This design comes from an exercise in tuning for small area, a short achievable clock period and few clock cycles per item on the open sky130 flow, not from production work. In this exercise RTL edits were held to simulation tests only and were not proved equivalent to the original. Not every run is shown, and edits may drop behaviour that the tests do not exercise. The flow treats the clock pin as an ideal source. Dropping or thinning the clock tree relies on that and would not hold on a real chip.

--- flow/design.v ---
`default_nettype none
module shift_add_multiplier #(
    parameter OPERAND_WIDTH = 16
) (
    input logic i_clk,
    input logic i_reset,
    input logic i_operands_valid,
    input logic [OPERAND_WIDTH-1:0] i_operand_a,
    input logic [OPERAND_WIDTH-1:0] i_operand_b,
    output logic o_result_valid,
    output logic [OPERAND_WIDTH*2-1:0] o_result
);
  logic [16:0] bx;
  assign bx = {i_operand_b, 1'b0};
  logic [7:0] neg_d, one_d, two_d;
  always_comb begin
    for (int i = 0; i < 8; i++) begin
      neg_d[i] = bx[2*i+2];
      one_d[i] = bx[2*i+1] ^ bx[2*i];
      two_d[i] = (bx[2*i+2] & ~bx[2*i+1] & ~bx[2*i]) | (~bx[2*i+2] & bx[2*i+1] & bx[2*i]);
    end
  end
  logic [15:0] a_q;
  logic [7:0] neg_q, one_q, two_q;
  logic b15_q;
  logic v0_q, v1_q, v2_q;
  logic [91:0] m_d, m_q;
  logic [31:0] p_d, p_q;
  always_ff @(posedge i_clk) begin
    a_q <= i_operand_a;
    neg_q <= neg_d;
    one_q <= one_d;
    two_q <= two_d;
    b15_q <= i_operand_b[15];
    m_q <= m_d;
    p_q <= p_d;
  end
  always_ff @(posedge i_clk) begin
    if (i_reset) begin
      v0_q <= 1'b0;
      v1_q <= 1'b0;
      v2_q <= 1'b0;
    end else begin
      v0_q <= i_operands_valid;
      v1_q <= v0_q;
      v2_q <= v1_q;
    end
  end
  logic pp0_0_1;
  logic pp0_1_2;
  logic pp0_2_3;
  logic pp0_3_4;
  logic pp0_4_5;
  logic pp0_5_6;
  logic pp0_6_7;
  logic pp0_7_8;
  logic pp0_8_9;
  logic pp0_9_10;
  logic pp0_10_11;
  logic pp0_11_12;
  logic pp0_12_13;
  logic pp0_13_14;
  logic pp0_14_15;
  logic pp0_15_16;
  logic pp0_16_17;
  logic ns0_18;
  logic pp1_0_19;
  logic pp1_1_20;
  logic pp1_2_21;
  logic pp1_3_22;
  logic pp1_4_23;
  logic pp1_5_24;
  logic pp1_6_25;
  logic pp1_7_26;
  logic pp1_8_27;
  logic pp1_9_28;
  logic pp1_10_29;
  logic pp1_11_30;
  logic pp1_12_31;
  logic pp1_13_32;
  logic pp1_14_33;
  logic pp1_15_34;
  logic pp1_16_35;
  logic ns1_36;
  logic pp2_0_37;
  logic pp2_1_38;
  logic pp2_2_39;
  logic pp2_3_40;
  logic pp2_4_41;
  logic pp2_5_42;
  logic pp2_6_43;
  logic pp2_7_44;
  logic pp2_8_45;
  logic pp2_9_46;
  logic pp2_10_47;
  logic pp2_11_48;
  logic pp2_12_49;
  logic pp2_13_50;
  logic pp2_14_51;
  logic pp2_15_52;
  logic pp2_16_53;
  logic ns2_54;
  logic pp3_0_55;
  logic pp3_1_56;
  logic pp3_2_57;
  logic pp3_3_58;
  logic pp3_4_59;
  logic pp3_5_60;
  logic pp3_6_61;
  logic pp3_7_62;
  logic pp3_8_63;
  logic pp3_9_64;
  logic pp3_10_65;
  logic pp3_11_66;
  logic pp3_12_67;
  logic pp3_13_68;
  logic pp3_14_69;
  logic pp3_15_70;
  logic pp3_16_71;
  logic ns3_72;
  logic pp4_0_73;
  logic pp4_1_74;
  logic pp4_2_75;
  logic pp4_3_76;
  logic pp4_4_77;
  logic pp4_5_78;
  logic pp4_6_79;
  logic pp4_7_80;
  logic pp4_8_81;
  logic pp4_9_82;
  logic pp4_10_83;
  logic pp4_11_84;
  logic pp4_12_85;
  logic pp4_13_86;
  logic pp4_14_87;
  logic pp4_15_88;
  logic pp4_16_89;
  logic ns4_90;
  logic pp5_0_91;
  logic pp5_1_92;
  logic pp5_2_93;
  logic pp5_3_94;
  logic pp5_4_95;
  logic pp5_5_96;
  logic pp5_6_97;
  logic pp5_7_98;
  logic pp5_8_99;
  logic pp5_9_100;
  logic pp5_10_101;
  logic pp5_11_102;
  logic pp5_12_103;
  logic pp5_13_104;
  logic pp5_14_105;
  logic pp5_15_106;
  logic pp5_16_107;
  logic ns5_108;
  logic pp6_0_109;
  logic pp6_1_110;
  logic pp6_2_111;
  logic pp6_3_112;
  logic pp6_4_113;
  logic pp6_5_114;
  logic pp6_6_115;
  logic pp6_7_116;
  logic pp6_8_117;
  logic pp6_9_118;
  logic pp6_10_119;
  logic pp6_11_120;
  logic pp6_12_121;
  logic pp6_13_122;
  logic pp6_14_123;
  logic pp6_15_124;
  logic pp6_16_125;
  logic ns6_126;
  logic pp7_0_127;
  logic pp7_1_128;
  logic pp7_2_129;
  logic pp7_3_130;
  logic pp7_4_131;
  logic pp7_5_132;
  logic pp7_6_133;
  logic pp7_7_134;
  logic pp7_8_135;
  logic pp7_9_136;
  logic pp7_10_137;
  logic pp7_11_138;
  logic pp7_12_139;
  logic pp7_13_140;
  logic pp7_14_141;
  logic pp7_15_142;
  logic pp7_16_143;
  logic ns7_144;
  logic pp8_0_145;
  logic pp8_1_146;
  logic pp8_2_147;
  logic pp8_3_148;
  logic pp8_4_149;
  logic pp8_5_150;
  logic pp8_6_151;
  logic pp8_7_152;
  logic pp8_8_153;
  logic pp8_9_154;
  logic pp8_10_155;
  logic pp8_11_156;
  logic pp8_12_157;
  logic pp8_13_158;
  logic pp8_14_159;
  logic pp8_15_160;
  logic hs4_161;
  logic hc4_162;
  logic hs5_163;
  logic hc5_164;
  logic fs6_165;
  logic fc6_166;
  logic hs6_167;
  logic hc6_168;
  logic fs7_169;
  logic fc7_170;
  logic hs7_171;
  logic hc7_172;
  logic fs8_173;
  logic fc8_174;
  logic fs8_175;
  logic fc8_176;
  logic hs8_177;
  logic hc8_178;
  logic fs9_179;
  logic fc9_180;
  logic fs9_181;
  logic fc9_182;
  logic hs9_183;
  logic hc9_184;
  logic fs10_185;
  logic fc10_186;
  logic fs10_187;
  logic fc10_188;
  logic fs10_189;
  logic fc10_190;
  logic hs10_191;
  logic hc10_192;
  logic fs11_193;
  logic fc11_194;
  logic fs11_195;
  logic fc11_196;
  logic fs11_197;
  logic fc11_198;
  logic hs11_199;
  logic hc11_200;
  logic fs12_201;
  logic fc12_202;
  logic fs12_203;
  logic fc12_204;
  logic fs12_205;
  logic fc12_206;
  logic fs12_207;
  logic fc12_208;
  logic hs12_209;
  logic hc12_210;
  logic fs13_211;
  logic fc13_212;
  logic fs13_213;
  logic fc13_214;
  logic fs13_215;
  logic fc13_216;
  logic fs13_217;
  logic fc13_218;
  logic hs13_219;
  logic hc13_220;
  logic fs14_221;
  logic fc14_222;
  logic fs14_223;
  logic fc14_224;
  logic fs14_225;
  logic fc14_226;
  logic fs14_227;
  logic fc14_228;
  logic fs14_229;
  logic fc14_230;
  logic hs14_231;
  logic hc14_232;
  logic fs15_233;
  logic fc15_234;
  logic fs15_235;
  logic fc15_236;
  logic fs15_237;
  logic fc15_238;
  logic fs15_239;
  logic fc15_240;
  logic fs15_241;
  logic fc15_242;
  logic hs15_243;
  logic hc15_244;
  logic fs16_245;
  logic fc16_246;
  logic fs16_247;
  logic fc16_248;
  logic fs16_249;
  logic fc16_250;
  logic fs16_251;
  logic fc16_252;
  logic fs16_253;
  logic fc16_254;
  logic fs16_255;
  logic fc16_256;
  logic fs17_257;
  logic fc17_258;
  logic fs17_259;
  logic fc17_260;
  logic fs17_261;
  logic fc17_262;
  logic fs17_263;
  logic fc17_264;
  logic fs17_265;
  logic fc17_266;
  logic fs17_267;
  logic fc17_268;
  logic fs18_269;
  logic fc18_270;
  logic fs18_271;
  logic fc18_272;
  logic fs18_273;
  logic fc18_274;
  logic fs18_275;
  logic fc18_276;
  logic fs18_277;
  logic fc18_278;
  logic fs18_279;
  logic fc18_280;
  logic fs19_281;
  logic fc19_282;
  logic fs19_283;
  logic fc19_284;
  logic fs19_285;
  logic fc19_286;
  logic fs19_287;
  logic fc19_288;
  logic fs19_289;
  logic fc19_290;
  logic fs19_291;
  logic fc19_292;
  logic fs20_293;
  logic fc20_294;
  logic fs20_295;
  logic fc20_296;
  logic fs20_297;
  logic fc20_298;
  logic fs20_299;
  logic fc20_300;
  logic fs20_301;
  logic fc20_302;
  logic hs20_303;
  logic hc20_304;
  logic fs21_305;
  logic fc21_306;
  logic fs21_307;
  logic fc21_308;
  logic fs21_309;
  logic fc21_310;
  logic fs21_311;
  logic fc21_312;
  logic fs21_313;
  logic fc21_314;
  logic fs22_315;
  logic fc22_316;
  logic fs22_317;
  logic fc22_318;
  logic fs22_319;
  logic fc22_320;
  logic fs22_321;
  logic fc22_322;
  logic hs22_323;
  logic hc22_324;
  logic fs23_325;
  logic fc23_326;
  logic fs23_327;
  logic fc23_328;
  logic fs23_329;
  logic fc23_330;
  logic fs23_331;
  logic fc23_332;
  logic fs24_333;
  logic fc24_334;
  logic fs24_335;
  logic fc24_336;
  logic fs24_337;
  logic fc24_338;
  logic hs24_339;
  logic hc24_340;
  logic fs25_341;
  logic fc25_342;
  logic fs25_343;
  logic fc25_344;
  logic fs25_345;
  logic fc25_346;
  logic fs26_347;
  logic fc26_348;
  logic fs26_349;
  logic fc26_350;
  logic hs26_351;
  logic hc26_352;
  logic fs27_353;
  logic fc27_354;
  logic fs27_355;
  logic fc27_356;
  logic fs28_357;
  logic fc28_358;
  logic hs28_359;
  logic hc28_360;
  logic fs29_361;
  logic fc29_362;
  logic hs30_363;
  logic hc30_364;
  logic hs2_365;
  logic hc2_366;
  logic hs3_367;
  logic hc3_368;
  logic fs4_369;
  logic fc4_370;
  logic fs5_371;
  logic fc5_372;
  logic fs6_373;
  logic fc6_374;
  logic fs7_375;
  logic fc7_376;
  logic fs8_377;
  logic fc8_378;
  logic fs9_379;
  logic fc9_380;
  logic fs10_381;
  logic fc10_382;
  logic fs11_383;
  logic fc11_384;
  logic fs12_385;
  logic fc12_386;
  logic fs13_387;
  logic fc13_388;
  logic fs14_389;
  logic fc14_390;
  logic fs15_391;
  logic fc15_392;
  logic fs16_393;
  logic fc16_394;
  logic fs17_395;
  logic fc17_396;
  logic fs18_397;
  logic fc18_398;
  logic fs19_399;
  logic fc19_400;
  logic fs20_401;
  logic fc20_402;
  logic fs21_403;
  logic fc21_404;
  logic fs22_405;
  logic fc22_406;
  logic fs23_407;
  logic fc23_408;
  logic fs24_409;
  logic fc24_410;
  logic fs25_411;
  logic fc25_412;
  logic fs26_413;
  logic fc26_414;
  logic fs27_415;
  logic fc27_416;
  logic fs28_417;
  logic fc28_418;
  logic fs29_419;
  logic fc29_420;
  logic fs30_421;
  logic fc30_422;
  logic fs31_423;
  logic fc31_424;
  logic fx_425;
  logic fx_426;
  logic fx_427;
  logic fx_428;
  logic fx_429;
  logic fx_430;
  logic fx_431;
  logic fx_432;
  logic fx_433;
  logic fx_434;
  logic fx_435;
  logic fx_436;
  logic fx_437;
  logic fx_438;
  logic fx_439;
  logic fx_440;
  logic fx_441;
  logic fx_442;
  logic fx_443;
  logic fx_444;
  logic fx_445;
  logic fx_446;
  logic fx_447;
  logic fx_448;
  logic fx_449;
  logic fx_450;
  logic fx_451;
  logic fx_452;
  logic fx_453;
  logic fx_454;
  logic fx_455;
  logic fx_456;
  logic fx_457;
  logic fx_458;
  logic fx_459;
  logic fx_460;
  logic fx_461;
  logic fx_462;
  logic fx_463;
  logic fx_464;
  logic fx_465;
  logic fx_466;
  logic fx_467;
  logic fx_468;
  logic fx_469;
  logic fx_470;
  logic fx_471;
  logic fx_472;
  logic fx_473;
  logic fx_474;
  logic fx_475;
  logic fx_476;
  logic fx_477;
  logic fx_478;
  logic fx_479;
  logic fx_480;
  logic fx_481;
  logic fx_482;
  logic fx_483;
  logic fx_484;
  logic fx_485;
  logic fx_486;
  logic fx_487;
  logic fx_488;
  logic fx_489;
  logic fx_490;
  logic fx_491;
  logic fx_492;
  logic fx_493;
  logic fx_494;
  logic fx_495;
  logic fx_496;
  logic fx_497;
  logic fx_498;
  logic fx_499;
  assign pp0_0_1 = ((one_q[0] & a_q[0])) ^ neg_q[0];
  assign pp0_1_2 = ((one_q[0] & a_q[1]) | (two_q[0] & a_q[0])) ^ neg_q[0];
  assign pp0_2_3 = ((one_q[0] & a_q[2]) | (two_q[0] & a_q[1])) ^ neg_q[0];
  assign pp0_3_4 = ((one_q[0] & a_q[3]) | (two_q[0] & a_q[2])) ^ neg_q[0];
  assign pp0_4_5 = ((one_q[0] & a_q[4]) | (two_q[0] & a_q[3])) ^ neg_q[0];
  assign pp0_5_6 = ((one_q[0] & a_q[5]) | (two_q[0] & a_q[4])) ^ neg_q[0];
  assign pp0_6_7 = ((one_q[0] & a_q[6]) | (two_q[0] & a_q[5])) ^ neg_q[0];
  assign pp0_7_8 = ((one_q[0] & a_q[7]) | (two_q[0] & a_q[6])) ^ neg_q[0];
  assign pp0_8_9 = ((one_q[0] & a_q[8]) | (two_q[0] & a_q[7])) ^ neg_q[0];
  assign pp0_9_10 = ((one_q[0] & a_q[9]) | (two_q[0] & a_q[8])) ^ neg_q[0];
  assign pp0_10_11 = ((one_q[0] & a_q[10]) | (two_q[0] & a_q[9])) ^ neg_q[0];
  assign pp0_11_12 = ((one_q[0] & a_q[11]) | (two_q[0] & a_q[10])) ^ neg_q[0];
  assign pp0_12_13 = ((one_q[0] & a_q[12]) | (two_q[0] & a_q[11])) ^ neg_q[0];
  assign pp0_13_14 = ((one_q[0] & a_q[13]) | (two_q[0] & a_q[12])) ^ neg_q[0];
  assign pp0_14_15 = ((one_q[0] & a_q[14]) | (two_q[0] & a_q[13])) ^ neg_q[0];
  assign pp0_15_16 = ((one_q[0] & a_q[15]) | (two_q[0] & a_q[14])) ^ neg_q[0];
  assign pp0_16_17 = ((two_q[0] & a_q[15])) ^ neg_q[0];
  assign ns0_18 = ~neg_q[0];
  assign pp1_0_19 = ((one_q[1] & a_q[0])) ^ neg_q[1];
  assign pp1_1_20 = ((one_q[1] & a_q[1]) | (two_q[1] & a_q[0])) ^ neg_q[1];
  assign pp1_2_21 = ((one_q[1] & a_q[2]) | (two_q[1] & a_q[1])) ^ neg_q[1];
  assign pp1_3_22 = ((one_q[1] & a_q[3]) | (two_q[1] & a_q[2])) ^ neg_q[1];
  assign pp1_4_23 = ((one_q[1] & a_q[4]) | (two_q[1] & a_q[3])) ^ neg_q[1];
  assign pp1_5_24 = ((one_q[1] & a_q[5]) | (two_q[1] & a_q[4])) ^ neg_q[1];
  assign pp1_6_25 = ((one_q[1] & a_q[6]) | (two_q[1] & a_q[5])) ^ neg_q[1];
  assign pp1_7_26 = ((one_q[1] & a_q[7]) | (two_q[1] & a_q[6])) ^ neg_q[1];
  assign pp1_8_27 = ((one_q[1] & a_q[8]) | (two_q[1] & a_q[7])) ^ neg_q[1];
  assign pp1_9_28 = ((one_q[1] & a_q[9]) | (two_q[1] & a_q[8])) ^ neg_q[1];
  assign pp1_10_29 = ((one_q[1] & a_q[10]) | (two_q[1] & a_q[9])) ^ neg_q[1];
  assign pp1_11_30 = ((one_q[1] & a_q[11]) | (two_q[1] & a_q[10])) ^ neg_q[1];
  assign pp1_12_31 = ((one_q[1] & a_q[12]) | (two_q[1] & a_q[11])) ^ neg_q[1];
  assign pp1_13_32 = ((one_q[1] & a_q[13]) | (two_q[1] & a_q[12])) ^ neg_q[1];
  assign pp1_14_33 = ((one_q[1] & a_q[14]) | (two_q[1] & a_q[13])) ^ neg_q[1];
  assign pp1_15_34 = ((one_q[1] & a_q[15]) | (two_q[1] & a_q[14])) ^ neg_q[1];
  assign pp1_16_35 = ((two_q[1] & a_q[15])) ^ neg_q[1];
  assign ns1_36 = ~neg_q[1];
  assign pp2_0_37 = ((one_q[2] & a_q[0])) ^ neg_q[2];
  assign pp2_1_38 = ((one_q[2] & a_q[1]) | (two_q[2] & a_q[0])) ^ neg_q[2];
  assign pp2_2_39 = ((one_q[2] & a_q[2]) | (two_q[2] & a_q[1])) ^ neg_q[2];
  assign pp2_3_40 = ((one_q[2] & a_q[3]) | (two_q[2] & a_q[2])) ^ neg_q[2];
  assign pp2_4_41 = ((one_q[2] & a_q[4]) | (two_q[2] & a_q[3])) ^ neg_q[2];
  assign pp2_5_42 = ((one_q[2] & a_q[5]) | (two_q[2] & a_q[4])) ^ neg_q[2];
  assign pp2_6_43 = ((one_q[2] & a_q[6]) | (two_q[2] & a_q[5])) ^ neg_q[2];
  assign pp2_7_44 = ((one_q[2] & a_q[7]) | (two_q[2] & a_q[6])) ^ neg_q[2];
  assign pp2_8_45 = ((one_q[2] & a_q[8]) | (two_q[2] & a_q[7])) ^ neg_q[2];
  assign pp2_9_46 = ((one_q[2] & a_q[9]) | (two_q[2] & a_q[8])) ^ neg_q[2];
  assign pp2_10_47 = ((one_q[2] & a_q[10]) | (two_q[2] & a_q[9])) ^ neg_q[2];
  assign pp2_11_48 = ((one_q[2] & a_q[11]) | (two_q[2] & a_q[10])) ^ neg_q[2];
  assign pp2_12_49 = ((one_q[2] & a_q[12]) | (two_q[2] & a_q[11])) ^ neg_q[2];
  assign pp2_13_50 = ((one_q[2] & a_q[13]) | (two_q[2] & a_q[12])) ^ neg_q[2];
  assign pp2_14_51 = ((one_q[2] & a_q[14]) | (two_q[2] & a_q[13])) ^ neg_q[2];
  assign pp2_15_52 = ((one_q[2] & a_q[15]) | (two_q[2] & a_q[14])) ^ neg_q[2];
  assign pp2_16_53 = ((two_q[2] & a_q[15])) ^ neg_q[2];
  assign ns2_54 = ~neg_q[2];
  assign pp3_0_55 = ((one_q[3] & a_q[0])) ^ neg_q[3];
  assign pp3_1_56 = ((one_q[3] & a_q[1]) | (two_q[3] & a_q[0])) ^ neg_q[3];
  assign pp3_2_57 = ((one_q[3] & a_q[2]) | (two_q[3] & a_q[1])) ^ neg_q[3];
  assign pp3_3_58 = ((one_q[3] & a_q[3]) | (two_q[3] & a_q[2])) ^ neg_q[3];
  assign pp3_4_59 = ((one_q[3] & a_q[4]) | (two_q[3] & a_q[3])) ^ neg_q[3];
  assign pp3_5_60 = ((one_q[3] & a_q[5]) | (two_q[3] & a_q[4])) ^ neg_q[3];
  assign pp3_6_61 = ((one_q[3] & a_q[6]) | (two_q[3] & a_q[5])) ^ neg_q[3];
  assign pp3_7_62 = ((one_q[3] & a_q[7]) | (two_q[3] & a_q[6])) ^ neg_q[3];
  assign pp3_8_63 = ((one_q[3] & a_q[8]) | (two_q[3] & a_q[7])) ^ neg_q[3];
  assign pp3_9_64 = ((one_q[3] & a_q[9]) | (two_q[3] & a_q[8])) ^ neg_q[3];
  assign pp3_10_65 = ((one_q[3] & a_q[10]) | (two_q[3] & a_q[9])) ^ neg_q[3];
  assign pp3_11_66 = ((one_q[3] & a_q[11]) | (two_q[3] & a_q[10])) ^ neg_q[3];
  assign pp3_12_67 = ((one_q[3] & a_q[12]) | (two_q[3] & a_q[11])) ^ neg_q[3];
  assign pp3_13_68 = ((one_q[3] & a_q[13]) | (two_q[3] & a_q[12])) ^ neg_q[3];
  assign pp3_14_69 = ((one_q[3] & a_q[14]) | (two_q[3] & a_q[13])) ^ neg_q[3];
  assign pp3_15_70 = ((one_q[3] & a_q[15]) | (two_q[3] & a_q[14])) ^ neg_q[3];
  assign pp3_16_71 = ((two_q[3] & a_q[15])) ^ neg_q[3];
  assign ns3_72 = ~neg_q[3];
  assign pp4_0_73 = ((one_q[4] & a_q[0])) ^ neg_q[4];
  assign pp4_1_74 = ((one_q[4] & a_q[1]) | (two_q[4] & a_q[0])) ^ neg_q[4];
  assign pp4_2_75 = ((one_q[4] & a_q[2]) | (two_q[4] & a_q[1])) ^ neg_q[4];
  assign pp4_3_76 = ((one_q[4] & a_q[3]) | (two_q[4] & a_q[2])) ^ neg_q[4];
  assign pp4_4_77 = ((one_q[4] & a_q[4]) | (two_q[4] & a_q[3])) ^ neg_q[4];
  assign pp4_5_78 = ((one_q[4] & a_q[5]) | (two_q[4] & a_q[4])) ^ neg_q[4];
  assign pp4_6_79 = ((one_q[4] & a_q[6]) | (two_q[4] & a_q[5])) ^ neg_q[4];
  assign pp4_7_80 = ((one_q[4] & a_q[7]) | (two_q[4] & a_q[6])) ^ neg_q[4];
  assign pp4_8_81 = ((one_q[4] & a_q[8]) | (two_q[4] & a_q[7])) ^ neg_q[4];
  assign pp4_9_82 = ((one_q[4] & a_q[9]) | (two_q[4] & a_q[8])) ^ neg_q[4];
  assign pp4_10_83 = ((one_q[4] & a_q[10]) | (two_q[4] & a_q[9])) ^ neg_q[4];
  assign pp4_11_84 = ((one_q[4] & a_q[11]) | (two_q[4] & a_q[10])) ^ neg_q[4];
  assign pp4_12_85 = ((one_q[4] & a_q[12]) | (two_q[4] & a_q[11])) ^ neg_q[4];
  assign pp4_13_86 = ((one_q[4] & a_q[13]) | (two_q[4] & a_q[12])) ^ neg_q[4];
  assign pp4_14_87 = ((one_q[4] & a_q[14]) | (two_q[4] & a_q[13])) ^ neg_q[4];
  assign pp4_15_88 = ((one_q[4] & a_q[15]) | (two_q[4] & a_q[14])) ^ neg_q[4];
  assign pp4_16_89 = ((two_q[4] & a_q[15])) ^ neg_q[4];
  assign ns4_90 = ~neg_q[4];
  assign pp5_0_91 = ((one_q[5] & a_q[0])) ^ neg_q[5];
  assign pp5_1_92 = ((one_q[5] & a_q[1]) | (two_q[5] & a_q[0])) ^ neg_q[5];
  assign pp5_2_93 = ((one_q[5] & a_q[2]) | (two_q[5] & a_q[1])) ^ neg_q[5];
  assign pp5_3_94 = ((one_q[5] & a_q[3]) | (two_q[5] & a_q[2])) ^ neg_q[5];
  assign pp5_4_95 = ((one_q[5] & a_q[4]) | (two_q[5] & a_q[3])) ^ neg_q[5];
  assign pp5_5_96 = ((one_q[5] & a_q[5]) | (two_q[5] & a_q[4])) ^ neg_q[5];
  assign pp5_6_97 = ((one_q[5] & a_q[6]) | (two_q[5] & a_q[5])) ^ neg_q[5];
  assign pp5_7_98 = ((one_q[5] & a_q[7]) | (two_q[5] & a_q[6])) ^ neg_q[5];
  assign pp5_8_99 = ((one_q[5] & a_q[8]) | (two_q[5] & a_q[7])) ^ neg_q[5];
  assign pp5_9_100 = ((one_q[5] & a_q[9]) | (two_q[5] & a_q[8])) ^ neg_q[5];
  assign pp5_10_101 = ((one_q[5] & a_q[10]) | (two_q[5] & a_q[9])) ^ neg_q[5];
  assign pp5_11_102 = ((one_q[5] & a_q[11]) | (two_q[5] & a_q[10])) ^ neg_q[5];
  assign pp5_12_103 = ((one_q[5] & a_q[12]) | (two_q[5] & a_q[11])) ^ neg_q[5];
  assign pp5_13_104 = ((one_q[5] & a_q[13]) | (two_q[5] & a_q[12])) ^ neg_q[5];
  assign pp5_14_105 = ((one_q[5] & a_q[14]) | (two_q[5] & a_q[13])) ^ neg_q[5];
  assign pp5_15_106 = ((one_q[5] & a_q[15]) | (two_q[5] & a_q[14])) ^ neg_q[5];
  assign pp5_16_107 = ((two_q[5] & a_q[15])) ^ neg_q[5];
  assign ns5_108 = ~neg_q[5];
  assign pp6_0_109 = ((one_q[6] & a_q[0])) ^ neg_q[6];
  assign pp6_1_110 = ((one_q[6] & a_q[1]) | (two_q[6] & a_q[0])) ^ neg_q[6];
  assign pp6_2_111 = ((one_q[6] & a_q[2]) | (two_q[6] & a_q[1])) ^ neg_q[6];
  assign pp6_3_112 = ((one_q[6] & a_q[3]) | (two_q[6] & a_q[2])) ^ neg_q[6];
  assign pp6_4_113 = ((one_q[6] & a_q[4]) | (two_q[6] & a_q[3])) ^ neg_q[6];
  assign pp6_5_114 = ((one_q[6] & a_q[5]) | (two_q[6] & a_q[4])) ^ neg_q[6];
  assign pp6_6_115 = ((one_q[6] & a_q[6]) | (two_q[6] & a_q[5])) ^ neg_q[6];
  assign pp6_7_116 = ((one_q[6] & a_q[7]) | (two_q[6] & a_q[6])) ^ neg_q[6];
  assign pp6_8_117 = ((one_q[6] & a_q[8]) | (two_q[6] & a_q[7])) ^ neg_q[6];
  assign pp6_9_118 = ((one_q[6] & a_q[9]) | (two_q[6] & a_q[8])) ^ neg_q[6];
  assign pp6_10_119 = ((one_q[6] & a_q[10]) | (two_q[6] & a_q[9])) ^ neg_q[6];
  assign pp6_11_120 = ((one_q[6] & a_q[11]) | (two_q[6] & a_q[10])) ^ neg_q[6];
  assign pp6_12_121 = ((one_q[6] & a_q[12]) | (two_q[6] & a_q[11])) ^ neg_q[6];
  assign pp6_13_122 = ((one_q[6] & a_q[13]) | (two_q[6] & a_q[12])) ^ neg_q[6];
  assign pp6_14_123 = ((one_q[6] & a_q[14]) | (two_q[6] & a_q[13])) ^ neg_q[6];
  assign pp6_15_124 = ((one_q[6] & a_q[15]) | (two_q[6] & a_q[14])) ^ neg_q[6];
  assign pp6_16_125 = ((two_q[6] & a_q[15])) ^ neg_q[6];
  assign ns6_126 = ~neg_q[6];
  assign pp7_0_127 = ((one_q[7] & a_q[0])) ^ neg_q[7];
  assign pp7_1_128 = ((one_q[7] & a_q[1]) | (two_q[7] & a_q[0])) ^ neg_q[7];
  assign pp7_2_129 = ((one_q[7] & a_q[2]) | (two_q[7] & a_q[1])) ^ neg_q[7];
  assign pp7_3_130 = ((one_q[7] & a_q[3]) | (two_q[7] & a_q[2])) ^ neg_q[7];
  assign pp7_4_131 = ((one_q[7] & a_q[4]) | (two_q[7] & a_q[3])) ^ neg_q[7];
  assign pp7_5_132 = ((one_q[7] & a_q[5]) | (two_q[7] & a_q[4])) ^ neg_q[7];
  assign pp7_6_133 = ((one_q[7] & a_q[6]) | (two_q[7] & a_q[5])) ^ neg_q[7];
  assign pp7_7_134 = ((one_q[7] & a_q[7]) | (two_q[7] & a_q[6])) ^ neg_q[7];
  assign pp7_8_135 = ((one_q[7] & a_q[8]) | (two_q[7] & a_q[7])) ^ neg_q[7];
  assign pp7_9_136 = ((one_q[7] & a_q[9]) | (two_q[7] & a_q[8])) ^ neg_q[7];
  assign pp7_10_137 = ((one_q[7] & a_q[10]) | (two_q[7] & a_q[9])) ^ neg_q[7];
  assign pp7_11_138 = ((one_q[7] & a_q[11]) | (two_q[7] & a_q[10])) ^ neg_q[7];
  assign pp7_12_139 = ((one_q[7] & a_q[12]) | (two_q[7] & a_q[11])) ^ neg_q[7];
  assign pp7_13_140 = ((one_q[7] & a_q[13]) | (two_q[7] & a_q[12])) ^ neg_q[7];
  assign pp7_14_141 = ((one_q[7] & a_q[14]) | (two_q[7] & a_q[13])) ^ neg_q[7];
  assign pp7_15_142 = ((one_q[7] & a_q[15]) | (two_q[7] & a_q[14])) ^ neg_q[7];
  assign pp7_16_143 = ((two_q[7] & a_q[15])) ^ neg_q[7];
  assign ns7_144 = ~neg_q[7];
  assign pp8_0_145 = a_q[0] & b15_q;
  assign pp8_1_146 = a_q[1] & b15_q;
  assign pp8_2_147 = a_q[2] & b15_q;
  assign pp8_3_148 = a_q[3] & b15_q;
  assign pp8_4_149 = a_q[4] & b15_q;
  assign pp8_5_150 = a_q[5] & b15_q;
  assign pp8_6_151 = a_q[6] & b15_q;
  assign pp8_7_152 = a_q[7] & b15_q;
  assign pp8_8_153 = a_q[8] & b15_q;
  assign pp8_9_154 = a_q[9] & b15_q;
  assign pp8_10_155 = a_q[10] & b15_q;
  assign pp8_11_156 = a_q[11] & b15_q;
  assign pp8_12_157 = a_q[12] & b15_q;
  assign pp8_13_158 = a_q[13] & b15_q;
  assign pp8_14_159 = a_q[14] & b15_q;
  assign pp8_15_160 = a_q[15] & b15_q;
  assign hs4_161 = neg_q[2] ^ pp0_4_5;
  assign hc4_162 = neg_q[2] & pp0_4_5;
  assign hs5_163 = pp0_5_6 ^ pp1_3_22;
  assign hc5_164 = pp0_5_6 & pp1_3_22;
  assign fs6_165 = neg_q[3] ^ pp0_6_7 ^ pp1_4_23;
  assign fc6_166 = (neg_q[3] & pp0_6_7) | (neg_q[3] & pp1_4_23) | (pp0_6_7 & pp1_4_23);
  assign hs6_167 = pp2_2_39 ^ pp3_0_55;
  assign hc6_168 = pp2_2_39 & pp3_0_55;
  assign fs7_169 = pp0_7_8 ^ pp1_5_24 ^ pp2_3_40;
  assign fc7_170 = (pp0_7_8 & pp1_5_24) | (pp0_7_8 & pp2_3_40) | (pp1_5_24 & pp2_3_40);
  assign hs7_171 = pp3_1_56 ^ hc6_168;
  assign hc7_172 = pp3_1_56 & hc6_168;
  assign fs8_173 = neg_q[4] ^ pp0_8_9 ^ pp1_6_25;
  assign fc8_174 = (neg_q[4] & pp0_8_9) | (neg_q[4] & pp1_6_25) | (pp0_8_9 & pp1_6_25);
  assign fs8_175 = pp2_4_41 ^ pp3_2_57 ^ pp4_0_73;
  assign fc8_176 = (pp2_4_41 & pp3_2_57) | (pp2_4_41 & pp4_0_73) | (pp3_2_57 & pp4_0_73);
  assign hs8_177 = fs8_173 ^ fs8_175;
  assign hc8_178 = fs8_173 & fs8_175;
  assign fs9_179 = pp0_9_10 ^ pp1_7_26 ^ pp2_5_42;
  assign fc9_180 = (pp0_9_10 & pp1_7_26) | (pp0_9_10 & pp2_5_42) | (pp1_7_26 & pp2_5_42);
  assign fx_425 = pp3_3_58 ^ pp4_1_74;
  assign fs9_181 = fx_425 ^ fs9_179;
  assign fc9_182 = fx_425 ? fs9_179 : pp3_3_58;
  assign hs9_183 = fc8_174 ^ fc8_176;
  assign hc9_184 = fc8_174 & fc8_176;
  assign fs10_185 = neg_q[5] ^ pp0_10_11 ^ pp1_8_27;
  assign fc10_186 = (neg_q[5] & pp0_10_11) | (neg_q[5] & pp1_8_27) | (pp0_10_11 & pp1_8_27);
  assign fs10_187 = pp2_6_43 ^ pp3_4_59 ^ pp4_2_75;
  assign fc10_188 = (pp2_6_43 & pp3_4_59) | (pp2_6_43 & pp4_2_75) | (pp3_4_59 & pp4_2_75);
  assign fs10_189 = pp5_0_91 ^ fs10_185 ^ fs10_187;
  assign fc10_190 = (pp5_0_91 & fs10_185) | (pp5_0_91 & fs10_187) | (fs10_185 & fs10_187);
  assign hs10_191 = fc9_180 ^ fc9_182;
  assign hc10_192 = fc9_180 & fc9_182;
  assign fx_426 = pp0_11_12 ^ pp1_9_28;
  assign fs11_193 = fx_426 ^ pp2_7_44;
  assign fc11_194 = fx_426 ? pp2_7_44 : pp0_11_12;
  assign fx_427 = pp3_5_60 ^ pp4_3_76;
  assign fs11_195 = fx_427 ^ pp5_1_92;
  assign fc11_196 = fx_427 ? pp5_1_92 : pp3_5_60;
  assign fx_428 = fs11_193 ^ fs11_195;
  assign fs11_197 = fx_428 ^ fc10_186;
  assign fc11_198 = fx_428 ? fc10_186 : fs11_193;
  assign hs11_199 = fc10_188 ^ fs11_197;
  assign hc11_200 = fc10_188 & fs11_197;
  assign fx_429 = neg_q[6] ^ pp0_12_13;
  assign fs12_201 = fx_429 ^ pp1_10_29;
  assign fc12_202 = fx_429 ? pp1_10_29 : neg_q[6];
  assign fs12_203 = pp2_8_45 ^ pp3_6_61 ^ pp4_4_77;
  assign fc12_204 = (pp2_8_45 & pp3_6_61) | (pp2_8_45 & pp4_4_77) | (pp3_6_61 & pp4_4_77);
  assign fx_430 = pp5_2_93 ^ pp6_0_109;
  assign fs12_205 = fx_430 ^ fs12_201;
  assign fc12_206 = fx_430 ? fs12_201 : pp5_2_93;
  assign fs12_207 = fs12_203 ^ fc11_194 ^ fc11_196;
  assign fc12_208 = (fs12_203 & fc11_194) | (fs12_203 & fc11_196) | (fc11_194 & fc11_196);
  assign hs12_209 = fs12_205 ^ fc11_198;
  assign hc12_210 = fs12_205 & fc11_198;
  assign fx_431 = pp0_13_14 ^ pp1_11_30;
  assign fs13_211 = fx_431 ^ pp2_9_46;
  assign fc13_212 = fx_431 ? pp2_9_46 : pp0_13_14;
  assign fs13_213 = pp3_7_62 ^ pp4_5_78 ^ pp5_3_94;
  assign fc13_214 = (pp3_7_62 & pp4_5_78) | (pp3_7_62 & pp5_3_94) | (pp4_5_78 & pp5_3_94);
  assign fx_432 = pp6_1_110 ^ fs13_211;
  assign fs13_215 = fx_432 ^ fs13_213;
  assign fc13_216 = fx_432 ? fs13_213 : pp6_1_110;
  assign fx_433 = fc12_202 ^ fc12_204;
  assign fs13_217 = fx_433 ^ fc12_206;
  assign fc13_218 = fx_433 ? fc12_206 : fc12_202;
  assign hs13_219 = fs13_215 ^ fs13_217;
  assign hc13_220 = fs13_215 & fs13_217;
  assign fx_434 = neg_q[7] ^ pp0_14_15;
  assign fs14_221 = fx_434 ^ pp1_12_31;
  assign fc14_222 = fx_434 ? pp1_12_31 : neg_q[7];
  assign fx_435 = pp2_10_47 ^ pp3_8_63;
  assign fs14_223 = fx_435 ^ pp4_6_79;
  assign fc14_224 = fx_435 ? pp4_6_79 : pp2_10_47;
  assign fs14_225 = pp5_4_95 ^ pp6_2_111 ^ pp7_0_127;
  assign fc14_226 = (pp5_4_95 & pp6_2_111) | (pp5_4_95 & pp7_0_127) | (pp6_2_111 & pp7_0_127);
  assign fx_436 = fs14_221 ^ fs14_223;
  assign fs14_227 = fx_436 ^ fs14_225;
  assign fc14_228 = fx_436 ? fs14_225 : fs14_221;
  assign fx_437 = fc13_212 ^ fc13_214;
  assign fs14_229 = fx_437 ^ fs14_227;
  assign fc14_230 = fx_437 ? fs14_227 : fc13_212;
  assign hs14_231 = fc13_216 ^ fc13_218;
  assign hc14_232 = fc13_216 & fc13_218;
  assign fx_438 = pp0_15_16 ^ pp1_13_32;
  assign fs15_233 = fx_438 ^ pp2_11_48;
  assign fc15_234 = fx_438 ? pp2_11_48 : pp0_15_16;
  assign fs15_235 = pp3_9_64 ^ pp4_7_80 ^ pp5_5_96;
  assign fc15_236 = (pp3_9_64 & pp4_7_80) | (pp3_9_64 & pp5_5_96) | (pp4_7_80 & pp5_5_96);
  assign fx_439 = pp6_3_112 ^ pp7_1_128;
  assign fs15_237 = fx_439 ^ fs15_233;
  assign fc15_238 = fx_439 ? fs15_233 : pp6_3_112;
  assign fx_440 = fs15_235 ^ fc14_222;
  assign fs15_239 = fx_440 ^ fc14_224;
  assign fc15_240 = fx_440 ? fc14_224 : fs15_235;
  assign fx_441 = fc14_226 ^ fs15_237;
  assign fs15_241 = fx_441 ^ fc14_228;
  assign fc15_242 = fx_441 ? fc14_228 : fc14_226;
  assign hs15_243 = fs15_239 ^ fc14_230;
  assign hc15_244 = fs15_239 & fc14_230;
  assign fx_442 = pp8_0_145 ^ pp0_16_17;
  assign fs16_245 = fx_442 ^ pp1_14_33;
  assign fc16_246 = fx_442 ? pp1_14_33 : pp8_0_145;
  assign fx_443 = pp2_12_49 ^ pp3_10_65;
  assign fs16_247 = fx_443 ^ pp4_8_81;
  assign fc16_248 = fx_443 ? pp4_8_81 : pp2_12_49;
  assign fs16_249 = pp5_6_97 ^ pp6_4_113 ^ pp7_2_129;
  assign fc16_250 = (pp5_6_97 & pp6_4_113) | (pp5_6_97 & pp7_2_129) | (pp6_4_113 & pp7_2_129);
  assign fx_444 = fs16_245 ^ fs16_247;
  assign fs16_251 = fx_444 ^ fs16_249;
  assign fc16_252 = fx_444 ? fs16_249 : fs16_245;
  assign fx_445 = fc15_234 ^ fc15_236;
  assign fs16_253 = fx_445 ^ fc15_238;
  assign fc16_254 = fx_445 ? fc15_238 : fc15_234;
  assign fx_446 = fs16_251 ^ fs16_253;
  assign fs16_255 = fx_446 ^ fc15_240;
  assign fc16_256 = fx_446 ? fc15_240 : fs16_251;
  assign fx_447 = neg_q[0] ^ pp8_1_146;
  assign fs17_257 = fx_447 ^ pp1_15_34;
  assign fc17_258 = fx_447 ? pp1_15_34 : neg_q[0];
  assign fx_448 = pp2_13_50 ^ pp3_11_66;
  assign fs17_259 = fx_448 ^ pp4_9_82;
  assign fc17_260 = fx_448 ? pp4_9_82 : pp2_13_50;
  assign fs17_261 = pp5_7_98 ^ pp6_5_114 ^ pp7_3_130;
  assign fc17_262 = (pp5_7_98 & pp6_5_114) | (pp5_7_98 & pp7_3_130) | (pp6_5_114 & pp7_3_130);
  assign fx_449 = fs17_257 ^ fs17_259;
  assign fs17_263 = fx_449 ^ fs17_261;
  assign fc17_264 = fx_449 ? fs17_261 : fs17_257;
  assign fs17_265 = fc16_246 ^ fc16_248 ^ fc16_250;
  assign fc17_266 = (fc16_246 & fc16_248) | (fc16_246 & fc16_250) | (fc16_248 & fc16_250);
  assign fx_450 = fs17_263 ^ fc16_252;
  assign fs17_267 = fx_450 ^ fs17_265;
  assign fc17_268 = fx_450 ? fs17_265 : fs17_263;
  assign fx_451 = neg_q[0] ^ pp8_2_147;
  assign fs18_269 = fx_451 ^ pp1_16_35;
  assign fc18_270 = fx_451 ? pp1_16_35 : neg_q[0];
  assign fs18_271 = pp2_14_51 ^ pp3_12_67 ^ pp4_10_83;
  assign fc18_272 = (pp2_14_51 & pp3_12_67) | (pp2_14_51 & pp4_10_83) | (pp3_12_67 & pp4_10_83);
  assign fs18_273 = pp5_8_99 ^ pp6_6_115 ^ pp7_4_131;
  assign fc18_274 = (pp5_8_99 & pp6_6_115) | (pp5_8_99 & pp7_4_131) | (pp6_6_115 & pp7_4_131);
  assign fx_452 = fs18_269 ^ fc17_258;
  assign fs18_275 = fx_452 ^ fs18_271;
  assign fc18_276 = fx_452 ? fs18_271 : fs18_269;
  assign fs18_277 = fs18_273 ^ fc17_260 ^ fc17_262;
  assign fc18_278 = (fs18_273 & fc17_260) | (fs18_273 & fc17_262) | (fc17_260 & fc17_262);
  assign fx_453 = fs18_275 ^ fc17_264;
  assign fs18_279 = fx_453 ^ fs18_277;
  assign fc18_280 = fx_453 ? fs18_277 : fs18_275;
  assign fs19_281 = ns0_18 ^ ns1_36 ^ pp8_3_148;
  assign fc19_282 = (ns0_18 & ns1_36) | (ns0_18 & pp8_3_148) | (ns1_36 & pp8_3_148);
  assign fs19_283 = pp2_15_52 ^ pp3_13_68 ^ pp4_11_84;
  assign fc19_284 = (pp2_15_52 & pp3_13_68) | (pp2_15_52 & pp4_11_84) | (pp3_13_68 & pp4_11_84);
  assign fx_454 = pp5_9_100 ^ pp6_7_116;
  assign fs19_285 = fx_454 ^ pp7_5_132;
  assign fc19_286 = fx_454 ? pp7_5_132 : pp5_9_100;
  assign fx_455 = fs19_281 ^ fc18_270;
  assign fs19_287 = fx_455 ^ fs19_283;
  assign fc19_288 = fx_455 ? fs19_283 : fs19_281;
  assign fs19_289 = fs19_285 ^ fc18_272 ^ fc18_274;
  assign fc19_290 = (fs19_285 & fc18_272) | (fs19_285 & fc18_274) | (fc18_272 & fc18_274);
  assign fx_456 = fs19_287 ^ fc18_276;
  assign fs19_291 = fx_456 ^ fs19_289;
  assign fc19_292 = fx_456 ? fs19_289 : fs19_287;
  assign fx_457 = 1'b1 ^ pp8_4_149;
  assign fs20_293 = fx_457 ^ pp2_16_53;
  assign fc20_294 = fx_457 ? pp2_16_53 : 1'b1;
  assign fx_458 = pp3_14_69 ^ pp4_12_85;
  assign fs20_295 = fx_458 ^ pp5_10_101;
  assign fc20_296 = fx_458 ? pp5_10_101 : pp3_14_69;
  assign fx_459 = pp6_8_117 ^ pp7_6_133;
  assign fs20_297 = fx_459 ^ fc19_282;
  assign fc20_298 = fx_459 ? fc19_282 : pp6_8_117;
  assign fx_460 = fs20_293 ^ fs20_295;
  assign fs20_299 = fx_460 ^ fs20_297;
  assign fc20_300 = fx_460 ? fs20_297 : fs20_293;
  assign fs20_301 = fc19_284 ^ fc19_286 ^ fs20_299;
  assign fc20_302 = (fc19_284 & fc19_286) | (fc19_284 & fs20_299) | (fc19_286 & fs20_299);
  assign hs20_303 = fc19_288 ^ fc19_290;
  assign hc20_304 = fc19_288 & fc19_290;
  assign fx_461 = ns2_54 ^ pp8_5_150;
  assign fs21_305 = fx_461 ^ pp3_15_70;
  assign fc21_306 = fx_461 ? pp3_15_70 : ns2_54;
  assign fs21_307 = pp4_13_86 ^ pp5_11_102 ^ pp6_9_118;
  assign fc21_308 = (pp4_13_86 & pp5_11_102) | (pp4_13_86 & pp6_9_118) | (pp5_11_102 & pp6_9_118);
  assign fx_462 = pp7_7_134 ^ fs21_305;
  assign fs21_309 = fx_462 ^ fc20_294;
  assign fc21_310 = fx_462 ? fc20_294 : pp7_7_134;
  assign fx_463 = fs21_307 ^ fc20_296;
  assign fs21_311 = fx_463 ^ fc20_298;
  assign fc21_312 = fx_463 ? fc20_298 : fs21_307;
  assign fx_464 = fs21_309 ^ fc20_300;
  assign fs21_313 = fx_464 ^ fs21_311;
  assign fc21_314 = fx_464 ? fs21_311 : fs21_309;
  assign fx_465 = 1'b1 ^ pp8_6_151;
  assign fs22_315 = fx_465 ^ pp3_16_71;
  assign fc22_316 = fx_465 ? pp3_16_71 : 1'b1;
  assign fs22_317 = pp4_14_87 ^ pp5_12_103 ^ pp6_10_119;
  assign fc22_318 = (pp4_14_87 & pp5_12_103) | (pp4_14_87 & pp6_10_119) | (pp5_12_103 & pp6_10_119);
  assign fx_466 = pp7_8_135 ^ fs22_315;
  assign fs22_319 = fx_466 ^ fc21_306;
  assign fc22_320 = fx_466 ? fc21_306 : pp7_8_135;
  assign fx_467 = fs22_317 ^ fc21_308;
  assign fs22_321 = fx_467 ^ fs22_319;
  assign fc22_322 = fx_467 ? fs22_319 : fs22_317;
  assign hs22_323 = fc21_310 ^ fs22_321;
  assign hc22_324 = fc21_310 & fs22_321;
  assign fs23_325 = ns3_72 ^ pp8_7_152 ^ pp4_15_88;
  assign fc23_326 = (ns3_72 & pp8_7_152) | (ns3_72 & pp4_15_88) | (pp8_7_152 & pp4_15_88);
  assign fs23_327 = pp5_13_104 ^ pp6_11_120 ^ pp7_9_136;
  assign fc23_328 = (pp5_13_104 & pp6_11_120) | (pp5_13_104 & pp7_9_136) | (pp6_11_120 & pp7_9_136);
  assign fs23_329 = fs23_325 ^ fc22_316 ^ fs23_327;
  assign fc23_330 = (fs23_325 & fc22_316) | (fs23_325 & fs23_327) | (fc22_316 & fs23_327);
  assign fx_468 = fc22_318 ^ fc22_320;
  assign fs23_331 = fx_468 ^ fs23_329;
  assign fc23_332 = fx_468 ? fs23_329 : fc22_318;
  assign fs24_333 = 1'b1 ^ pp8_8_153 ^ pp4_16_89;
  assign fc24_334 = (1'b1 & pp8_8_153) | (1'b1 & pp4_16_89) | (pp8_8_153 & pp4_16_89);
  assign fs24_335 = pp5_14_105 ^ pp6_12_121 ^ pp7_10_137;
  assign fc24_336 = (pp5_14_105 & pp6_12_121) | (pp5_14_105 & pp7_10_137) | (pp6_12_121 & pp7_10_137);
  assign fx_469 = fs24_333 ^ fc23_326;
  assign fs24_337 = fx_469 ^ fs24_335;
  assign fc24_338 = fx_469 ? fs24_335 : fs24_333;
  assign hs24_339 = fc23_328 ^ fs24_337;
  assign hc24_340 = fc23_328 & fs24_337;
  assign fs25_341 = ns4_90 ^ pp8_9_154 ^ pp5_15_106;
  assign fc25_342 = (ns4_90 & pp8_9_154) | (ns4_90 & pp5_15_106) | (pp8_9_154 & pp5_15_106);
  assign fs25_343 = pp6_13_122 ^ pp7_11_138 ^ fs25_341;
  assign fc25_344 = (pp6_13_122 & pp7_11_138) | (pp6_13_122 & fs25_341) | (pp7_11_138 & fs25_341);
  assign fx_470 = fc24_334 ^ fc24_336;
  assign fs25_345 = fx_470 ^ fs25_343;
  assign fc25_346 = fx_470 ? fs25_343 : fc24_334;
  assign fs26_347 = 1'b1 ^ pp8_10_155 ^ pp5_16_107;
  assign fc26_348 = (1'b1 & pp8_10_155) | (1'b1 & pp5_16_107) | (pp8_10_155 & pp5_16_107);
  assign fx_471 = pp6_14_123 ^ pp7_12_139;
  assign fs26_349 = fx_471 ^ fs26_347;
  assign fc26_350 = fx_471 ? fs26_347 : pp6_14_123;
  assign hs26_351 = fc25_342 ^ fs26_349;
  assign hc26_352 = fc25_342 & fs26_349;
  assign fs27_353 = ns5_108 ^ pp8_11_156 ^ pp6_15_124;
  assign fc27_354 = (ns5_108 & pp8_11_156) | (ns5_108 & pp6_15_124) | (pp8_11_156 & pp6_15_124);
  assign fs27_355 = pp7_13_140 ^ fs27_353 ^ fc26_348;
  assign fc27_356 = (pp7_13_140 & fs27_353) | (pp7_13_140 & fc26_348) | (fs27_353 & fc26_348);
  assign fs28_357 = 1'b1 ^ pp8_12_157 ^ pp6_16_125;
  assign fc28_358 = (1'b1 & pp8_12_157) | (1'b1 & pp6_16_125) | (pp8_12_157 & pp6_16_125);
  assign hs28_359 = pp7_14_141 ^ fs28_357;
  assign hc28_360 = pp7_14_141 & fs28_357;
  assign fs29_361 = ns6_126 ^ pp8_13_158 ^ pp7_15_142;
  assign fc29_362 = (ns6_126 & pp8_13_158) | (ns6_126 & pp7_15_142) | (pp8_13_158 & pp7_15_142);
  assign hs30_363 = 1'b1 ^ pp8_14_159;
  assign hc30_364 = 1'b1 & pp8_14_159;
  assign m_d[0] = pp0_0_1;   
  assign m_d[1] = neg_q[0];   
  assign m_d[2] = pp0_1_2;   
  assign m_d[3] = pp0_2_3;   
  assign m_d[4] = pp1_0_19;   
  assign m_d[5] = neg_q[1];   
  assign m_d[6] = pp0_3_4;   
  assign m_d[7] = pp1_1_20;   
  assign m_d[8] = pp1_2_21;   
  assign m_d[9] = pp2_0_37;   
  assign m_d[10] = hs4_161;   
  assign m_d[11] = pp2_1_38;   
  assign m_d[12] = hc4_162;   
  assign m_d[13] = hs5_163;   
  assign m_d[14] = hc5_164;   
  assign m_d[15] = fs6_165;   
  assign m_d[16] = hs6_167;   
  assign m_d[17] = fs7_169;   
  assign m_d[18] = fc6_166;   
  assign m_d[19] = hs7_171;   
  assign m_d[20] = fc7_170;   
  assign m_d[21] = hc7_172;   
  assign m_d[22] = hs8_177;   
  assign m_d[23] = fs9_181;   
  assign m_d[24] = hc8_178;   
  assign m_d[25] = hs9_183;   
  assign m_d[26] = hc9_184;   
  assign m_d[27] = fs10_189;   
  assign m_d[28] = hs10_191;   
  assign m_d[29] = fc10_190;   
  assign m_d[30] = hc10_192;   
  assign m_d[31] = hs11_199;   
  assign m_d[32] = fs12_207;   
  assign m_d[33] = hc11_200;   
  assign m_d[34] = hs12_209;   
  assign m_d[35] = fc12_208;   
  assign m_d[36] = hc12_210;   
  assign m_d[37] = hs13_219;   
  assign m_d[38] = fs14_229;   
  assign m_d[39] = hc13_220;   
  assign m_d[40] = hs14_231;   
  assign m_d[41] = fs15_241;   
  assign m_d[42] = hc14_232;   
  assign m_d[43] = hs15_243;   
  assign m_d[44] = fc15_242;   
  assign m_d[45] = hc15_244;   
  assign m_d[46] = fs16_255;   
  assign m_d[47] = fc16_254;   
  assign m_d[48] = fc16_256;   
  assign m_d[49] = fs17_267;   
  assign m_d[50] = fc17_266;   
  assign m_d[51] = fc17_268;   
  assign m_d[52] = fs18_279;   
  assign m_d[53] = fc18_278;   
  assign m_d[54] = fc18_280;   
  assign m_d[55] = fs19_291;   
  assign m_d[56] = fs20_301;   
  assign m_d[57] = fc19_292;   
  assign m_d[58] = hs20_303;   
  assign m_d[59] = fc20_302;   
  assign m_d[60] = hc20_304;   
  assign m_d[61] = fs21_313;   
  assign m_d[62] = fc21_312;   
  assign m_d[63] = fc21_314;   
  assign m_d[64] = hs22_323;   
  assign m_d[65] = fc22_322;   
  assign m_d[66] = hc22_324;   
  assign m_d[67] = fs23_331;   
  assign m_d[68] = fc23_330;   
  assign m_d[69] = fc23_332;   
  assign m_d[70] = hs24_339;   
  assign m_d[71] = fc24_338;   
  assign m_d[72] = hc24_340;   
  assign m_d[73] = fs25_345;   
  assign m_d[74] = fc25_344;   
  assign m_d[75] = fc25_346;   
  assign m_d[76] = hs26_351;   
  assign m_d[77] = fc26_350;   
  assign m_d[78] = hc26_352;   
  assign m_d[79] = fs27_355;   
  assign m_d[80] = fc27_354;   
  assign m_d[81] = fc27_356;   
  assign m_d[82] = hs28_359;   
  assign m_d[83] = fc28_358;   
  assign m_d[84] = hc28_360;   
  assign m_d[85] = fs29_361;   
  assign m_d[86] = pp7_16_143;   
  assign m_d[87] = fc29_362;   
  assign m_d[88] = hs30_363;   
  assign m_d[89] = ns7_144;   
  assign m_d[90] = pp8_15_160;   
  assign m_d[91] = hc30_364;   
  logic [31:0] rx, ry;
  assign hs2_365 = m_q[3] ^ m_q[4];
  assign hc2_366 = m_q[3] & m_q[4];
  assign hs3_367 = m_q[6] ^ m_q[7];
  assign hc3_368 = m_q[6] & m_q[7];
  assign fx_472 = m_q[8] ^ m_q[9];
  assign fs4_369 = fx_472 ^ m_q[10];
  assign fc4_370 = fx_472 ? m_q[10] : m_q[8];
  assign fx_473 = m_q[11] ^ m_q[12];
  assign fs5_371 = fx_473 ^ m_q[13];
  assign fc5_372 = fx_473 ? m_q[13] : m_q[11];
  assign fx_474 = m_q[14] ^ m_q[15];
  assign fs6_373 = fx_474 ^ m_q[16];
  assign fc6_374 = fx_474 ? m_q[16] : m_q[14];
  assign fx_475 = m_q[17] ^ m_q[18];
  assign fs7_375 = fx_475 ^ m_q[19];
  assign fc7_376 = fx_475 ? m_q[19] : m_q[17];
  assign fx_476 = m_q[20] ^ m_q[21];
  assign fs8_377 = fx_476 ^ m_q[22];
  assign fc8_378 = fx_476 ? m_q[22] : m_q[20];
  assign fx_477 = m_q[23] ^ m_q[24];
  assign fs9_379 = fx_477 ^ m_q[25];
  assign fc9_380 = fx_477 ? m_q[25] : m_q[23];
  assign fx_478 = m_q[26] ^ m_q[27];
  assign fs10_381 = fx_478 ^ m_q[28];
  assign fc10_382 = fx_478 ? m_q[28] : m_q[26];
  assign fx_479 = m_q[29] ^ m_q[30];
  assign fs11_383 = fx_479 ^ m_q[31];
  assign fc11_384 = fx_479 ? m_q[31] : m_q[29];
  assign fx_480 = m_q[32] ^ m_q[33];
  assign fs12_385 = fx_480 ^ m_q[34];
  assign fc12_386 = fx_480 ? m_q[34] : m_q[32];
  assign fx_481 = m_q[35] ^ m_q[36];
  assign fs13_387 = fx_481 ^ m_q[37];
  assign fc13_388 = fx_481 ? m_q[37] : m_q[35];
  assign fx_482 = m_q[38] ^ m_q[39];
  assign fs14_389 = fx_482 ^ m_q[40];
  assign fc14_390 = fx_482 ? m_q[40] : m_q[38];
  assign fx_483 = m_q[41] ^ m_q[42];
  assign fs15_391 = fx_483 ^ m_q[43];
  assign fc15_392 = fx_483 ? m_q[43] : m_q[41];
  assign fx_484 = m_q[44] ^ m_q[45];
  assign fs16_393 = fx_484 ^ m_q[46];
  assign fc16_394 = fx_484 ? m_q[46] : m_q[44];
  assign fx_485 = m_q[47] ^ m_q[48];
  assign fs17_395 = fx_485 ^ m_q[49];
  assign fc17_396 = fx_485 ? m_q[49] : m_q[47];
  assign fx_486 = m_q[50] ^ m_q[51];
  assign fs18_397 = fx_486 ^ m_q[52];
  assign fc18_398 = fx_486 ? m_q[52] : m_q[50];
  assign fx_487 = m_q[53] ^ m_q[54];
  assign fs19_399 = fx_487 ^ m_q[55];
  assign fc19_400 = fx_487 ? m_q[55] : m_q[53];
  assign fx_488 = m_q[56] ^ m_q[57];
  assign fs20_401 = fx_488 ^ m_q[58];
  assign fc20_402 = fx_488 ? m_q[58] : m_q[56];
  assign fx_489 = m_q[59] ^ m_q[60];
  assign fs21_403 = fx_489 ^ m_q[61];
  assign fc21_404 = fx_489 ? m_q[61] : m_q[59];
  assign fx_490 = m_q[62] ^ m_q[63];
  assign fs22_405 = fx_490 ^ m_q[64];
  assign fc22_406 = fx_490 ? m_q[64] : m_q[62];
  assign fx_491 = m_q[65] ^ m_q[66];
  assign fs23_407 = fx_491 ^ m_q[67];
  assign fc23_408 = fx_491 ? m_q[67] : m_q[65];
  assign fx_492 = m_q[68] ^ m_q[69];
  assign fs24_409 = fx_492 ^ m_q[70];
  assign fc24_410 = fx_492 ? m_q[70] : m_q[68];
  assign fx_493 = m_q[71] ^ m_q[72];
  assign fs25_411 = fx_493 ^ m_q[73];
  assign fc25_412 = fx_493 ? m_q[73] : m_q[71];
  assign fx_494 = m_q[74] ^ m_q[75];
  assign fs26_413 = fx_494 ^ m_q[76];
  assign fc26_414 = fx_494 ? m_q[76] : m_q[74];
  assign fx_495 = m_q[77] ^ m_q[78];
  assign fs27_415 = fx_495 ^ m_q[79];
  assign fc27_416 = fx_495 ? m_q[79] : m_q[77];
  assign fx_496 = m_q[80] ^ m_q[81];
  assign fs28_417 = fx_496 ^ m_q[82];
  assign fc28_418 = fx_496 ? m_q[82] : m_q[80];
  assign fx_497 = m_q[83] ^ m_q[84];
  assign fs29_419 = fx_497 ^ m_q[85];
  assign fc29_420 = fx_497 ? m_q[85] : m_q[83];
  assign fx_498 = m_q[86] ^ m_q[87];
  assign fs30_421 = fx_498 ^ m_q[88];
  assign fc30_422 = fx_498 ? m_q[88] : m_q[86];
  assign fx_499 = m_q[89] ^ m_q[90];
  assign fs31_423 = fx_499 ^ m_q[91];
  assign fc31_424 = fx_499 ? m_q[91] : m_q[89];
  assign rx[0] = m_q[0];
  assign ry[0] = m_q[1];
  assign rx[1] = m_q[2];
  assign ry[1] = 1'b0;
  assign rx[2] = m_q[5];
  assign ry[2] = hs2_365;
  assign rx[3] = hc2_366;
  assign ry[3] = hs3_367;
  assign rx[4] = hc3_368;
  assign ry[4] = fs4_369;
  assign rx[5] = fc4_370;
  assign ry[5] = fs5_371;
  assign rx[6] = fc5_372;
  assign ry[6] = fs6_373;
  assign rx[7] = fc6_374;
  assign ry[7] = fs7_375;
  assign rx[8] = fc7_376;
  assign ry[8] = fs8_377;
  assign rx[9] = fc8_378;
  assign ry[9] = fs9_379;
  assign rx[10] = fc9_380;
  assign ry[10] = fs10_381;
  assign rx[11] = fc10_382;
  assign ry[11] = fs11_383;
  assign rx[12] = fc11_384;
  assign ry[12] = fs12_385;
  assign rx[13] = fc12_386;
  assign ry[13] = fs13_387;
  assign rx[14] = fc13_388;
  assign ry[14] = fs14_389;
  assign rx[15] = fc14_390;
  assign ry[15] = fs15_391;
  assign rx[16] = fc15_392;
  assign ry[16] = fs16_393;
  assign rx[17] = fc16_394;
  assign ry[17] = fs17_395;
  assign rx[18] = fc17_396;
  assign ry[18] = fs18_397;
  assign rx[19] = fc18_398;
  assign ry[19] = fs19_399;
  assign rx[20] = fc19_400;
  assign ry[20] = fs20_401;
  assign rx[21] = fc20_402;
  assign ry[21] = fs21_403;
  assign rx[22] = fc21_404;
  assign ry[22] = fs22_405;
  assign rx[23] = fc22_406;
  assign ry[23] = fs23_407;
  assign rx[24] = fc23_408;
  assign ry[24] = fs24_409;
  assign rx[25] = fc24_410;
  assign ry[25] = fs25_411;
  assign rx[26] = fc25_412;
  assign ry[26] = fs26_413;
  assign rx[27] = fc26_414;
  assign ry[27] = fs27_415;
  assign rx[28] = fc27_416;
  assign ry[28] = fs28_417;
  assign rx[29] = fc28_418;
  assign ry[29] = fs29_419;
  assign rx[30] = fc29_420;
  assign ry[30] = fs30_421;
  assign rx[31] = fc30_422;
  assign ry[31] = fs31_423;
  assign p_d = rx + ry;
  assign o_result = p_q;
  assign o_result_valid = v2_q;
endmodule
--- flow/run.sh ---
#!/bin/bash
# synth_recipe.tcl (not shown) runs the flow's synth.tcl, then flattens the netlist and writes it again
# the make line also repeats each setting of config.mk as NAME=value (left out here)
make -C /OpenROAD-flow-scripts/flow DESIGN_CONFIG=/design/flow/config.mk WORK_HOME=/design/flow/orfs CLKGATE_MAP_FILE= SYNTH_SCRIPT=/design/flow/synth_recipe.tcl finish
--- flow/config.mk ---
export PLATFORM = sky130hd
export DESIGN_NAME = shift_add_multiplier
export DESIGN_NICKNAME = shift_add_multiplier
export VERILOG_FILES = /design/flow/design.v
export SDC_FILE = /design/flow/constraint.sdc
export NUM_CORES = 4
export LEC_CHECK = 0
export ABC_CLOCK_PERIOD_IN_PS = 2200
export CAP_MARGIN = 20
export CORE_MARGIN = 2
export CORE_UTILIZATION = 60
export PLACE_DENSITY = 0.7
export SETUP_SLACK_MARGIN = 3.3
export SLEW_MARGIN = 20
--- flow/constraint.sdc ---
create_clock -name core_clock -period 5.5 [get_ports {i_clk}]
set_input_delay 1.1000 -clock core_clock [delete_from_list [all_inputs] [get_ports {i_clk}]]
set_output_delay 1.1000 -clock core_clock [all_outputs]
set_load 0.01 [all_outputs]
==> results.txt, run 1 <==
- Port Buffers: 67
- Reg clk slew, reported paths: roughly 0.070 ns
- Reg-to-reg slack, setup: around 2.9 ns
- Startpoint Class: flip-flop
- CTS tree: built
- WL final: roughly 38 mm
- CP Capture Type: flip-flop
- Starting Density: 60.75%
- Number of flops mapped to enable cells by yosys: 0
- Critical path type: flip-flop to flip-flop
- Initial antenna violation count: 0
- Max Cap Viol: 0
- Final Hold Fails: 0
- Placer congestion estimate: slightly above 0.9
- Max Buffers Root-to-Sink: 2
- FFs w/ async S/R, synth: 0%
- CTS Buf Count: 17
- Commonest cells in the netlist: xnor2_1, dfxtp_1, a22oi_1
- Final max-slew violation count: 0
- Grt ovf: 0
- Crit share post-route: 46.93%
- Rel. slew slack: about 60%
- Synthesized Nets: between 1000 and 1500
- Synth Cell Area: roughly 0.011 mm2
- Drt first-iter violations: ~1200
- Vias: 10163
- Setup violations, final: 0
- Run status: complete, no violations
- Hold_ws: between 0.4 and 0.5 ns
- Nets: ~1500
- Primary FF master, synth: dfxtp_1
- Pre-antenna DRT Iters: 6
- CP arrival: around 2.9 ns
- Post-synth top area share: about 30%
- Drt drc: 0
- Die Area: around 0.020 mm2
- Count of different cell masters after synthesis: 73
- # diodes: 0
- I/O pin count: around 70
- Max Clk Rate: between 300 and 400 MHz
- Share of cells above drive strength 1: a little under two fifths
- Clk latency of the worst-skew pair: 0.44 ns
- Post-CTS Hold Buffers: 0
- Mapped Cells: 1177
- Largest net degree at the start of global routing: 22
- Row count: 50
- Routed WL per cell: ~24 um
- TritonCTS Sinks: around 170
- GRT Total Usage: around 30%
- Worst-path fanout max: 3
- Setup_tns: 0 ns
- Remaining antenna violation count after routing: 0
- Ys Warns: 1
- Min-Delay Path Class: flip-flop to flip-flop
- Core box area: between 0.015 and 0.02 mm2
- Area leader, netlist: dfxtp_1
- Clock Skew: 0.01563 ns
- Vias in the first global route: a little under 9000
- H-tree levels: 4
- Synth area leaders: dfxtp_1, xnor2_1, a22oi_1, ha_1, fa_1
Testbench counts for the RTL of run 1, summed over its fixed seeds: cycles 40,012, items 40,000.
run 1: worst max-delay path, stage by stage (launching register included):
cell       delay, ns
dfxtp_2         0.34
xnor2_2         0.14
xnor2_1         0.14
ha_2            0.20
or3_4           0.35
o221ai_4        0.23
a21oi_4         0.11
or2_4           0.28
a2111oi_4       0.39
o21bai_1        0.13
xor2_1          0.15
run 1: registers in the layout, summed over array words and instances (netlist names):
register / flops
m_q: 92
two_q: 8
a_q: 16
one_q: 8
p_q: 32
v0_q: 1
v1_q: 1
v2_q: 1
neg_q: 8
run 1: layout by cell type (no fill, tap or decap), types with 33 or more instances in the layout:
cell             instances
xor2_1                  40
xnor2_2                 69
maj3_1                  35
a22oi_2                 58
clkdlybuf4s50_1         34
xnor2_1                195
buf_4                  146
inv_1                   36
dlygate4sd2_1           33
dfxtp_1                119
nand2_1                 57
dfxtp_4                 37
a22oi_1                 61
run 1: timing repair:
action / CTS / global route
pin swaps: 56 / 138
hold endpoints to repair: 0 / 0
endpoints found under the setup margin: 112 / 59
resized for setup: 195 / 192
buffers inserted: 96 / 83
run 1: through the flow:
stage	area, um2	cells	setup slack (ns)	utilization [%]
global placement	12130	1393	2.660	65.08
finish	15580	1604	2.919	83.56
detailed placement	12130	1393	2.623	65.08
global route	15580	1604	2.855	83.56
CTS	14000	1521	2.937	75.09
floorplan	11880	1177	3.125	-
run 1: cell families after synthesis:
group | Yosys count | synth area share (%)
xor+xnor | 316 | 24.82
buf+inv | 138 | 5.137
mux | 1 | 0.09942
compound gates | 256 | 16.39
fa+ha+maj | 146 | 17.20
simple gates | 153 | 6.827
flops | 167 | 29.52
run 1: worst paths after layout:
path | end | startpoint | cells after the start
setup / recovery | p_q[29]$_DFF_P_ | m_q[10]$_DFF_P_ | 10
setup reg to reg | p_q[29]$_DFF_P_ | m_q[10]$_DFF_P_ | 10
hold / removal | v2_q$_SDFF_PP0_ | v1_q$_SDFF_PP0_ | 1
hold reg to reg | v2_q$_SDFF_PP0_ | v1_q$_SDFF_PP0_ | 1
run 1: cell type report:
cell class,instances,area share (%)
Tap cell,234,1.879
Sequential cell,167,22.44
Clock buffer,20,2.931
Inverter,49,1.213
Timing Repair Buffer,250,14.25
Clock inverter,12,0.8353
Multi-Input combinational cell,872,56.45
run 1: routing by layer:
layer  up-vias  track usage (%)  share of wire (%)
met5         -                0                  0
met4         0            12.00                6.9
met3       279            6.817                 11
met2       765            46.93                 44
met1      4709            40.07                 38
li1       4410                -                  -
==> run_1/drive_strength.png <==
Scale: 3 px per um.
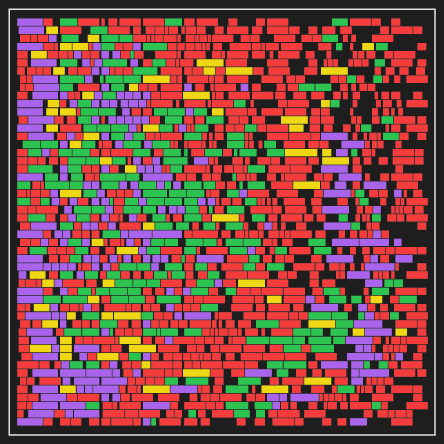
Green stands for drive 2, cells 230, most used xnor2_2. Yellow stands for drive 6 and up, cells 65, most used buf_6. Purple stands for drive 3 to 4, cells 227, most used buf_4. Red stands for drive 1 or less, cells 848, most used xnor2_1.
Non-clk bufs: 250
Syn-to-layout area delta: 37.55%
worst setup margin: 2.919 ns
Final Instance Area: 0.01558 mm2

==> run_1/met2.png <==
Scale: 3 px per um.
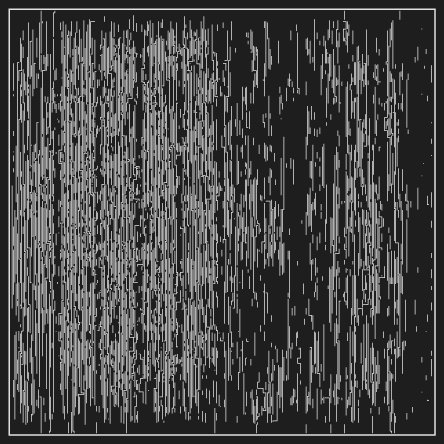
1305 nets have wire on it. The longest straight run is 46.6 um. The layer carries 16800 um of wire. The wires run mostly vertical. The layer holds 44% of the routed length.

==> run_1/final_ir_drop.png <==
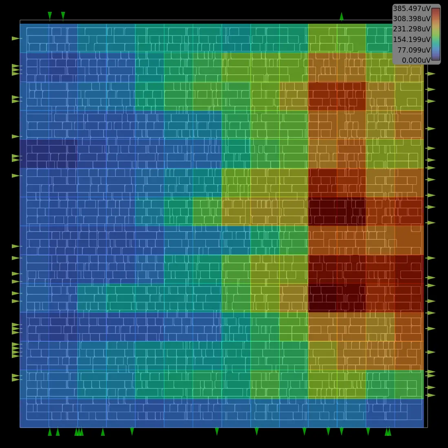

==> inputs of run 2 (changes only) <==
--- a/flow/config.mk
+++ b/flow/config.mk
@@ -14 +14,2 @@
 export SLEW_MARGIN = 20
+export TNS_END_PERCENT = 0
==> run_2/gate_families.png <==
Scale: 4 px per um.
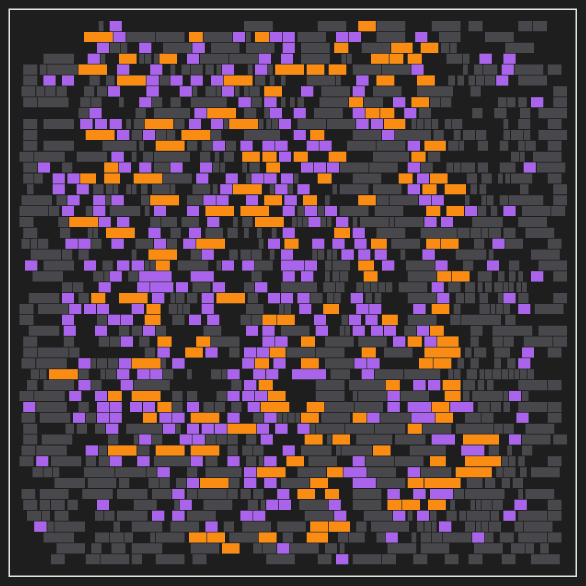
Orange stands for adder and majority cells, cells 146. Purple stands for XOR/XNOR gates, cells 316.
most common cell after layout, fill and taps aside: xnor2_1
Final Non-Filler Cells: 1436

==> run_2/final_congestion.png <==
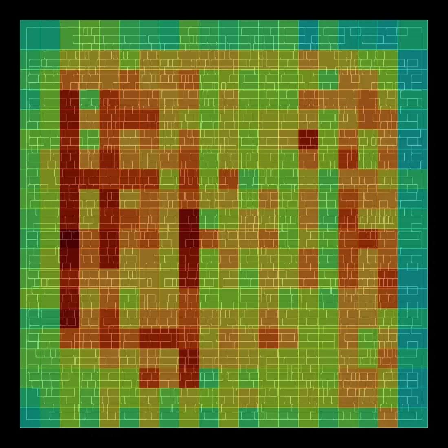
Routed WL per cell: 18.48 um
met2 Use GR: 39.75%
utilization after layout: 69.68%
GRT Total Usage: 27.26%

==> results.txt, run 2 <==
- Run status: complete, no violations
- Drt first-iter violations: 671 (-46%)
- FFs w/ async S/R, synth: 0% (unchanged)
- Initial antenna violation count: 0 (unchanged)
- CP Capture Type: flip-flop
- Rel. slew slack: 67.01% (+8.0 points)
- Area leader, netlist: dfxtp_1
- Vias in the first global route: 8131 (-8.2%)
- Dpl ws: 2.645 ns (+0.02216 ns)
- Biggest registers after layout: m_q x92, p_q x32, a_q x16
- Most flops, register: m_q
- Critical path type: flip-flop to flip-flop
- Final max-slew violation count: 0 (unchanged)
- Crit share post-route: 46.69% (-0.23 points)
- Pre-antenna DRT Iters: 6 (unchanged)
- Post-synth top area share: 29.52% (unchanged)
- Vias: 8461 (-17%)
- Clock Skew: 0.008920 ns (-0.006706 ns)
- WL final: 26.54 mm (-30%)
- # diodes: 0 (unchanged)
- H-tree levels: 4 (unchanged)
- Reg clk slew, reported paths: 0.07 ns (about the same)
- Most frequent cells in the layout: xnor2_1, dfxtp_1, a22oi_1, clkdlybuf4s50_1, nand2_1
- Number of flip-flops in the largest register: 92 (unchanged)
- Primary FF master, synth: dfxtp_1
- Clk latency of the worst-skew pair: 0.43 ns (about the same)
- Commonest cells in the netlist: xnor2_1, dfxtp_1, a22oi_1
- Core box area: 0.01864 mm2 (unchanged)
- M1 wire length: 12.40 mm (-15%)
- Met3 wire length: 2.077 mm (-49%)
- Min-Delay Path Class: flip-flop to flip-flop
- DR top layer: met4
- Synth area leaders: dfxtp_1, xnor2_1, a22oi_1, ha_1, fa_1
- Mapped Cells: 1177 (unchanged)
- Ys Warns: 1 (unchanged)
- Largest net degree at the start of global routing: 26 (+18%)
- Max Clk Rate: 389.4 MHz (+0.50%)
- Nets: 1313 (-11%)
- Met2 Routed Length: 11.54 mm (-31%)
- Syn-to-layout area delta: 14.69%
- Worst setup margin: 2.932 ns (+0.01290 ns)
- Startpoint Class: flip-flop
- Setup violations, final: 0 (unchanged)
- Synth Cell Area: 0.01133 mm2 (unchanged)
- Row count: 50 (unchanged)
- Setup_tns: 0 ns (unchanged)
- CTS tree: built
- Hold_ws: 0.4492 ns (+0.009075 ns)
- Placed cell areas: 0.01205 mm2 (-0.67%)
- Drt drc: 0 (unchanged)
- Max Buffers Root-to-Sink: 2 (unchanged)
- Grt ovf: 0 (unchanged)
- Remaining antenna violation count after routing: 0 (unchanged)
- Starting Density: 60.75% (unchanged)
- Final Instance Area: 0.01299 mm2 (-17%)
- CP arrival: 2.89 ns (about the same)
- TritonCTS Sinks: 167 (unchanged)
- Final Hold Fails: 0 (unchanged)
- Synthesized Nets: 1301 (unchanged)
- Max Cap Viol: 0 (unchanged)
- Port Buffers: 67 (unchanged)
## run 2: cell counts after synthesis
Identical to the previous run, type by type.
## run 2: area by class of cell
type                    instances  area (um2)  area share [%]
multi-input cells             872        7741           59.59
flip-flops and latches        167        3397           26.15
repair buffers                 82       790.8           6.087
clock buffers                  21       470.5           3.622
well taps                     234       292.8           2.254
inverters                      49       188.9           1.454
clock inverters                11       108.9          0.8380
## run 2: metal layers
layer  global-route usage, %  up-vias
met3                   5.602       44
met1                   40.27     3997
met2                   39.75      363
li1                        -     4057
met4                   9.000        0
met5                       0        -
## run 2: final timing paths
kind | from | endpoint | depth (start not counted)
setup reg to reg | m_q[23]$_DFF_P_ | p_q[22]$_DFF_P_ | 11
setup / recovery | m_q[23]$_DFF_P_ | p_q[22]$_DFF_P_ | 11
hold / removal | m_q[1]$_DFF_P_ | p_q[0]$_DFF_P_ | 1
hold reg to reg | m_q[1]$_DFF_P_ | p_q[0]$_DFF_P_ | 1
## run 2: cell families (layout without fill, tap and decap cells)
group | count (synthesis) | after routing | share of synthesized area [%]
mux | 1 | 1 | 0.09942
simple gates | 153 | 153 | 6.827
compound gates | 256 | 256 | 16.39
flops | 167 | 167 | 29.52
xor+xnor | 316 | 316 | 24.82
fa+ha+maj | 146 | 146 | 17.20
buf+inv | 138 | 163 | 5.137
## run 2: what timing repair did
| action | in CTS | in global routing |
|---|---|---|
| setup buffers | 7 | 2 |
| resized for setup | 60 | 29 |
| pin swaps | 16 | 18 |
| cloned | 0 | 0 |
| endpoints found under the setup margin | 106 | 98 |
## run 2: stage by stage
step | cells
after floorplan | 1177
after global placement | 1395
after detailed placement | 1395
after CTS | 1434
after global routing | 1436
final | 1436
## run 2: worst max-delay path, cell delays in order (launching register included)
cell       delay [ns]
dfxtp_1          0.34
maj3_2           0.35
ha_4             0.25
and4_4           0.20
o2bb2ai_4        0.12
or2_4            0.28
a221oi_4         0.26
buf_6            0.16
o21a_1           0.15
nand2b_1         0.10
buf_4            0.15
xnor2_1          0.11
==> inputs of run 3 (changes only) <==
--- a/flow/config.mk
+++ b/flow/config.mk
@@ -12,4 +12,2 @@
 export PLACE_DENSITY = 0.7
-export SETUP_SLACK_MARGIN = 3.3
 export SLEW_MARGIN = 20
-export TNS_END_PERCENT = 0
==> run_3/final_ir_drop.png <==
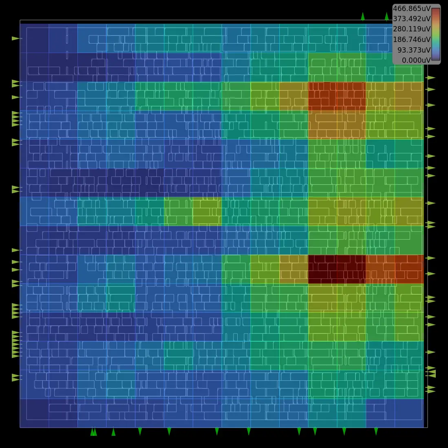

==> run_3/met2.png <==
Scale: 3 px per um.
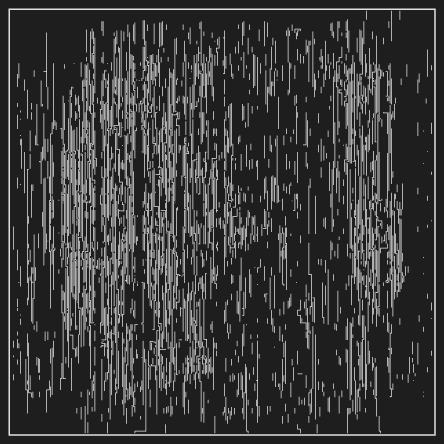
The layer holds 43% of the routed length. The longest straight run is 45.7 um. The wires run mostly vertical. The layer carries 11300 um of wire. 1061 nets have wire on it.
WL final: 26.08 mm
vias: 8395
met2 Use GR: 39.35%

==> results.txt, run 3 <==
- Drt drc: 0 (unchanged)
- Post-synthesis xor/xnor area fraction: 24.82% (unchanged)
- Row count: 50 (unchanged)
- Slowest stage delay, CP: 0.90 ns (+0.55 ns)
- Post-synth top area share: 29.52% (unchanged)
- Max Cap Viol: 0 (unchanged)
- Crit path max-delay cell type: dfxtp_1
- Clk latency of the worst-skew pair: 0.44 ns (about the same)
- Port Buffers: 67 (unchanged)
- Starting Density: 60.75% (unchanged)
- Remaining antenna violation count after routing: 0 (unchanged)
- FFs w/ async S/R, synth: 0% (unchanged)
- H-tree levels: 4 (unchanged)
- First-pass GRT wire length: ~41 mm
- Initial antenna violation count: 0 (unchanged)
- Post-CTS Hold Buffers: 0
- Final max-slew violation count: 0 (unchanged)
- Pre-antenna DRT Iters: 5 (-1)
- Syn-to-layout area delta: 10.91%
- Synthesized Nets: 1301 (unchanged)
- Adder-cell share of the synthesized area: 17.20% (unchanged)
- CTS tree: built
- Dpl ws: 2.485 ns (-0.1597 ns)
- R2R depth: 9 (-2)
- Most flops, register: m_q
- CP arrival: 3.35 ns (+0.46 ns)
- Synth Cell Area: 0.01133 mm2 (unchanged)
- Min-Delay Path Class: flip-flop to flip-flop
- Drt first-iter violations: 685 (+2.1%)
- Hold_ws: 0.4438 ns (-0.005309 ns)
- Reg2reg start: neg_q[7]$_DFF_P_
- Utilization after layout: 67.38% (-2.3 points)
- Simple-gate share of the synthesized area: 6.827% (unchanged)
- GRT Total Usage: 26.43% (-0.83 points)
- Nets: 1303 (-0.76%)
- I/O pin count: ~70
- Setup bufs post-CTS: 0 (-7)
- Synth area leaders: dfxtp_1, xnor2_1, a22oi_1, ha_1, fa_1
- CP Capture Type: flip-flop
- Startpoint Class: flip-flop
- CP cell instances: buf_4 -> nand2_1 -> fa_1 -> xnor2_1 -> nor2_1 -> nand2b_1 -> xnor2_1 -> fa_1 -> inv_1
- Primary FF master, synth: dfxtp_1
- TritonCTS Sinks: 167 (unchanged)
- Reg clk slew, reported paths: 0.07 ns (about the same)
- Largest family of logic cells by synthesized area: XOR/XNOR gates
- Largest net degree at the start of global routing: 26 (unchanged)
- Grt ovf: 0 (unchanged)
- Core box area: 0.01864 mm2 (unchanged)
- Setup violations, final: 0 (unchanged)
- Worst Hold Endpoint: v2_q$_SDFF_PP0_
- Most frequent cells in the layout: xnor2_1, dfxtp_1, a22oi_1, clkdlybuf4s50_1, nand2_1
- Number of flip-flops in the largest register: 92 (unchanged)
- Post-CTS sizing: 0 (-100%)
- Mux contribution to synthesized area: 0.09943% (unchanged)
- Commonest cells in the netlist: xnor2_1, dfxtp_1, a22oi_1
- Setup_tns: 0 ns (unchanged)
- Final min period: 3.013 ns
- Max Buffers Root-to-Sink: 2 (unchanged)
- Routed WL per cell: 18.29 um (-1.0%)
- Final Hold Fails: 0 (unchanged)
- # diodes: 0 (unchanged)
- Clock Skew: 0.008599 ns (-0.0003204 ns)
- Hold Crit Start: v1_q$_SDFF_PP0_
- Worst setup margin: 2.487 ns (-0.4452 ns)
- Run status: complete, no violations
- Crit share post-route: 54.79% (+8.1 points)
- Vias in the first global route: 7775 (-4.4%)
- Mapped Cells: 1177 (unchanged)
- Max Clk Rate: 331.9 MHz (-15%)
- Hold Path Depth: 1 (unchanged)
- Rel. slew slack: 40.45% (-27 points)
- CTS Buf Count: 17
- Biggest registers after layout: m_q x92, p_q x32, a_q x16
- Critical path type: flip-flop to flip-flop
- Reg2Reg Capture Point: m_q[56]$_DFF_P_
run 3: cell counts after synthesis:
Identical to the previous run, type by type.
run 3: metal layers:
layer | track usage, % | share of wire, % | wire length, um
met1 | 38.66 | 47 | 12300
met2 | 39.35 | 43 | 11280
met3 | 4.657 | 7.7 | 2012
met4 | 9.158 | 1.9 | 488
met5 | 0 | 0 | 0
run 3: critical path, delay by kind of cell (launching register included):
family        cells  cell delay [ns]
buf+inv           2             0.37
flops             1             0.90
xor+xnor          2             0.36
simple gates      3             0.34
fa+ha+maj         2             0.95
run 3: worst max-delay path by stage:
| stage | startpoint | to | cells after the start |
|---|---|---|---|
| global route | neg_q[7]$_DFF_P_ | m_q[56]$_DFF_P_ | 9 |
| CTS | neg_q[7]$_DFF_P_ | m_q[56]$_DFF_P_ | 9 |
| global placement | neg_q[7]$_DFF_P_ | m_q[56]$_DFF_P_ | 9 |
| floorplan | neg_q[5]$_DFF_P_ | m_q[54]$_DFF_P_ | 8 |
| finish | neg_q[7]$_DFF_P_ | m_q[56]$_DFF_P_ | 9 |
| detailed placement | neg_q[7]$_DFF_P_ | m_q[56]$_DFF_P_ | 9 |
run 3: logic make-up (layout without fill, tap and decap cells):
kind of cell / Yosys count / after routing
muxes: 1 / 1
and+or+nand+nor: 153 / 153
AOI/OAI and AO/OA: 256 / 256
buffers and inverters: 138 / 153
DFF: 167 / 167
adders and majority gates: 146 / 146
xor gates and xnor gates: 316 / 316
run 3: layout make-up:
class | instances | area (um2)
fillers | 1504 | 6081
well taps | 234 | 292.8
multi-input cells | 872 | 7401
flip-flops and latches | 167 | 3343
clock inverters | 12 | 161.4
clock buffers | 20 | 466.7
inverters | 49 | 188.9
repair buffers | 72 | 708.2
run 3: per-stage QoR:
| stage | std cells | instance area [um2] |
|---|---|---|
| after floorplan | 1177 | 11330 |
| after detailed placement | 1394 | 11930 |
| after global placement | 1394 | 11930 |
| after CTS | 1426 | 12560 |
| final | 1426 | 12560 |
| after global routing | 1426 | 12560 |
==> inputs of run 4 (changes only) <==
==> flow/flow/run.sh (new file) <==
#!/bin/bash
# Own layout flow: the standard flow (standard.sh: the standard synthesis
# and ORFS steps unchanged) with these settings:
#  - port buffers are sky130_fd_sc_hd__buf_2 cells instead of the delay cells
#    buffer_ports picks by default;
#  - clock tree: clkbuf_8 buffers and no dummy load cells;
#  - after clock tree synthesis, flow/post_cts.tcl downsizes cells where that
#    leaves the worst setup slack unchanged (area recovery, same logic).
# standard.sh's full output goes to standard_flow.log; ORFS keeps each step's
# log under orfs/logs/.
set -euo pipefail
here=$(pwd)
bash standard.sh \
  "BUFFER_PORTS_ARGS=-buffer_cell sky130_fd_sc_hd__buf_2" \
  "CTS_ARGS=-sink_clustering_enable -repair_clock_nets -dont_use_dummy_load -buf_list sky130_fd_sc_hd__clkbuf_8" \
  "POST_CTS_TCL=$here/flow/post_cts.tcl" \
  finish > standard_flow.log 2>&1
==> flow/flow/post_cts.tcl (new file) <==
# POST_CTS hook: area recovery by downsizing cells whose smaller drive
# strength leaves the worst slack unchanged (see sizer.tcl).
source [file join [file dirname [info script]] sizer.tcl]
set sz_period [get_property [lindex [all_clocks] 0] period]
estimate_parasitics -placement
puts "sizer start: period [format %.3f [expr {$sz_period - [sz_wns]}]] area [format %.0f [sz_area]]"
sz_down 0.05
check_placement -verbose
puts "sizer end: period [format %.3f [expr {$sz_period - [sz_wns]}]] area [format %.0f [sz_area]]"
==> flow/flow/sizer.tcl (new file) <==

proc sz_base {name} {
  regsub {_[0-9]+$} $name "" b
  return $b
}

proc sz_wns {} {
  return [expr {[sta::worst_slack_cmd max] * 1e9}]
}

# replace_cell drops the parasitics of the nets on the cell; estimate them again
proc sz_swap {iname cell} {
  replace_cell $iname $cell
  estimate_parasitics -placement
}

proc sz_area {} {
  return [expr {[rsz::design_area] * 1e12}]
}

# families: base name -> list of lib cell names
global sz_fam sz_area_of
set sz_fam [dict create]
set sz_area_of [dict create]
foreach lc [get_lib_cells *] {
  set n [get_name $lc]
  if {![string match sky130_fd_sc_hd__* $n]} { continue }
  if {[string match *lpflow* $n] || [string match *probe* $n]} { continue }
  dict lappend sz_fam [sz_base $n] $n
  dict set sz_area_of $n [get_property $lc area]
}

proc sz_alts {inst} {
  global sz_fam
  if {[string match clk* [get_full_name $inst]]} { return {} }
  set cur [get_property $inst ref_name]
  set b [sz_base $cur]
  if {![dict exists $sz_fam $b]} { return {} }
  if {[string match *clkbuf* $b] || [string match *clkinv* $b] || [string match *tap* $b] || [string match *fill* $b] || [string match *conb* $b]} { return {} }
  set r {}
  foreach n [dict get $sz_fam $b] { if {$n ne $cur} { lappend r $n } }
  return $r
}

proc sz_cost {period} {
  return [expr {[sz_area] * $period}]
}

proc sz_path_insts {pe} {
  set r {}
  foreach p [get_property $pe points] {
    set pin [get_property $p pin]
    if {[get_property $pin direction] ne "output"} { continue }
    set c [get_cells -quiet -of_objects $pin]
    if {$c eq ""} { continue }
    lappend r [get_full_name $c]
  }
  return [lsort -unique $r]
}

proc sz_endpoint_slack {ep} {
  set pe [find_timing_paths -to $ep -group_path_count 1]
  return [get_property $pe slack]
}

# upsizing along the worst path
proc sz_up {clk_period max_moves} {
  global sz_area_of
  set moves {}
  set best_cost [sz_cost [expr {$clk_period - [sz_wns]}]]
  set best_n 0
  set stall 0
  for {set it 0} {$it < $max_moves} {incr it} {
    set wns [sz_wns]
    set pe [find_timing_paths -group_path_count 1 -sort_by_slack]
    set ep [get_full_name [get_property $pe endpoint]]
    set eps [get_property $pe slack]
    set best {}
    set best_gain 0.0
    foreach iname [sz_path_insts $pe] {
      set inst [get_cells $iname]
      set cur [get_property $inst ref_name]
      foreach alt [sz_alts $inst] {
        sz_swap $iname $alt
        set nw [sz_wns]
        if {$nw >= $wns - 1e-4} {
          set ns [sz_endpoint_slack [get_pins $ep]]
          set da [expr {[dict get $sz_area_of $alt] - [dict get $sz_area_of $cur]}]
          set gain [expr {($ns - $eps) / (abs($da) + 1.0)}]
          if {$ns > $eps + 0.001 && $gain > $best_gain} {
            set best_gain $gain
            set best [list $iname $cur $alt]
          }
        }
        sz_swap $iname $cur
      }
    }
    if {$best eq {}} { break }
    sz_swap [lindex $best 0] [lindex $best 2]
    lappend moves $best
    set c [sz_cost [expr {$clk_period - [sz_wns]}]]
    if {$c < $best_cost - 1e-6} {
      set best_cost $c
      set best_n [llength $moves]
    }
  }
  # undo the moves after the best point
  for {set i [expr {[llength $moves] - 1}]} {$i >= $best_n} {incr i -1} {
    set m [lindex $moves $i]
    sz_swap [lindex $m 0] [lindex $m 1]
  }
  puts "sizer up: [llength $moves] moves tried, kept $best_n, period [format %.3f [expr {$clk_period - [sz_wns]}]] area [format %.0f [sz_area]]"
}

# downsizing cells whose change leaves the worst slack as it is
proc sz_through_slack {iname} {
  set pins [get_pins -quiet -of_objects [get_cells $iname] -filter "direction==output"]
  if {$pins eq ""} { return 1e9 }
  set pe [find_timing_paths -through $pins -group_path_count 1]
  if {$pe eq ""} { return 1e9 }
  return [get_property $pe slack]
}

proc sz_down {{guard 0.05}} {
  global sz_area_of
  set wns [sz_wns]
  set n 0
  set insts {}
  foreach inst [get_cells *] {
    if {[sz_alts $inst] eq {}} { continue }
    lappend insts [get_full_name $inst]
  }
  foreach iname $insts {
    set inst [get_cells $iname]
    set cur [get_property $inst ref_name]
    set ca [dict get $sz_area_of $cur]
    # smaller alternatives, smallest first
    set cands {}
    foreach alt [sz_alts $inst] {
      set a [dict get $sz_area_of $alt]
      if {$a < $ca} { lappend cands [list $a $alt] }
    }
    foreach c [lsort -real -index 0 $cands] {
      set alt [lindex $c 1]
      sz_swap $iname $alt
      if {[sz_wns] >= $wns - 1e-4 && [sz_through_slack $iname] >= $wns + $guard} {
        incr n
        break
      }
      sz_swap $iname $cur
    }
  }
  puts "sizer down: $n cells downsized, area [format %.0f [sz_area]]"
}
==> flow/standard.sh (new file) <==
#!/bin/bash
# synth_recipe.tcl (not shown) runs the flow's synth.tcl, then flattens the netlist and writes it again
# the make line also repeats each setting of config.mk as NAME=value (left out here)
make -C /OpenROAD-flow-scripts/flow DESIGN_CONFIG=/design/flow/config.mk WORK_HOME=/design/flow/orfs CLKGATE_MAP_FILE= SYNTH_SCRIPT=/design/flow/synth_recipe.tcl "${@:-finish}"
--- a/flow/config.mk
+++ b/flow/config.mk
@@ -7,3 +7,3 @@
 export LEC_CHECK = 0
-export ABC_CLOCK_PERIOD_IN_PS = 2200
+export ABC_AREA = 1
 export CAP_MARGIN = 20
@@ -12,2 +12,4 @@
 export PLACE_DENSITY = 0.7
+export SETUP_SLACK_MARGIN = 3.5
 export SLEW_MARGIN = 20
+export TNS_END_PERCENT = 0
removed: flow/run.sh
==> run_4/gate_families.png <==
Scale: 4 px per um.
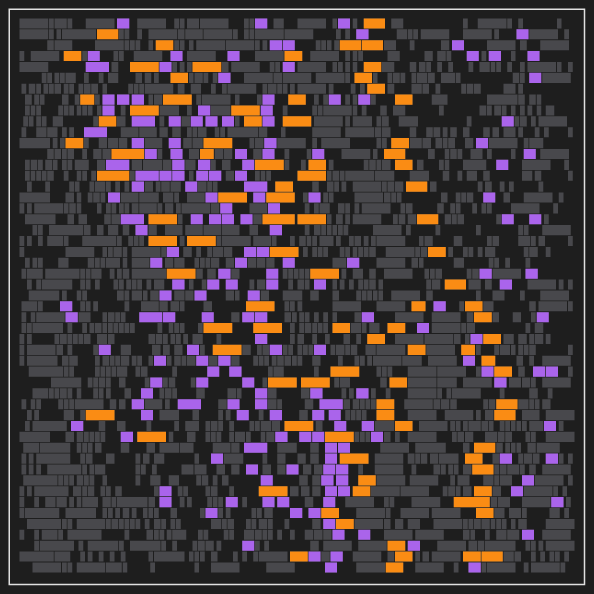
Purple stands for XOR/XNOR gates, cells 187, where widely spread. Orange stands for adder and majority cells, cells 94.

==> run_4/final_ir_drop.png <==
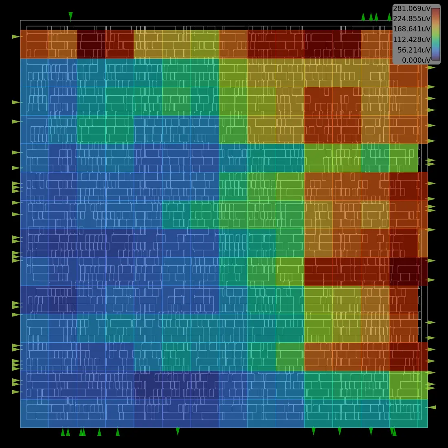

==> results.txt, run 4 <==
- Area leader, netlist: dfxtp_1
- WL final: 34.53 mm (+32%)
- Biggest registers after layout: m_q x92, p_q x32, a_q x16
- Clk latency of the worst-skew pair: 0.47 ns (+0.03 ns)
- Final Hold Fails: 0 (unchanged)
- Syn Area/Cell: approximately 7.3 um2
- Reg2reg start: two_q[4]$_DFF_P_
- Startpoint Class: flip-flop
- Number of flip-flops in the largest register: 92 (unchanged)
- CP Capture Type: flip-flop
- Max Clk Rate: 420.9 MHz (+27%)
- Starting Density: 60.54% (-0.21 points)
- Dominant cell by count in the synthesized netlist: nand2_1
- First-pass GRT wire length: 53.82 mm (+30%)
- Seq/Total Area, Yosys: approximately 29%
- Ys Warns: 1
- TritonCTS Sinks: 167 (unchanged)
- Fill cell count: 1744 (+16%)
- CP dominant cell by count: fa_1
- Count of different cell masters after synthesis: 43
- Max Cap Viol: 0 (unchanged)
- Core box area: 0.01927 mm2 (+3.4%)
- Vias: 11076 (+32%)
- Critical path type: flip-flop to flip-flop
- Reg2Reg Capture Point: m_q[67]$_DFF_P_
- Dpl ws: 2.545 ns (+0.05907 ns)
- Final min period: 2.376 ns (-0.6371 ns)
- Post-DR vias/cell: approximately 5.6
- Remaining antenna violation count after routing: 0 (unchanged)
- Final max-slew violation count: 0 (unchanged)
- Die H: 143.4 um
- Die W: approximately 140 um
- Die Area: between 0.02 and 0.025 mm2
- Worst-path fanout max: 8
- Min-Delay Path Class: flip-flop to flip-flop
- Cell Count Post-Placement: 1893 (+36%)
- Initial antenna violation count: 0 (unchanged)
- Reg clk slew, reported paths: 0.11 ns (+0.04 ns)
- Routed WL per cell: 17.50 um (-4.3%)
- Commonest cells in the netlist: nand2_1, inv_1, dfxtp_1
- Drt drc: 0 (unchanged)
- FFs w/ async S/R, synth: 0% (unchanged)
- R2R depth: 9 (unchanged)
- Vias in the first global route: 10331 (+33%)
- #FFs+latches synth: ~170
- Drt first-iter violations: 1083 (+58%)
- Synthesized Nets: 1730 (+33%)
- Nets: 1834 (+41%)
- Grt ovf: 0 (unchanged)
- Worst setup margin: 3.124 ns (+0.6371 ns)
- I/O pin count: 68 (unchanged)
- RSZ-0062 raised after global routing: yes
- Slew of the pin with the lowest slew margin: 0.4219 ns
- Share of cells above drive strength 1: 14.34%
- Slowest stage delay, CP: 0.48 ns (-0.42 ns)
- Setup violations, final: 0 (unchanged)
- Final Non-Filler Cells: 1973 (+38%)
- Pre-antenna DRT Iters: 7 (+2)
- Crit path max-delay cell type: fa_1
- Synth area leaders: dfxtp_1, nand2_1, xor2_1, ha_1, fa_1
- Run status: complete, no violations
- Placer congestion estimate: about 1.0
- CP arrival: 2.72 ns (-0.63 ns)
- Primary FF master, synth: dfxtp_1
- Worst Hold Endpoint: v1_q$_SDFF_PP0_
- Post-synth top area share: 28.66% (-0.86 points)
- Hold Path Depth: 2 (+1)
- Most common cell after layout, fill and taps aside: nand2_1
- CTS tree: built
- Row count: 51 (+2.0%)
- Most frequent cells in the layout: nand2_1, inv_1, xor2_1, dfxtp_1
- GRT Total Usage: 34.18% (+7.8 points)
- Setup_tns: 0 ns (unchanged)
- Hold Crit Start: v0_q$_SDFF_PP0_
- Most flops, register: m_q
- Post-DP HPWL: 25.12 mm
- Number of flops mapped to enable cells by yosys: 0
- Syn-to-layout area delta: 13.35%
- Utilization after layout: 68.62% (+1.2 points)
- # diodes: 0 (unchanged)
- Mapped Cells: 1606 (+36%)
- Synth Cell Area: 0.01167 mm2 (+3.0%)
- Reg-to-reg slack, setup: 3.12 ns
- Port Buffers: 67 (unchanged)
- Clock Skew: 0.03598 ns (+0.02738 ns)
- CP cell instances: clkinvlp_4 -> buf_4 -> o22ai_2 -> xor2_1 -> fa_1 -> inv_1 -> fa_1 -> nand3_1 -> nand2_1
- CP Data Required Time: 5.85 ns
- Rel. slew slack: 71.87% (+31 points)
- Crit share post-route: 43.20% (-12 points)
- Largest net degree at the start of global routing: 22 (-15%)
-- run 4: cell types whose count changed in the layout (fill, tap and decap cells not counted), moves of 25 or more --
cell / previous run / this run
nand2_1: 59 / 429
xnor2_1: 264 / 22
a22oi_1: 115 / 0
nand3_1: 8 / 77
o21ai_1: 1 / 26
clkdlybuf4s50_1: 67 / 0
o22ai_1: 1 / 93
maj3_1: 50 / 5
nor2_1: 20 / 83
inv_1: 45 / 157
buf_1: 0 / 93
dfxtp_1: 167 / 134
xor2_1: 48 / 154
-- run 4: worst max-delay path: cells and delay by family, from the launching register on --
family          cells  cell delay [ns]
fa+ha+maj           2             0.93
xor+xnor            1             0.21
compound gates      1             0.15
buf+inv             3             0.42
flops               1             0.41
simple gates        2             0.16
-- run 4: final cells by class --
cell class / instances / area (um2) / area share (%)
multi-input combinational: 1193 / 7776 / 58.80
sequential: 167 / 3425 / 25.90
timing repair buffer: 132 / 626.9 / 4.740
tap: 265 / 331.6 / 2.507
clock buffer: 17 / 234.0 / 1.769
inverter: 199 / 830.8 / 6.283
-- run 4: cell families after synthesis --
kind of cell,count (synthesis),share of synthesized area (%)
simple gates,661,23.12
buf+inv,246,8.537
compound gates,244,12.74
xor+xnor,187,14.10
flops,167,28.66
fa+ha+maj,94,12.16
mux,7,0.6757
-- run 4: how the worst max path moves through the flow --
stage	startpoint	to	slack [ns]
2_1_floorplan	one_q[7]$_DFF_P_	m_q[52]$_DFF_P_	3.38
6_report	two_q[4]$_DFF_P_	m_q[67]$_DFF_P_	3.12
5_1_grt	a_q[13]$_DFF_P_	m_q[67]$_DFF_P_	3.06
3_3_place_gp	neg_q[3]$_DFF_P_	m_q[56]$_DFF_P_	2.67
3_5_place_dp	neg_q[3]$_DFF_P_	m_q[56]$_DFF_P_	2.54
-- run 4: routing by layer --
metal / up-vias / GRT usage [%] / wire length [um]
met5: - / 0 / 0
met4: 0 / 19.81 / 2191
met3: 170 / 8.431 / 3084
met2: 575 / 54.01 / 15140
met1: 4929 / 42.48 / 14120
li1: 5402 / - / -
-- run 4: per-stage QoR --
step | hold WS, ns | instance area (um2)
2_1_floorplan | 0.3732 | 11910
3_3_place_gp | 0.3913 | 12180
3_5_place_dp | 0.3991 | 12180
5_1_grt | 0.4423 | 13220
6_report | 0.4124 | 13220
--- run 5: outline of the changes from run 4 ---
flow/design.v: 1207 -> 1103 lines; modules unchanged: 0
  shift_add_multiplier: edited, 1206 -> 1102 lines
==> run_5/drive_strength.png <==
Scale: 3 px per um.
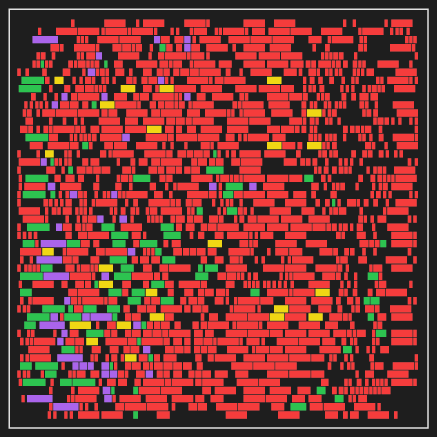
Purple stands for drive 3 to 4, cells 47, most used inv_4. Red stands for drive 1 or less, cells 1199, most used nand2_1. Green stands for drive 2, cells 82, most used o22ai_2. Yellow stands for drive 6 and up, cells 24, most used clkbuf_8.
Syn-to-layout area delta: 9.808%
Final Instance Area: 0.01202 mm2

==> run_5/final_congestion.png <==
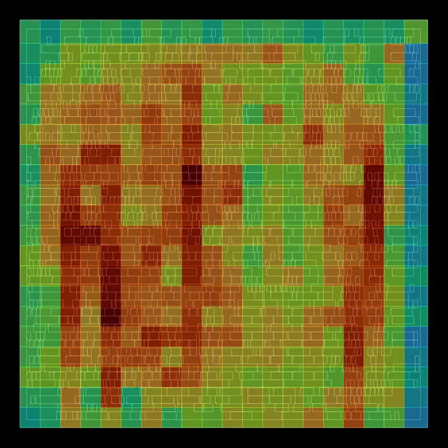
met1 Resource Use GR: 39.31%
met3 usage in global routing: 6.872%

==> results.txt, run 5 <==
- I/O pin count: 68 (unchanged)
- Clk latency of the worst-skew pair: 0.46 ns (about the same)
- First-pass GRT wire length: 45.24 mm (-16%)
- Startpoint Class: flip-flop
- CP Capture Type: flip-flop
- CP arrival: 2.80 ns (+0.08 ns)
- Met3 wire length: 2.525 mm (-18%)
- CTS tree: built
- Syn Area/Cell: 8.598 um2 (+18%)
- Drt drc: 0 (unchanged)
- Commonest cells in the netlist: nand2_1, dfxtp_1, xor2_1
- Core box area: 0.01790 mm2 (-7.1%)
- Placer congestion estimate: 0.9691 (-6.3%)
- Share of cells above drive strength 1: 11.32% (-3.0 points)
- TritonCTS Sinks: 167 (unchanged)
- Biggest registers after layout: m_q x92, p_q x32, a_q x16
- R2R depth: 12 (+3)
- Area leader, netlist: dfxtp_1
- Max Cap Viol: 0 (unchanged)
- Reg-to-reg slack, setup: 3.04 ns (-0.08 ns)
- Slew of the pin with the lowest slew margin: 0.5988 ns (+0.1769 ns)
- GRT Total Usage: 30.13% (-4.1 points)
- Worst setup margin: 3.042 ns (-0.08211 ns)
- CP Data Required Time: 5.84 ns (about the same)
- Pre-antenna DRT Iters: 6 (-1)
- Ys Warns: 1 (unchanged)
- Final min period: 2.458 ns (+0.08211 ns)
- Final max-slew violation count: 0 (unchanged)
- RSZ-0062 raised after global routing: yes
- Critical path type: flip-flop to flip-flop
- M1 wire length: 11.98 mm (-15%)
- Final Hold Fails: 0 (unchanged)
- Run status: complete, no violations
- Remaining antenna violation count after routing: 0 (unchanged)
- Worst-path fanout max: 7 (-1)
- Synth area leaders: dfxtp_1, fa_1, xor2_1, nand2_1, o22ai_1
- Reg2reg start: two_q[2]$_DFF_P_
- Initial antenna violation count: 0 (unchanged)
- Die H: 139.1 um (-3.1%)
- Post-DR vias/cell: 5.662 (+0.85%)
- Grt ovf: 0 (unchanged)
- Routed WL per cell: 18.09 um (+3.4%)
- Post-DP HPWL: 20.91 mm (-17%)
- Count of different cell masters after synthesis: 43 (unchanged)
- Clock Skew: 0.03056 ns (-0.005413 ns)
- Vias in the first global route: 8679 (-16%)
- FFs w/ async S/R, synth: 0% (unchanged)
- Die Area: 0.01934 mm2 (-6.0%)
- WL final: 28.61 mm (-17%)
- Post-synth top area share: 30.54% (+1.9 points)
- Reg clk slew, reported paths: 0.08 ns (-0.03 ns)
- Rel. slew slack: 60.08% (-12 points)
- Fill cell count: 1549 (-11%)
- Number of flops mapped to enable cells by yosys: 0 (unchanged)
- DR top layer: met4
- # diodes: 0 (unchanged)
- Mapped Cells: 1273 (-21%)
- Seq/Total Area, Yosys: 30.54% (+1.9 points)
- Dpl ws: 2.467 ns (-0.07708 ns)
- Starting Density: 61.14% (+0.60 points)
- Most flops, register: m_q
Testbench counts for the RTL of run 5, summed over its fixed seeds: cycles 40,012, items 40,000.
==> run 5: changes by cell type after synthesis, moves of 8 or more <==
| cell | delta |
|---|---|
| fa_1 | +49 |
| clkbuf_1 | +9 |
| inv_1 | -33 |
| inv_2 | -11 |
| o21ai_0 | -16 |
| o22ai_1 | +8 |
| nand3_1 | -37 |
| buf_4 | -9 |
| xnor2_1 | -15 |
| nand2_1 | -222 |
| nor3_1 | -18 |
| nand2_2 | +12 |
| nor2_1 | -21 |
==> run 5: worst max-delay path: stages (launching register included) <==
cell	delay (ns)
dfxtp_2	0.36
clkinvlp_4	0.21
o22ai_4	0.20
xor2_2	0.10
fa_1	0.60
nor2_1	0.06
inv_1	0.07
nand2_2	0.07
xor2_2	0.21
inv_1	0.06
nor2_1	0.08
a21oi_1	0.05
ha_1	0.27
==> run 5: through the flow <==
| step | hold slack, ns | util, % | cells | cell area, um2 |
|---|---|---|---|---|
| after floorplan | 0.3883 | - | 1273 | 11420 |
| after global placement | 0.3964 | 64.50 | 1523 | 11550 |
| after detailed placement | 0.4027 | 64.50 | 1523 | 11550 |
| after global routing | 0.4283 | 67.14 | 1581 | 12020 |
| final | 0.4088 | 67.14 | 1581 | 12020 |
==> run 5: cell families after synthesis <==
family                     count (synthesis)  synth area share (%)
xor gates and xnor gates                 170                 13.67
DFF                                      167                 30.54
and+or+nand+nor                          375                 14.70
buffers and inverters                    206                 7.282
adders and majority gates                138                 21.47
muxes                                      7                0.7202
AOI/OAI and AO/OA                        210                 11.61
==> run 5: how the worst max path moves through the flow <==
stage | slack, ns | to | startpoint | depth (start not counted)
after detailed placement | 2.47 | m_q[31]$_DFF_P_ | neg_q[4]$_DFF_P_ | 6
after global routing | 2.92 | m_q[43]$_DFF_P_ | two_q[2]$_DFF_P_ | 12
after floorplan | 3.24 | m_q[37]$_DFF_P_ | one_q[5]$_DFF_P_ | 9
final | 3.04 | m_q[43]$_DFF_P_ | two_q[2]$_DFF_P_ | 12
after global placement | 2.57 | m_q[31]$_DFF_P_ | neg_q[4]$_DFF_P_ | 6
==> run 5: layout make-up <==
cell class              instances  area [um2]  share of cell area, %
clock buffers                  17       234.0                  1.947
well taps                     229       286.5                  2.384
multi-input cells             900        6915                  57.54
repair buffers                107       495.5                  4.122
inverters                     159       686.9                  5.715
flip-flops and latches        167        3388                  28.19
repair inverters                2       12.51                 0.1041
==> run 5: metal layers <==
layer | global-route usage [%] | vias to the layer above
li1 | - | 4268
met1 | 39.31 | 4118
met2 | 47.73 | 468
met3 | 6.872 | 97
met4 | 14.46 | 0
met5 | 0 | -
==> inputs of run 6 (changes only) <==
--- a/flow/flow/run.sh
+++ b/flow/flow/run.sh
@@ -6,6 +6,2 @@
 #  - clock tree: clkbuf_8 buffers and no dummy load cells;
-#  - after clock tree synthesis, flow/post_cts.tcl downsizes cells where that
-#    leaves the worst setup slack unchanged (area recovery, same logic).
-# standard.sh's full output goes to standard_flow.log; ORFS keeps each step's
-# log under orfs/logs/.
 set -euo pipefail
@@ -16,2 +12,3 @@
   "POST_CTS_TCL=$here/flow/post_cts.tcl" \
+  "POST_GLOBAL_ROUTE_TCL=$here/flow/post_grt.tcl" \
   finish > standard_flow.log 2>&1
==> flow/flow/post_cts.tcl (replaced) <==
source [file join [file dirname [info script]] sizer.tcl]
set sz_period [get_property [lindex [all_clocks] 0] period]
estimate_parasitics -placement
puts "sizer start: period [format %.3f [expr {$sz_period - [sz_wns]}]] area [format %.0f [sz_area]]"
sz_up $sz_period 60
sz_down 0.05
detailed_placement
check_placement -verbose
estimate_parasitics -placement
puts "sizer end: period [format %.3f [expr {$sz_period - [sz_wns]}]] area [format %.0f [sz_area]]"
==> flow/flow/post_grt.tcl (new file) <==
source [file join [file dirname [info script]] sizer.tcl]
global sz_par
set sz_par -global_routing
set sz_period [get_property [lindex [all_clocks] 0] period]
estimate_parasitics -global_routing
puts "sizer start: period [format %.3f [expr {$sz_period - [sz_wns]}]] area [format %.0f [sz_area]]"
global_route -start_incremental
sz_up $sz_period 40
sz_down 0.05
detailed_placement
global_route -end_incremental
check_placement -verbose
estimate_parasitics -global_routing
puts "sizer end: period [format %.3f [expr {$sz_period - [sz_wns]}]] area [format %.0f [sz_area]]"
--- a/flow/flow/sizer.tcl
+++ b/flow/flow/sizer.tcl
@@ -1 +1,3 @@
+
+global sz_fam sz_area_of sz_par
 
@@ -11,5 +13,7 @@
 # replace_cell drops the parasitics of the nets on the cell; estimate them again
+set sz_par -placement
 proc sz_swap {iname cell} {
+  global sz_par
   replace_cell $iname $cell
-  estimate_parasitics -placement
+  estimate_parasitics $sz_par
 }
@@ -21,3 +25,2 @@
 # families: base name -> list of lib cell names
-global sz_fam sz_area_of
 set sz_fam [dict create]
==> run_6/met3.png <==
Scale: 3 px per um.
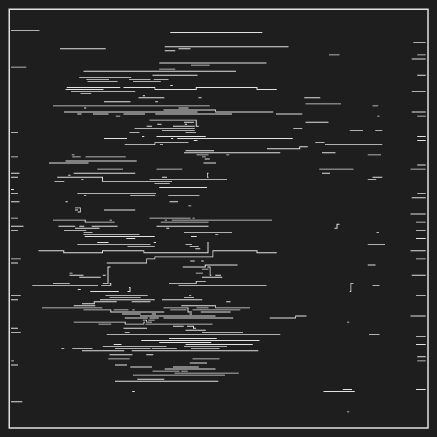
The layer holds 9.2% of the routed length. The longest straight run is 57.5 um. The layer carries 2630 um of wire.
WL final: 28.71 mm
met3 usage in global routing: 6.664%
vias: 8994

==> run_6/gate_families.png <==
Scale: 4 px per um.
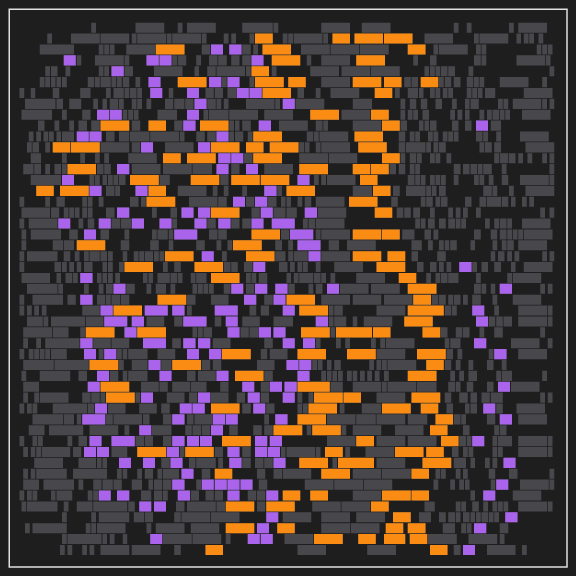
Purple stands for XOR/XNOR gates, cells 170. Orange stands for adder and majority cells, cells 138.

==> results.txt, run 6 <==
- Run status: complete, no violations
- Placer congestion estimate: 0.9691 (unchanged)
- CP arrival: 2.78 ns (-0.02 ns)
- Startpoint Class: flip-flop
- CP Capture Type: flip-flop
- Worst-path fanout max: 5 (-2)
- Grt ovf: 0 (unchanged)
- Syn-to-layout area delta: 10.79%
- Critical path type: flip-flop to flip-flop
- Drt drc: 0 (unchanged)
- Slew of the pin with the lowest slew margin: 0.4113 ns (-0.1875 ns)
- Cell Count Post-Placement: 1523 (unchanged)
- Rel. slew slack: 72.49% (+12 points)
- TritonCTS Sinks: 167 (unchanged)
- Remaining antenna violation count after routing: 0 (unchanged)
- Vias in the first global route: 8688 (+0.10%)
- Number of flops mapped to enable cells by yosys: 0 (unchanged)
- Final Non-Filler Cells: 1579 (-0.13%)
- Clk latency of the worst-skew pair: 0.47 ns (about the same)
- Commonest cells in the netlist: nand2_1, dfxtp_1, xor2_1
- Post-synth top area share: 30.54% (unchanged)
- Max Cap Viol: 0 (unchanged)
- Count of different cell masters after synthesis: 43 (unchanged)
- Initial antenna violation count: 0 (unchanged)
- Starting Density: 61.14% (unchanged)
- Biggest registers after layout: m_q x92, p_q x32, a_q x16
- Die H: 139.1 um (unchanged)
- Pre-antenna DRT Iters: 5 (-1)
- Reg clk slew, reported paths: 0.10 ns (+0.02 ns)
- Area leader, netlist: dfxtp_1
- Core box area: 0.01790 mm2 (unchanged)
- Most flops, register: m_q
- Share of cells above drive strength 1: 13.93% (+2.6 points)
- Ys Warns: 1 (unchanged)
- Clock Skew: 0.02931 ns (-0.001254 ns)
- Synth area leaders: dfxtp_1, fa_1, xor2_1, nand2_1, o22ai_1
- GRT Total Usage: 30.21% (+0.076 points)
- CTS tree: built
- Hold_ws: 0.4088 ns (+0.00004400 ns)
- FFs w/ async S/R, synth: 0% (unchanged)
- Die Area: 0.01934 mm2 (unchanged)
- Post-DR vias/cell: 5.696 (+0.61%)
- I/O pin count: 68 (unchanged)
- CP Data Required Time: 5.86 ns (+0.02 ns)
-- run 6: final cells by class --
cell class / instances / area [um2]
Multi-Input combinational cell: 900 / 7020
Fill cell: 1537 / 5776
Sequential cell: 167 / 3400
Inverter: 159 / 691.9
Timing Repair Buffer: 105 / 479.2
Tap cell: 229 / 286.5
Clock buffer: 17 / 234.0
Timing Repair inverter: 2 / 15.01
-- run 6: logic make-up (layout without fill, tap and decap cells) --
family                     after synthesis  after routing  synth area share (%)
and+or+nand+nor                        375            375                 14.70
AOI/OAI and AO/OA                      210            210                 11.61
buffers and inverters                  206            283                 7.282
xor gates and xnor gates               170            170                 13.67
DFF                                    167            167                 30.54
adders and majority gates              138            138                 21.47
muxes                                    7              7                0.7202
-- run 6: per-stage QoR --
step | worst slack (ns) | cell area (um2)
after detailed placement | 2.467 | 11550
after floorplan | 3.239 | 11420
after global placement | 2.571 | 11550
final | 3.084 | 12130
-- run 6: worst paths after layout --
path | from | endpoint | slack (ns) | cells after the start
hold reg to reg | v0_q$_SDFF_PP0_ | v1_q$_SDFF_PP0_ | 0.41 | 2
setup / recovery | m_q[23]$_DFF_P_ | p_q[29]$_DFF_P_ | 3.08 | 9
hold / removal | v0_q$_SDFF_PP0_ | v1_q$_SDFF_PP0_ | 0.41 | 2
setup reg to reg | m_q[23]$_DFF_P_ | p_q[29]$_DFF_P_ | 3.08 | 9
-- run 6: critical path, cell delays in order (launching register included) --
cell	delay, ns
dfxtp_1	0.34
fa_1	0.48
ha_1	0.40
nand2_2	0.11
nor2_1	0.28
nand2_1	0.12
o21ai_2	0.28
nand2_1	0.15
nand3_1	0.09
nand2_1	0.05
-- run 6: per-layer routing --
| layer | global-route usage, % | share of wire (%) | up-vias |
|---|---|---|---|
| met5 | 0 | 0 | - |
| met4 | 14.14 | 4.6 | 0 |
| met3 | 6.664 | 9.2 | 100 |
| met2 | 48.46 | 45 | 462 |
| met1 | 39.18 | 41 | 4166 |
| li1 | - | - | 4266 |
==> inputs of run 7 (changes only) <==
--- a/flow/flow/run.sh
+++ b/flow/flow/run.sh
@@ -6,2 +6,6 @@
 #  - clock tree: clkbuf_8 buffers and no dummy load cells;
+#  - after global routing (flow/post_grt.tcl): gate sizing again with
+#    global-route parasitics.
+# standard.sh's full output goes to standard_flow.log; ORFS keeps each step's
+# log under orfs/logs/.
 set -euo pipefail
--- a/flow/flow/post_cts.tcl
+++ b/flow/flow/post_cts.tcl
@@ -1,3 +1,9 @@
+source [file join [file dirname [info script]] skew.tcl]
 source [file join [file dirname [info script]] sizer.tcl]
 set sz_period [get_property [lindex [all_clocks] 0] period]
+estimate_parasitics -placement
+puts "skew start: period [format %.3f [expr {$sz_period - [sz_wns]}]]"
+sk_apply {a_q* neg_q* one_q* two_q* b15_q* v0_q*} {p_q* v2_q*} sky130_fd_sc_hd__clkbuf_2
+sk_cleanup
+detailed_placement
 estimate_parasitics -placement
--- a/flow/flow/sizer.tcl
+++ b/flow/flow/sizer.tcl
@@ -64,3 +64,5 @@
 proc sz_endpoint_slack {ep} {
-  set pe [find_timing_paths -to $ep -group_path_count 1]
+  set obj [get_ports -quiet $ep]
+  if {$obj eq ""} { set obj [get_pins $ep] }
+  set pe [find_timing_paths -to $obj -group_path_count 1]
   return [get_property $pe slack]
@@ -89,3 +91,3 @@
         if {$nw >= $wns - 1e-4} {
-          set ns [sz_endpoint_slack [get_pins $ep]]
+          set ns [sz_endpoint_slack $ep]
           set da [expr {[dict get $sz_area_of $alt] - [dict get $sz_area_of $cur]}]
==> flow/flow/skew.tcl (new file) <==
# Clock skew between pipeline stages (after clock tree synthesis).
# The input registers (the stage before the partial products) get their clock
# earlier, from buffers driven by the clock port, and the output registers get
# theirs later, through a delay cell: this moves time from the input paths and
# output paths, which have slack to spare, to the register-to-register stages.

proc sk_centroid {insts} {
  set sx 0; set sy 0; set n 0
  foreach i $insts {
    set loc [$i getLocation]
    set sx [expr {$sx + [lindex $loc 0]}]
    set sy [expr {$sy + [lindex $loc 1]}]
    incr n
  }
  return [list [expr {$sx / $n}] [expr {$sy / $n}]]
}

proc sk_flops {patterns} {
  set block [ord::get_db_block]
  set r {}
  foreach inst [$block getInsts] {
    set n [$inst getName]
    foreach p $patterns {
      if {[string match $p $n]} { lappend r $inst; break }
    }
  }
  return $r
}

# drive the CLK pins of insts from a new buffer (cell) whose input is net src
proc sk_rehang {insts src cell name} {
  set block [ord::get_db_block]
  set master [[ord::get_db] findMaster $cell]
  set buf [odb::dbInst_create $block $master $name]
  set net [odb::dbNet_create $block ${name}_net]
  $net setSigType CLOCK
  [$buf findITerm A] connect $src
  [$buf findITerm X] connect $net
  foreach i $insts {
    set it [$i findITerm CLK]
    $it disconnect
    $it connect $net
  }
  set c [sk_centroid $insts]
  $buf setLocation [lindex $c 0] [lindex $c 1]
  $buf setPlacementStatus PLACED
  return $buf
}

proc sk_apply {early_patterns late_patterns late_delay_cell} {
  set block [ord::get_db_block]
  set pnet [$block findNet i_clk]
  # the root clock buffer and its output net
  set root [[lindex [$pnet getITerms] 0] getInst]
  foreach it [$root getITerms] { if {[$it isOutputSignal]} { set rnet [$it getNet] } }
  # early: two buffers on the clock port, each for half the input registers
  set early [sk_flops $early_patterns]
  set early [lsort -command {apply {{a b} {expr {[lindex [$a getLocation] 0] - [lindex [$b getLocation] 0]}}}} $early]
  set h [expr {[llength $early] / 2}]
  sk_rehang [lrange $early 0 [expr {$h - 1}]] $pnet sky130_fd_sc_hd__clkbuf_16 clkskew_early_0
  sk_rehang [lrange $early $h end] $pnet sky130_fd_sc_hd__clkbuf_16 clkskew_early_1
  # late: root net -> delay cell -> two buffers -> output registers
  if {$late_delay_cell ne ""} {
    set master [[ord::get_db] findMaster $late_delay_cell]
    set d [odb::dbInst_create $block $master clkskew_late_d]
    set dnet [odb::dbNet_create $block clkskew_late_d_net]
    $dnet setSigType CLOCK
    [$d findITerm A] connect $rnet
    [$d findITerm X] connect $dnet
    set late [sk_flops $late_patterns]
    set late [lsort -command {apply {{a b} {expr {[lindex [$a getLocation] 0] - [lindex [$b getLocation] 0]}}}} $late]
    set h [expr {[llength $late] / 2}]
    sk_rehang [lrange $late 0 [expr {$h - 1}]] $dnet sky130_fd_sc_hd__clkbuf_16 clkskew_late_0
    sk_rehang [lrange $late $h end] $dnet sky130_fd_sc_hd__clkbuf_16 clkskew_late_1
    set c [sk_centroid $late]
    $d setLocation [lindex $c 0] [lindex $c 1]
    $d setPlacementStatus PLACED
  }
  global_connect
}

# remove clock buffers left without loads
proc sk_cleanup {} {
  set block [ord::get_db_block]
  foreach inst [$block getInsts] {
    if {![string match clkbuf_* [$inst getName]]} { continue }
    foreach it [$inst getITerms] {
      if {[$it isOutputSignal]} {
        set net [$it getNet]
        if {$net eq "NULL" || $net eq ""} { continue }
        set loads 0
        foreach x [$net getITerms] { if {[$x isInputSignal]} { incr loads } }
        if {$loads == 0} {
          puts "skew: removing [$inst getName] (no loads)"
          odb::dbInst_destroy $inst
          odb::dbNet_destroy $net
        }
      }
    }
  }
}
==> run_7/met2.png <==
Scale: 3 px per um.
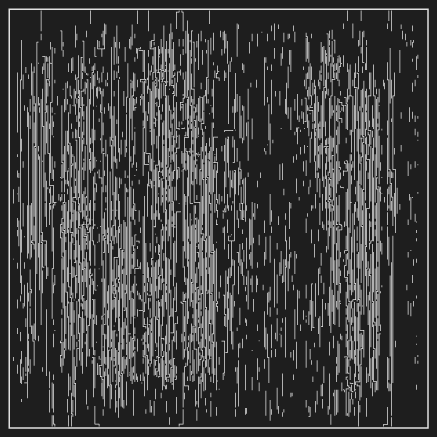
The longest straight run is 77.2 um. The wires run mostly vertical. 1258 nets have wire on it.
WL final: 29.24 mm
vias: 8975
met2 Use GR: 50.09%

==> run_7/final_congestion.png <==
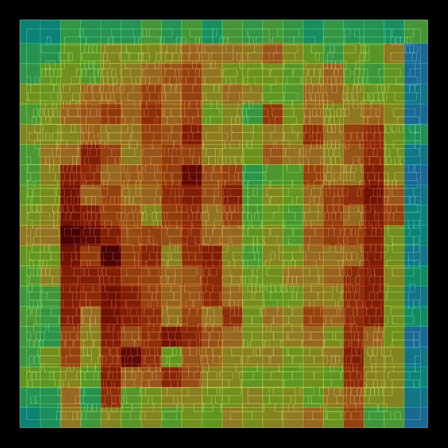
GRT Total Usage: 30.71%
Top Usage Layer GRT: met2
utilization after layout: 68.98%

==> results.txt, run 7 <==
- Cell Count Post-Placement: 1523 (unchanged)
- Worst-path fanout max: 1 (-4)
- I/O pin count: 68 (unchanged)
- Pre-antenna DRT Iters: 5 (unchanged)
- Ys Warns: 1 (unchanged)
- Syn-to-layout area delta: 12.81%
- Remaining antenna violation count after routing: 0 (unchanged)
- CP arrival: 1.09 ns (-1.69 ns)
- Share of cells above drive strength 1: 16.97% (+3.0 points)
- Clk latency of the worst-skew pair: 0.48 ns (about the same)
- CP Capture Type: primary output
- Commonest cells in the netlist: nand2_1, dfxtp_1, xor2_1
- CP top delay family: flip-flops
- Nets: around 1500
- Starting Density: 61.14% (unchanged)
- CP cell instances: buf_2
- Final max-slew violation count: 0
- Initial antenna violation count: 0 (unchanged)
- Grt ovf: 0 (unchanged)
- Post-synth top area share: 30.54% (unchanged)
- Core box area: 0.01790 mm2 (unchanged)
- Clock Skew: 0.3349 ns (+0.3056 ns)
- Post-DR vias/cell: 5.645 (-0.90%)
- Count of different cell masters after synthesis: 43 (unchanged)
- Syn Area/Cell: approximately 8.6 um2
- Setup_tns: 0 ns
- Most flops, register: m_q
- CP Data Required Time: 4.40 ns (-1.46 ns)
- Buffers and inverters on the worst path: 1 (+1)
- Reg clk slew, reported paths: 0.11 ns (about the same)
- Slowest stage delay, CP: 0.31 ns (-0.17 ns)
- Max Cap Viol: 0 (unchanged)
- Drt drc: 0 (unchanged)
- Run status: complete, no violations
- Die Area: 0.01934 mm2 (unchanged)
- Rel. slew slack: 71.42% (-1.1 points)
- Final Instance Area: 0.01235 mm2 (+1.8%)
- Synth area leaders: dfxtp_1, fa_1, xor2_1, nand2_1, o22ai_1
- Startpoint Class: flip-flop
- FFs w/ async S/R, synth: 0% (unchanged)
- Slew of the pin with the lowest slew margin: 0.4272 ns (+0.01591 ns)
- Critical path type: flip-flop to primary output
- Die H: 139.1 um (unchanged)
- Number of flops mapped to enable cells by yosys: 0 (unchanged)
- Area leader, netlist: dfxtp_1
- Vias in the first global route: 8790 (+1.2%)
- Biggest registers after layout: m_q x92, p_q x32, a_q x16
- TritonCTS Sinks: 167 (unchanged)
==> run 7: cell counts after synthesis <==
Identical to the previous run, type by type.
==> run 7: layout make-up, without the clock buffers <==
type / count / area, um2
repair inverters: 2 / 15.01
inverters: 159 / 686.9
plain buffers: 5 / 105.1
well taps: 229 / 286.5
flip-flops and latches: 167 / 3392
repair buffers: 112 / 534.3
multi-input cells: 900 / 7108
fillers: 1505 / 5554
==> run 7: metrics by stage <==
step / setup slack [ns] / hold slack (ns)
detailed placement: 2.467 / 0.4027
finish: 3.313 / 0.1630
floorplan: 3.239 / 0.3883
global placement: 2.571 / 0.3964
==> run 7: cells by family (layout without fill, tap and decap cells) <==
logic type               after synthesis  after routing  synth area share, %
multiplexers                           7              7               0.7202
AO/OA/AOI/OAI                        210            210                11.61
buffers and inverters                206            294                7.282
adder cells (fa/ha/maj)              138            138                21.47
XOR/XNOR                             170            170                13.67
flip-flops                           167            167                30.54
AND/OR/NAND/NOR                      375            375                14.70
==> run 7: worst register-to-register path, cell delays in order (launching register included) <==
cell        delay (ns)
dfxtp_2           0.37
clkinvlp_4        0.17
buf_6             0.18
o22ai_4           0.14
xor2_2            0.17
fa_1              0.47
fa_1              0.54
inv_1             0.05
ha_1              0.27
==> run 7: path summary, 6_finish.rpt <==
path               startpoint              end  slack (ns)  cells past startpoint
max            p_q[0]$_DFF_P_      o_result[0]        3.31                      1
min           v0_q$_SDFF_PP0_  v1_q$_SDFF_PP0_        0.16                      2
max reg2reg  two_q[1]$_DFF_P_  m_q[31]$_DFF_P_        3.34                      8
min reg2reg   v0_q$_SDFF_PP0_  v1_q$_SDFF_PP0_        0.16                      2
==> run 7: layer usage <==
metal  global-route usage [%]  wire length (um)
met5                        0                 0
met4                    13.98              1221
met3                    6.733              2394
met2                    50.09             13360
met1                    39.31             12260

## what the ideal ports hide
In the flow no input, the clock included, has a driving cell. The finished layouts below were timed again as built, in two steps.
Step 1 assumes that a clkbuf_16 drives the clock port and a buf_2 every other input.
Step 2, shift: input delay + t, output delay - t, t = (earliest + latest rising clock arrival at the registers) / 2. This alone moves slack from input paths to output paths.
a / b / c = ideal ports / drivers / drivers and shift; a / b = the first two.
run	t, ns	setup WS [ns]	clock arrival spread, ns	worst slew at a driven data input, ns
run 1	0.479	2.919 / 2.919 / 2.919	0.015 / 0.016	0.05
run 2	0.472	2.932 / 2.932 / 2.932	0.009 / 0.009	0.03
run 3	0.477	2.487 / 2.487 / 2.487	0.008 / 0.008	0.03
run 4	0.498	3.124 / 3.124 / 3.124	0.040 / 0.040	0.04
run 5	0.490	3.042 / 3.042 / 3.042	0.038 / 0.038	0.03
run 6	0.497	3.084 / 3.084 / 3.084	0.036 / 0.037	0.03
run 7	0.460	3.313 / 3.245 / 3.344	0.505 / 0.505	0.04
Clock arrivals are far apart in run 7, so t is only a midpoint there and step 2 fits no single register.
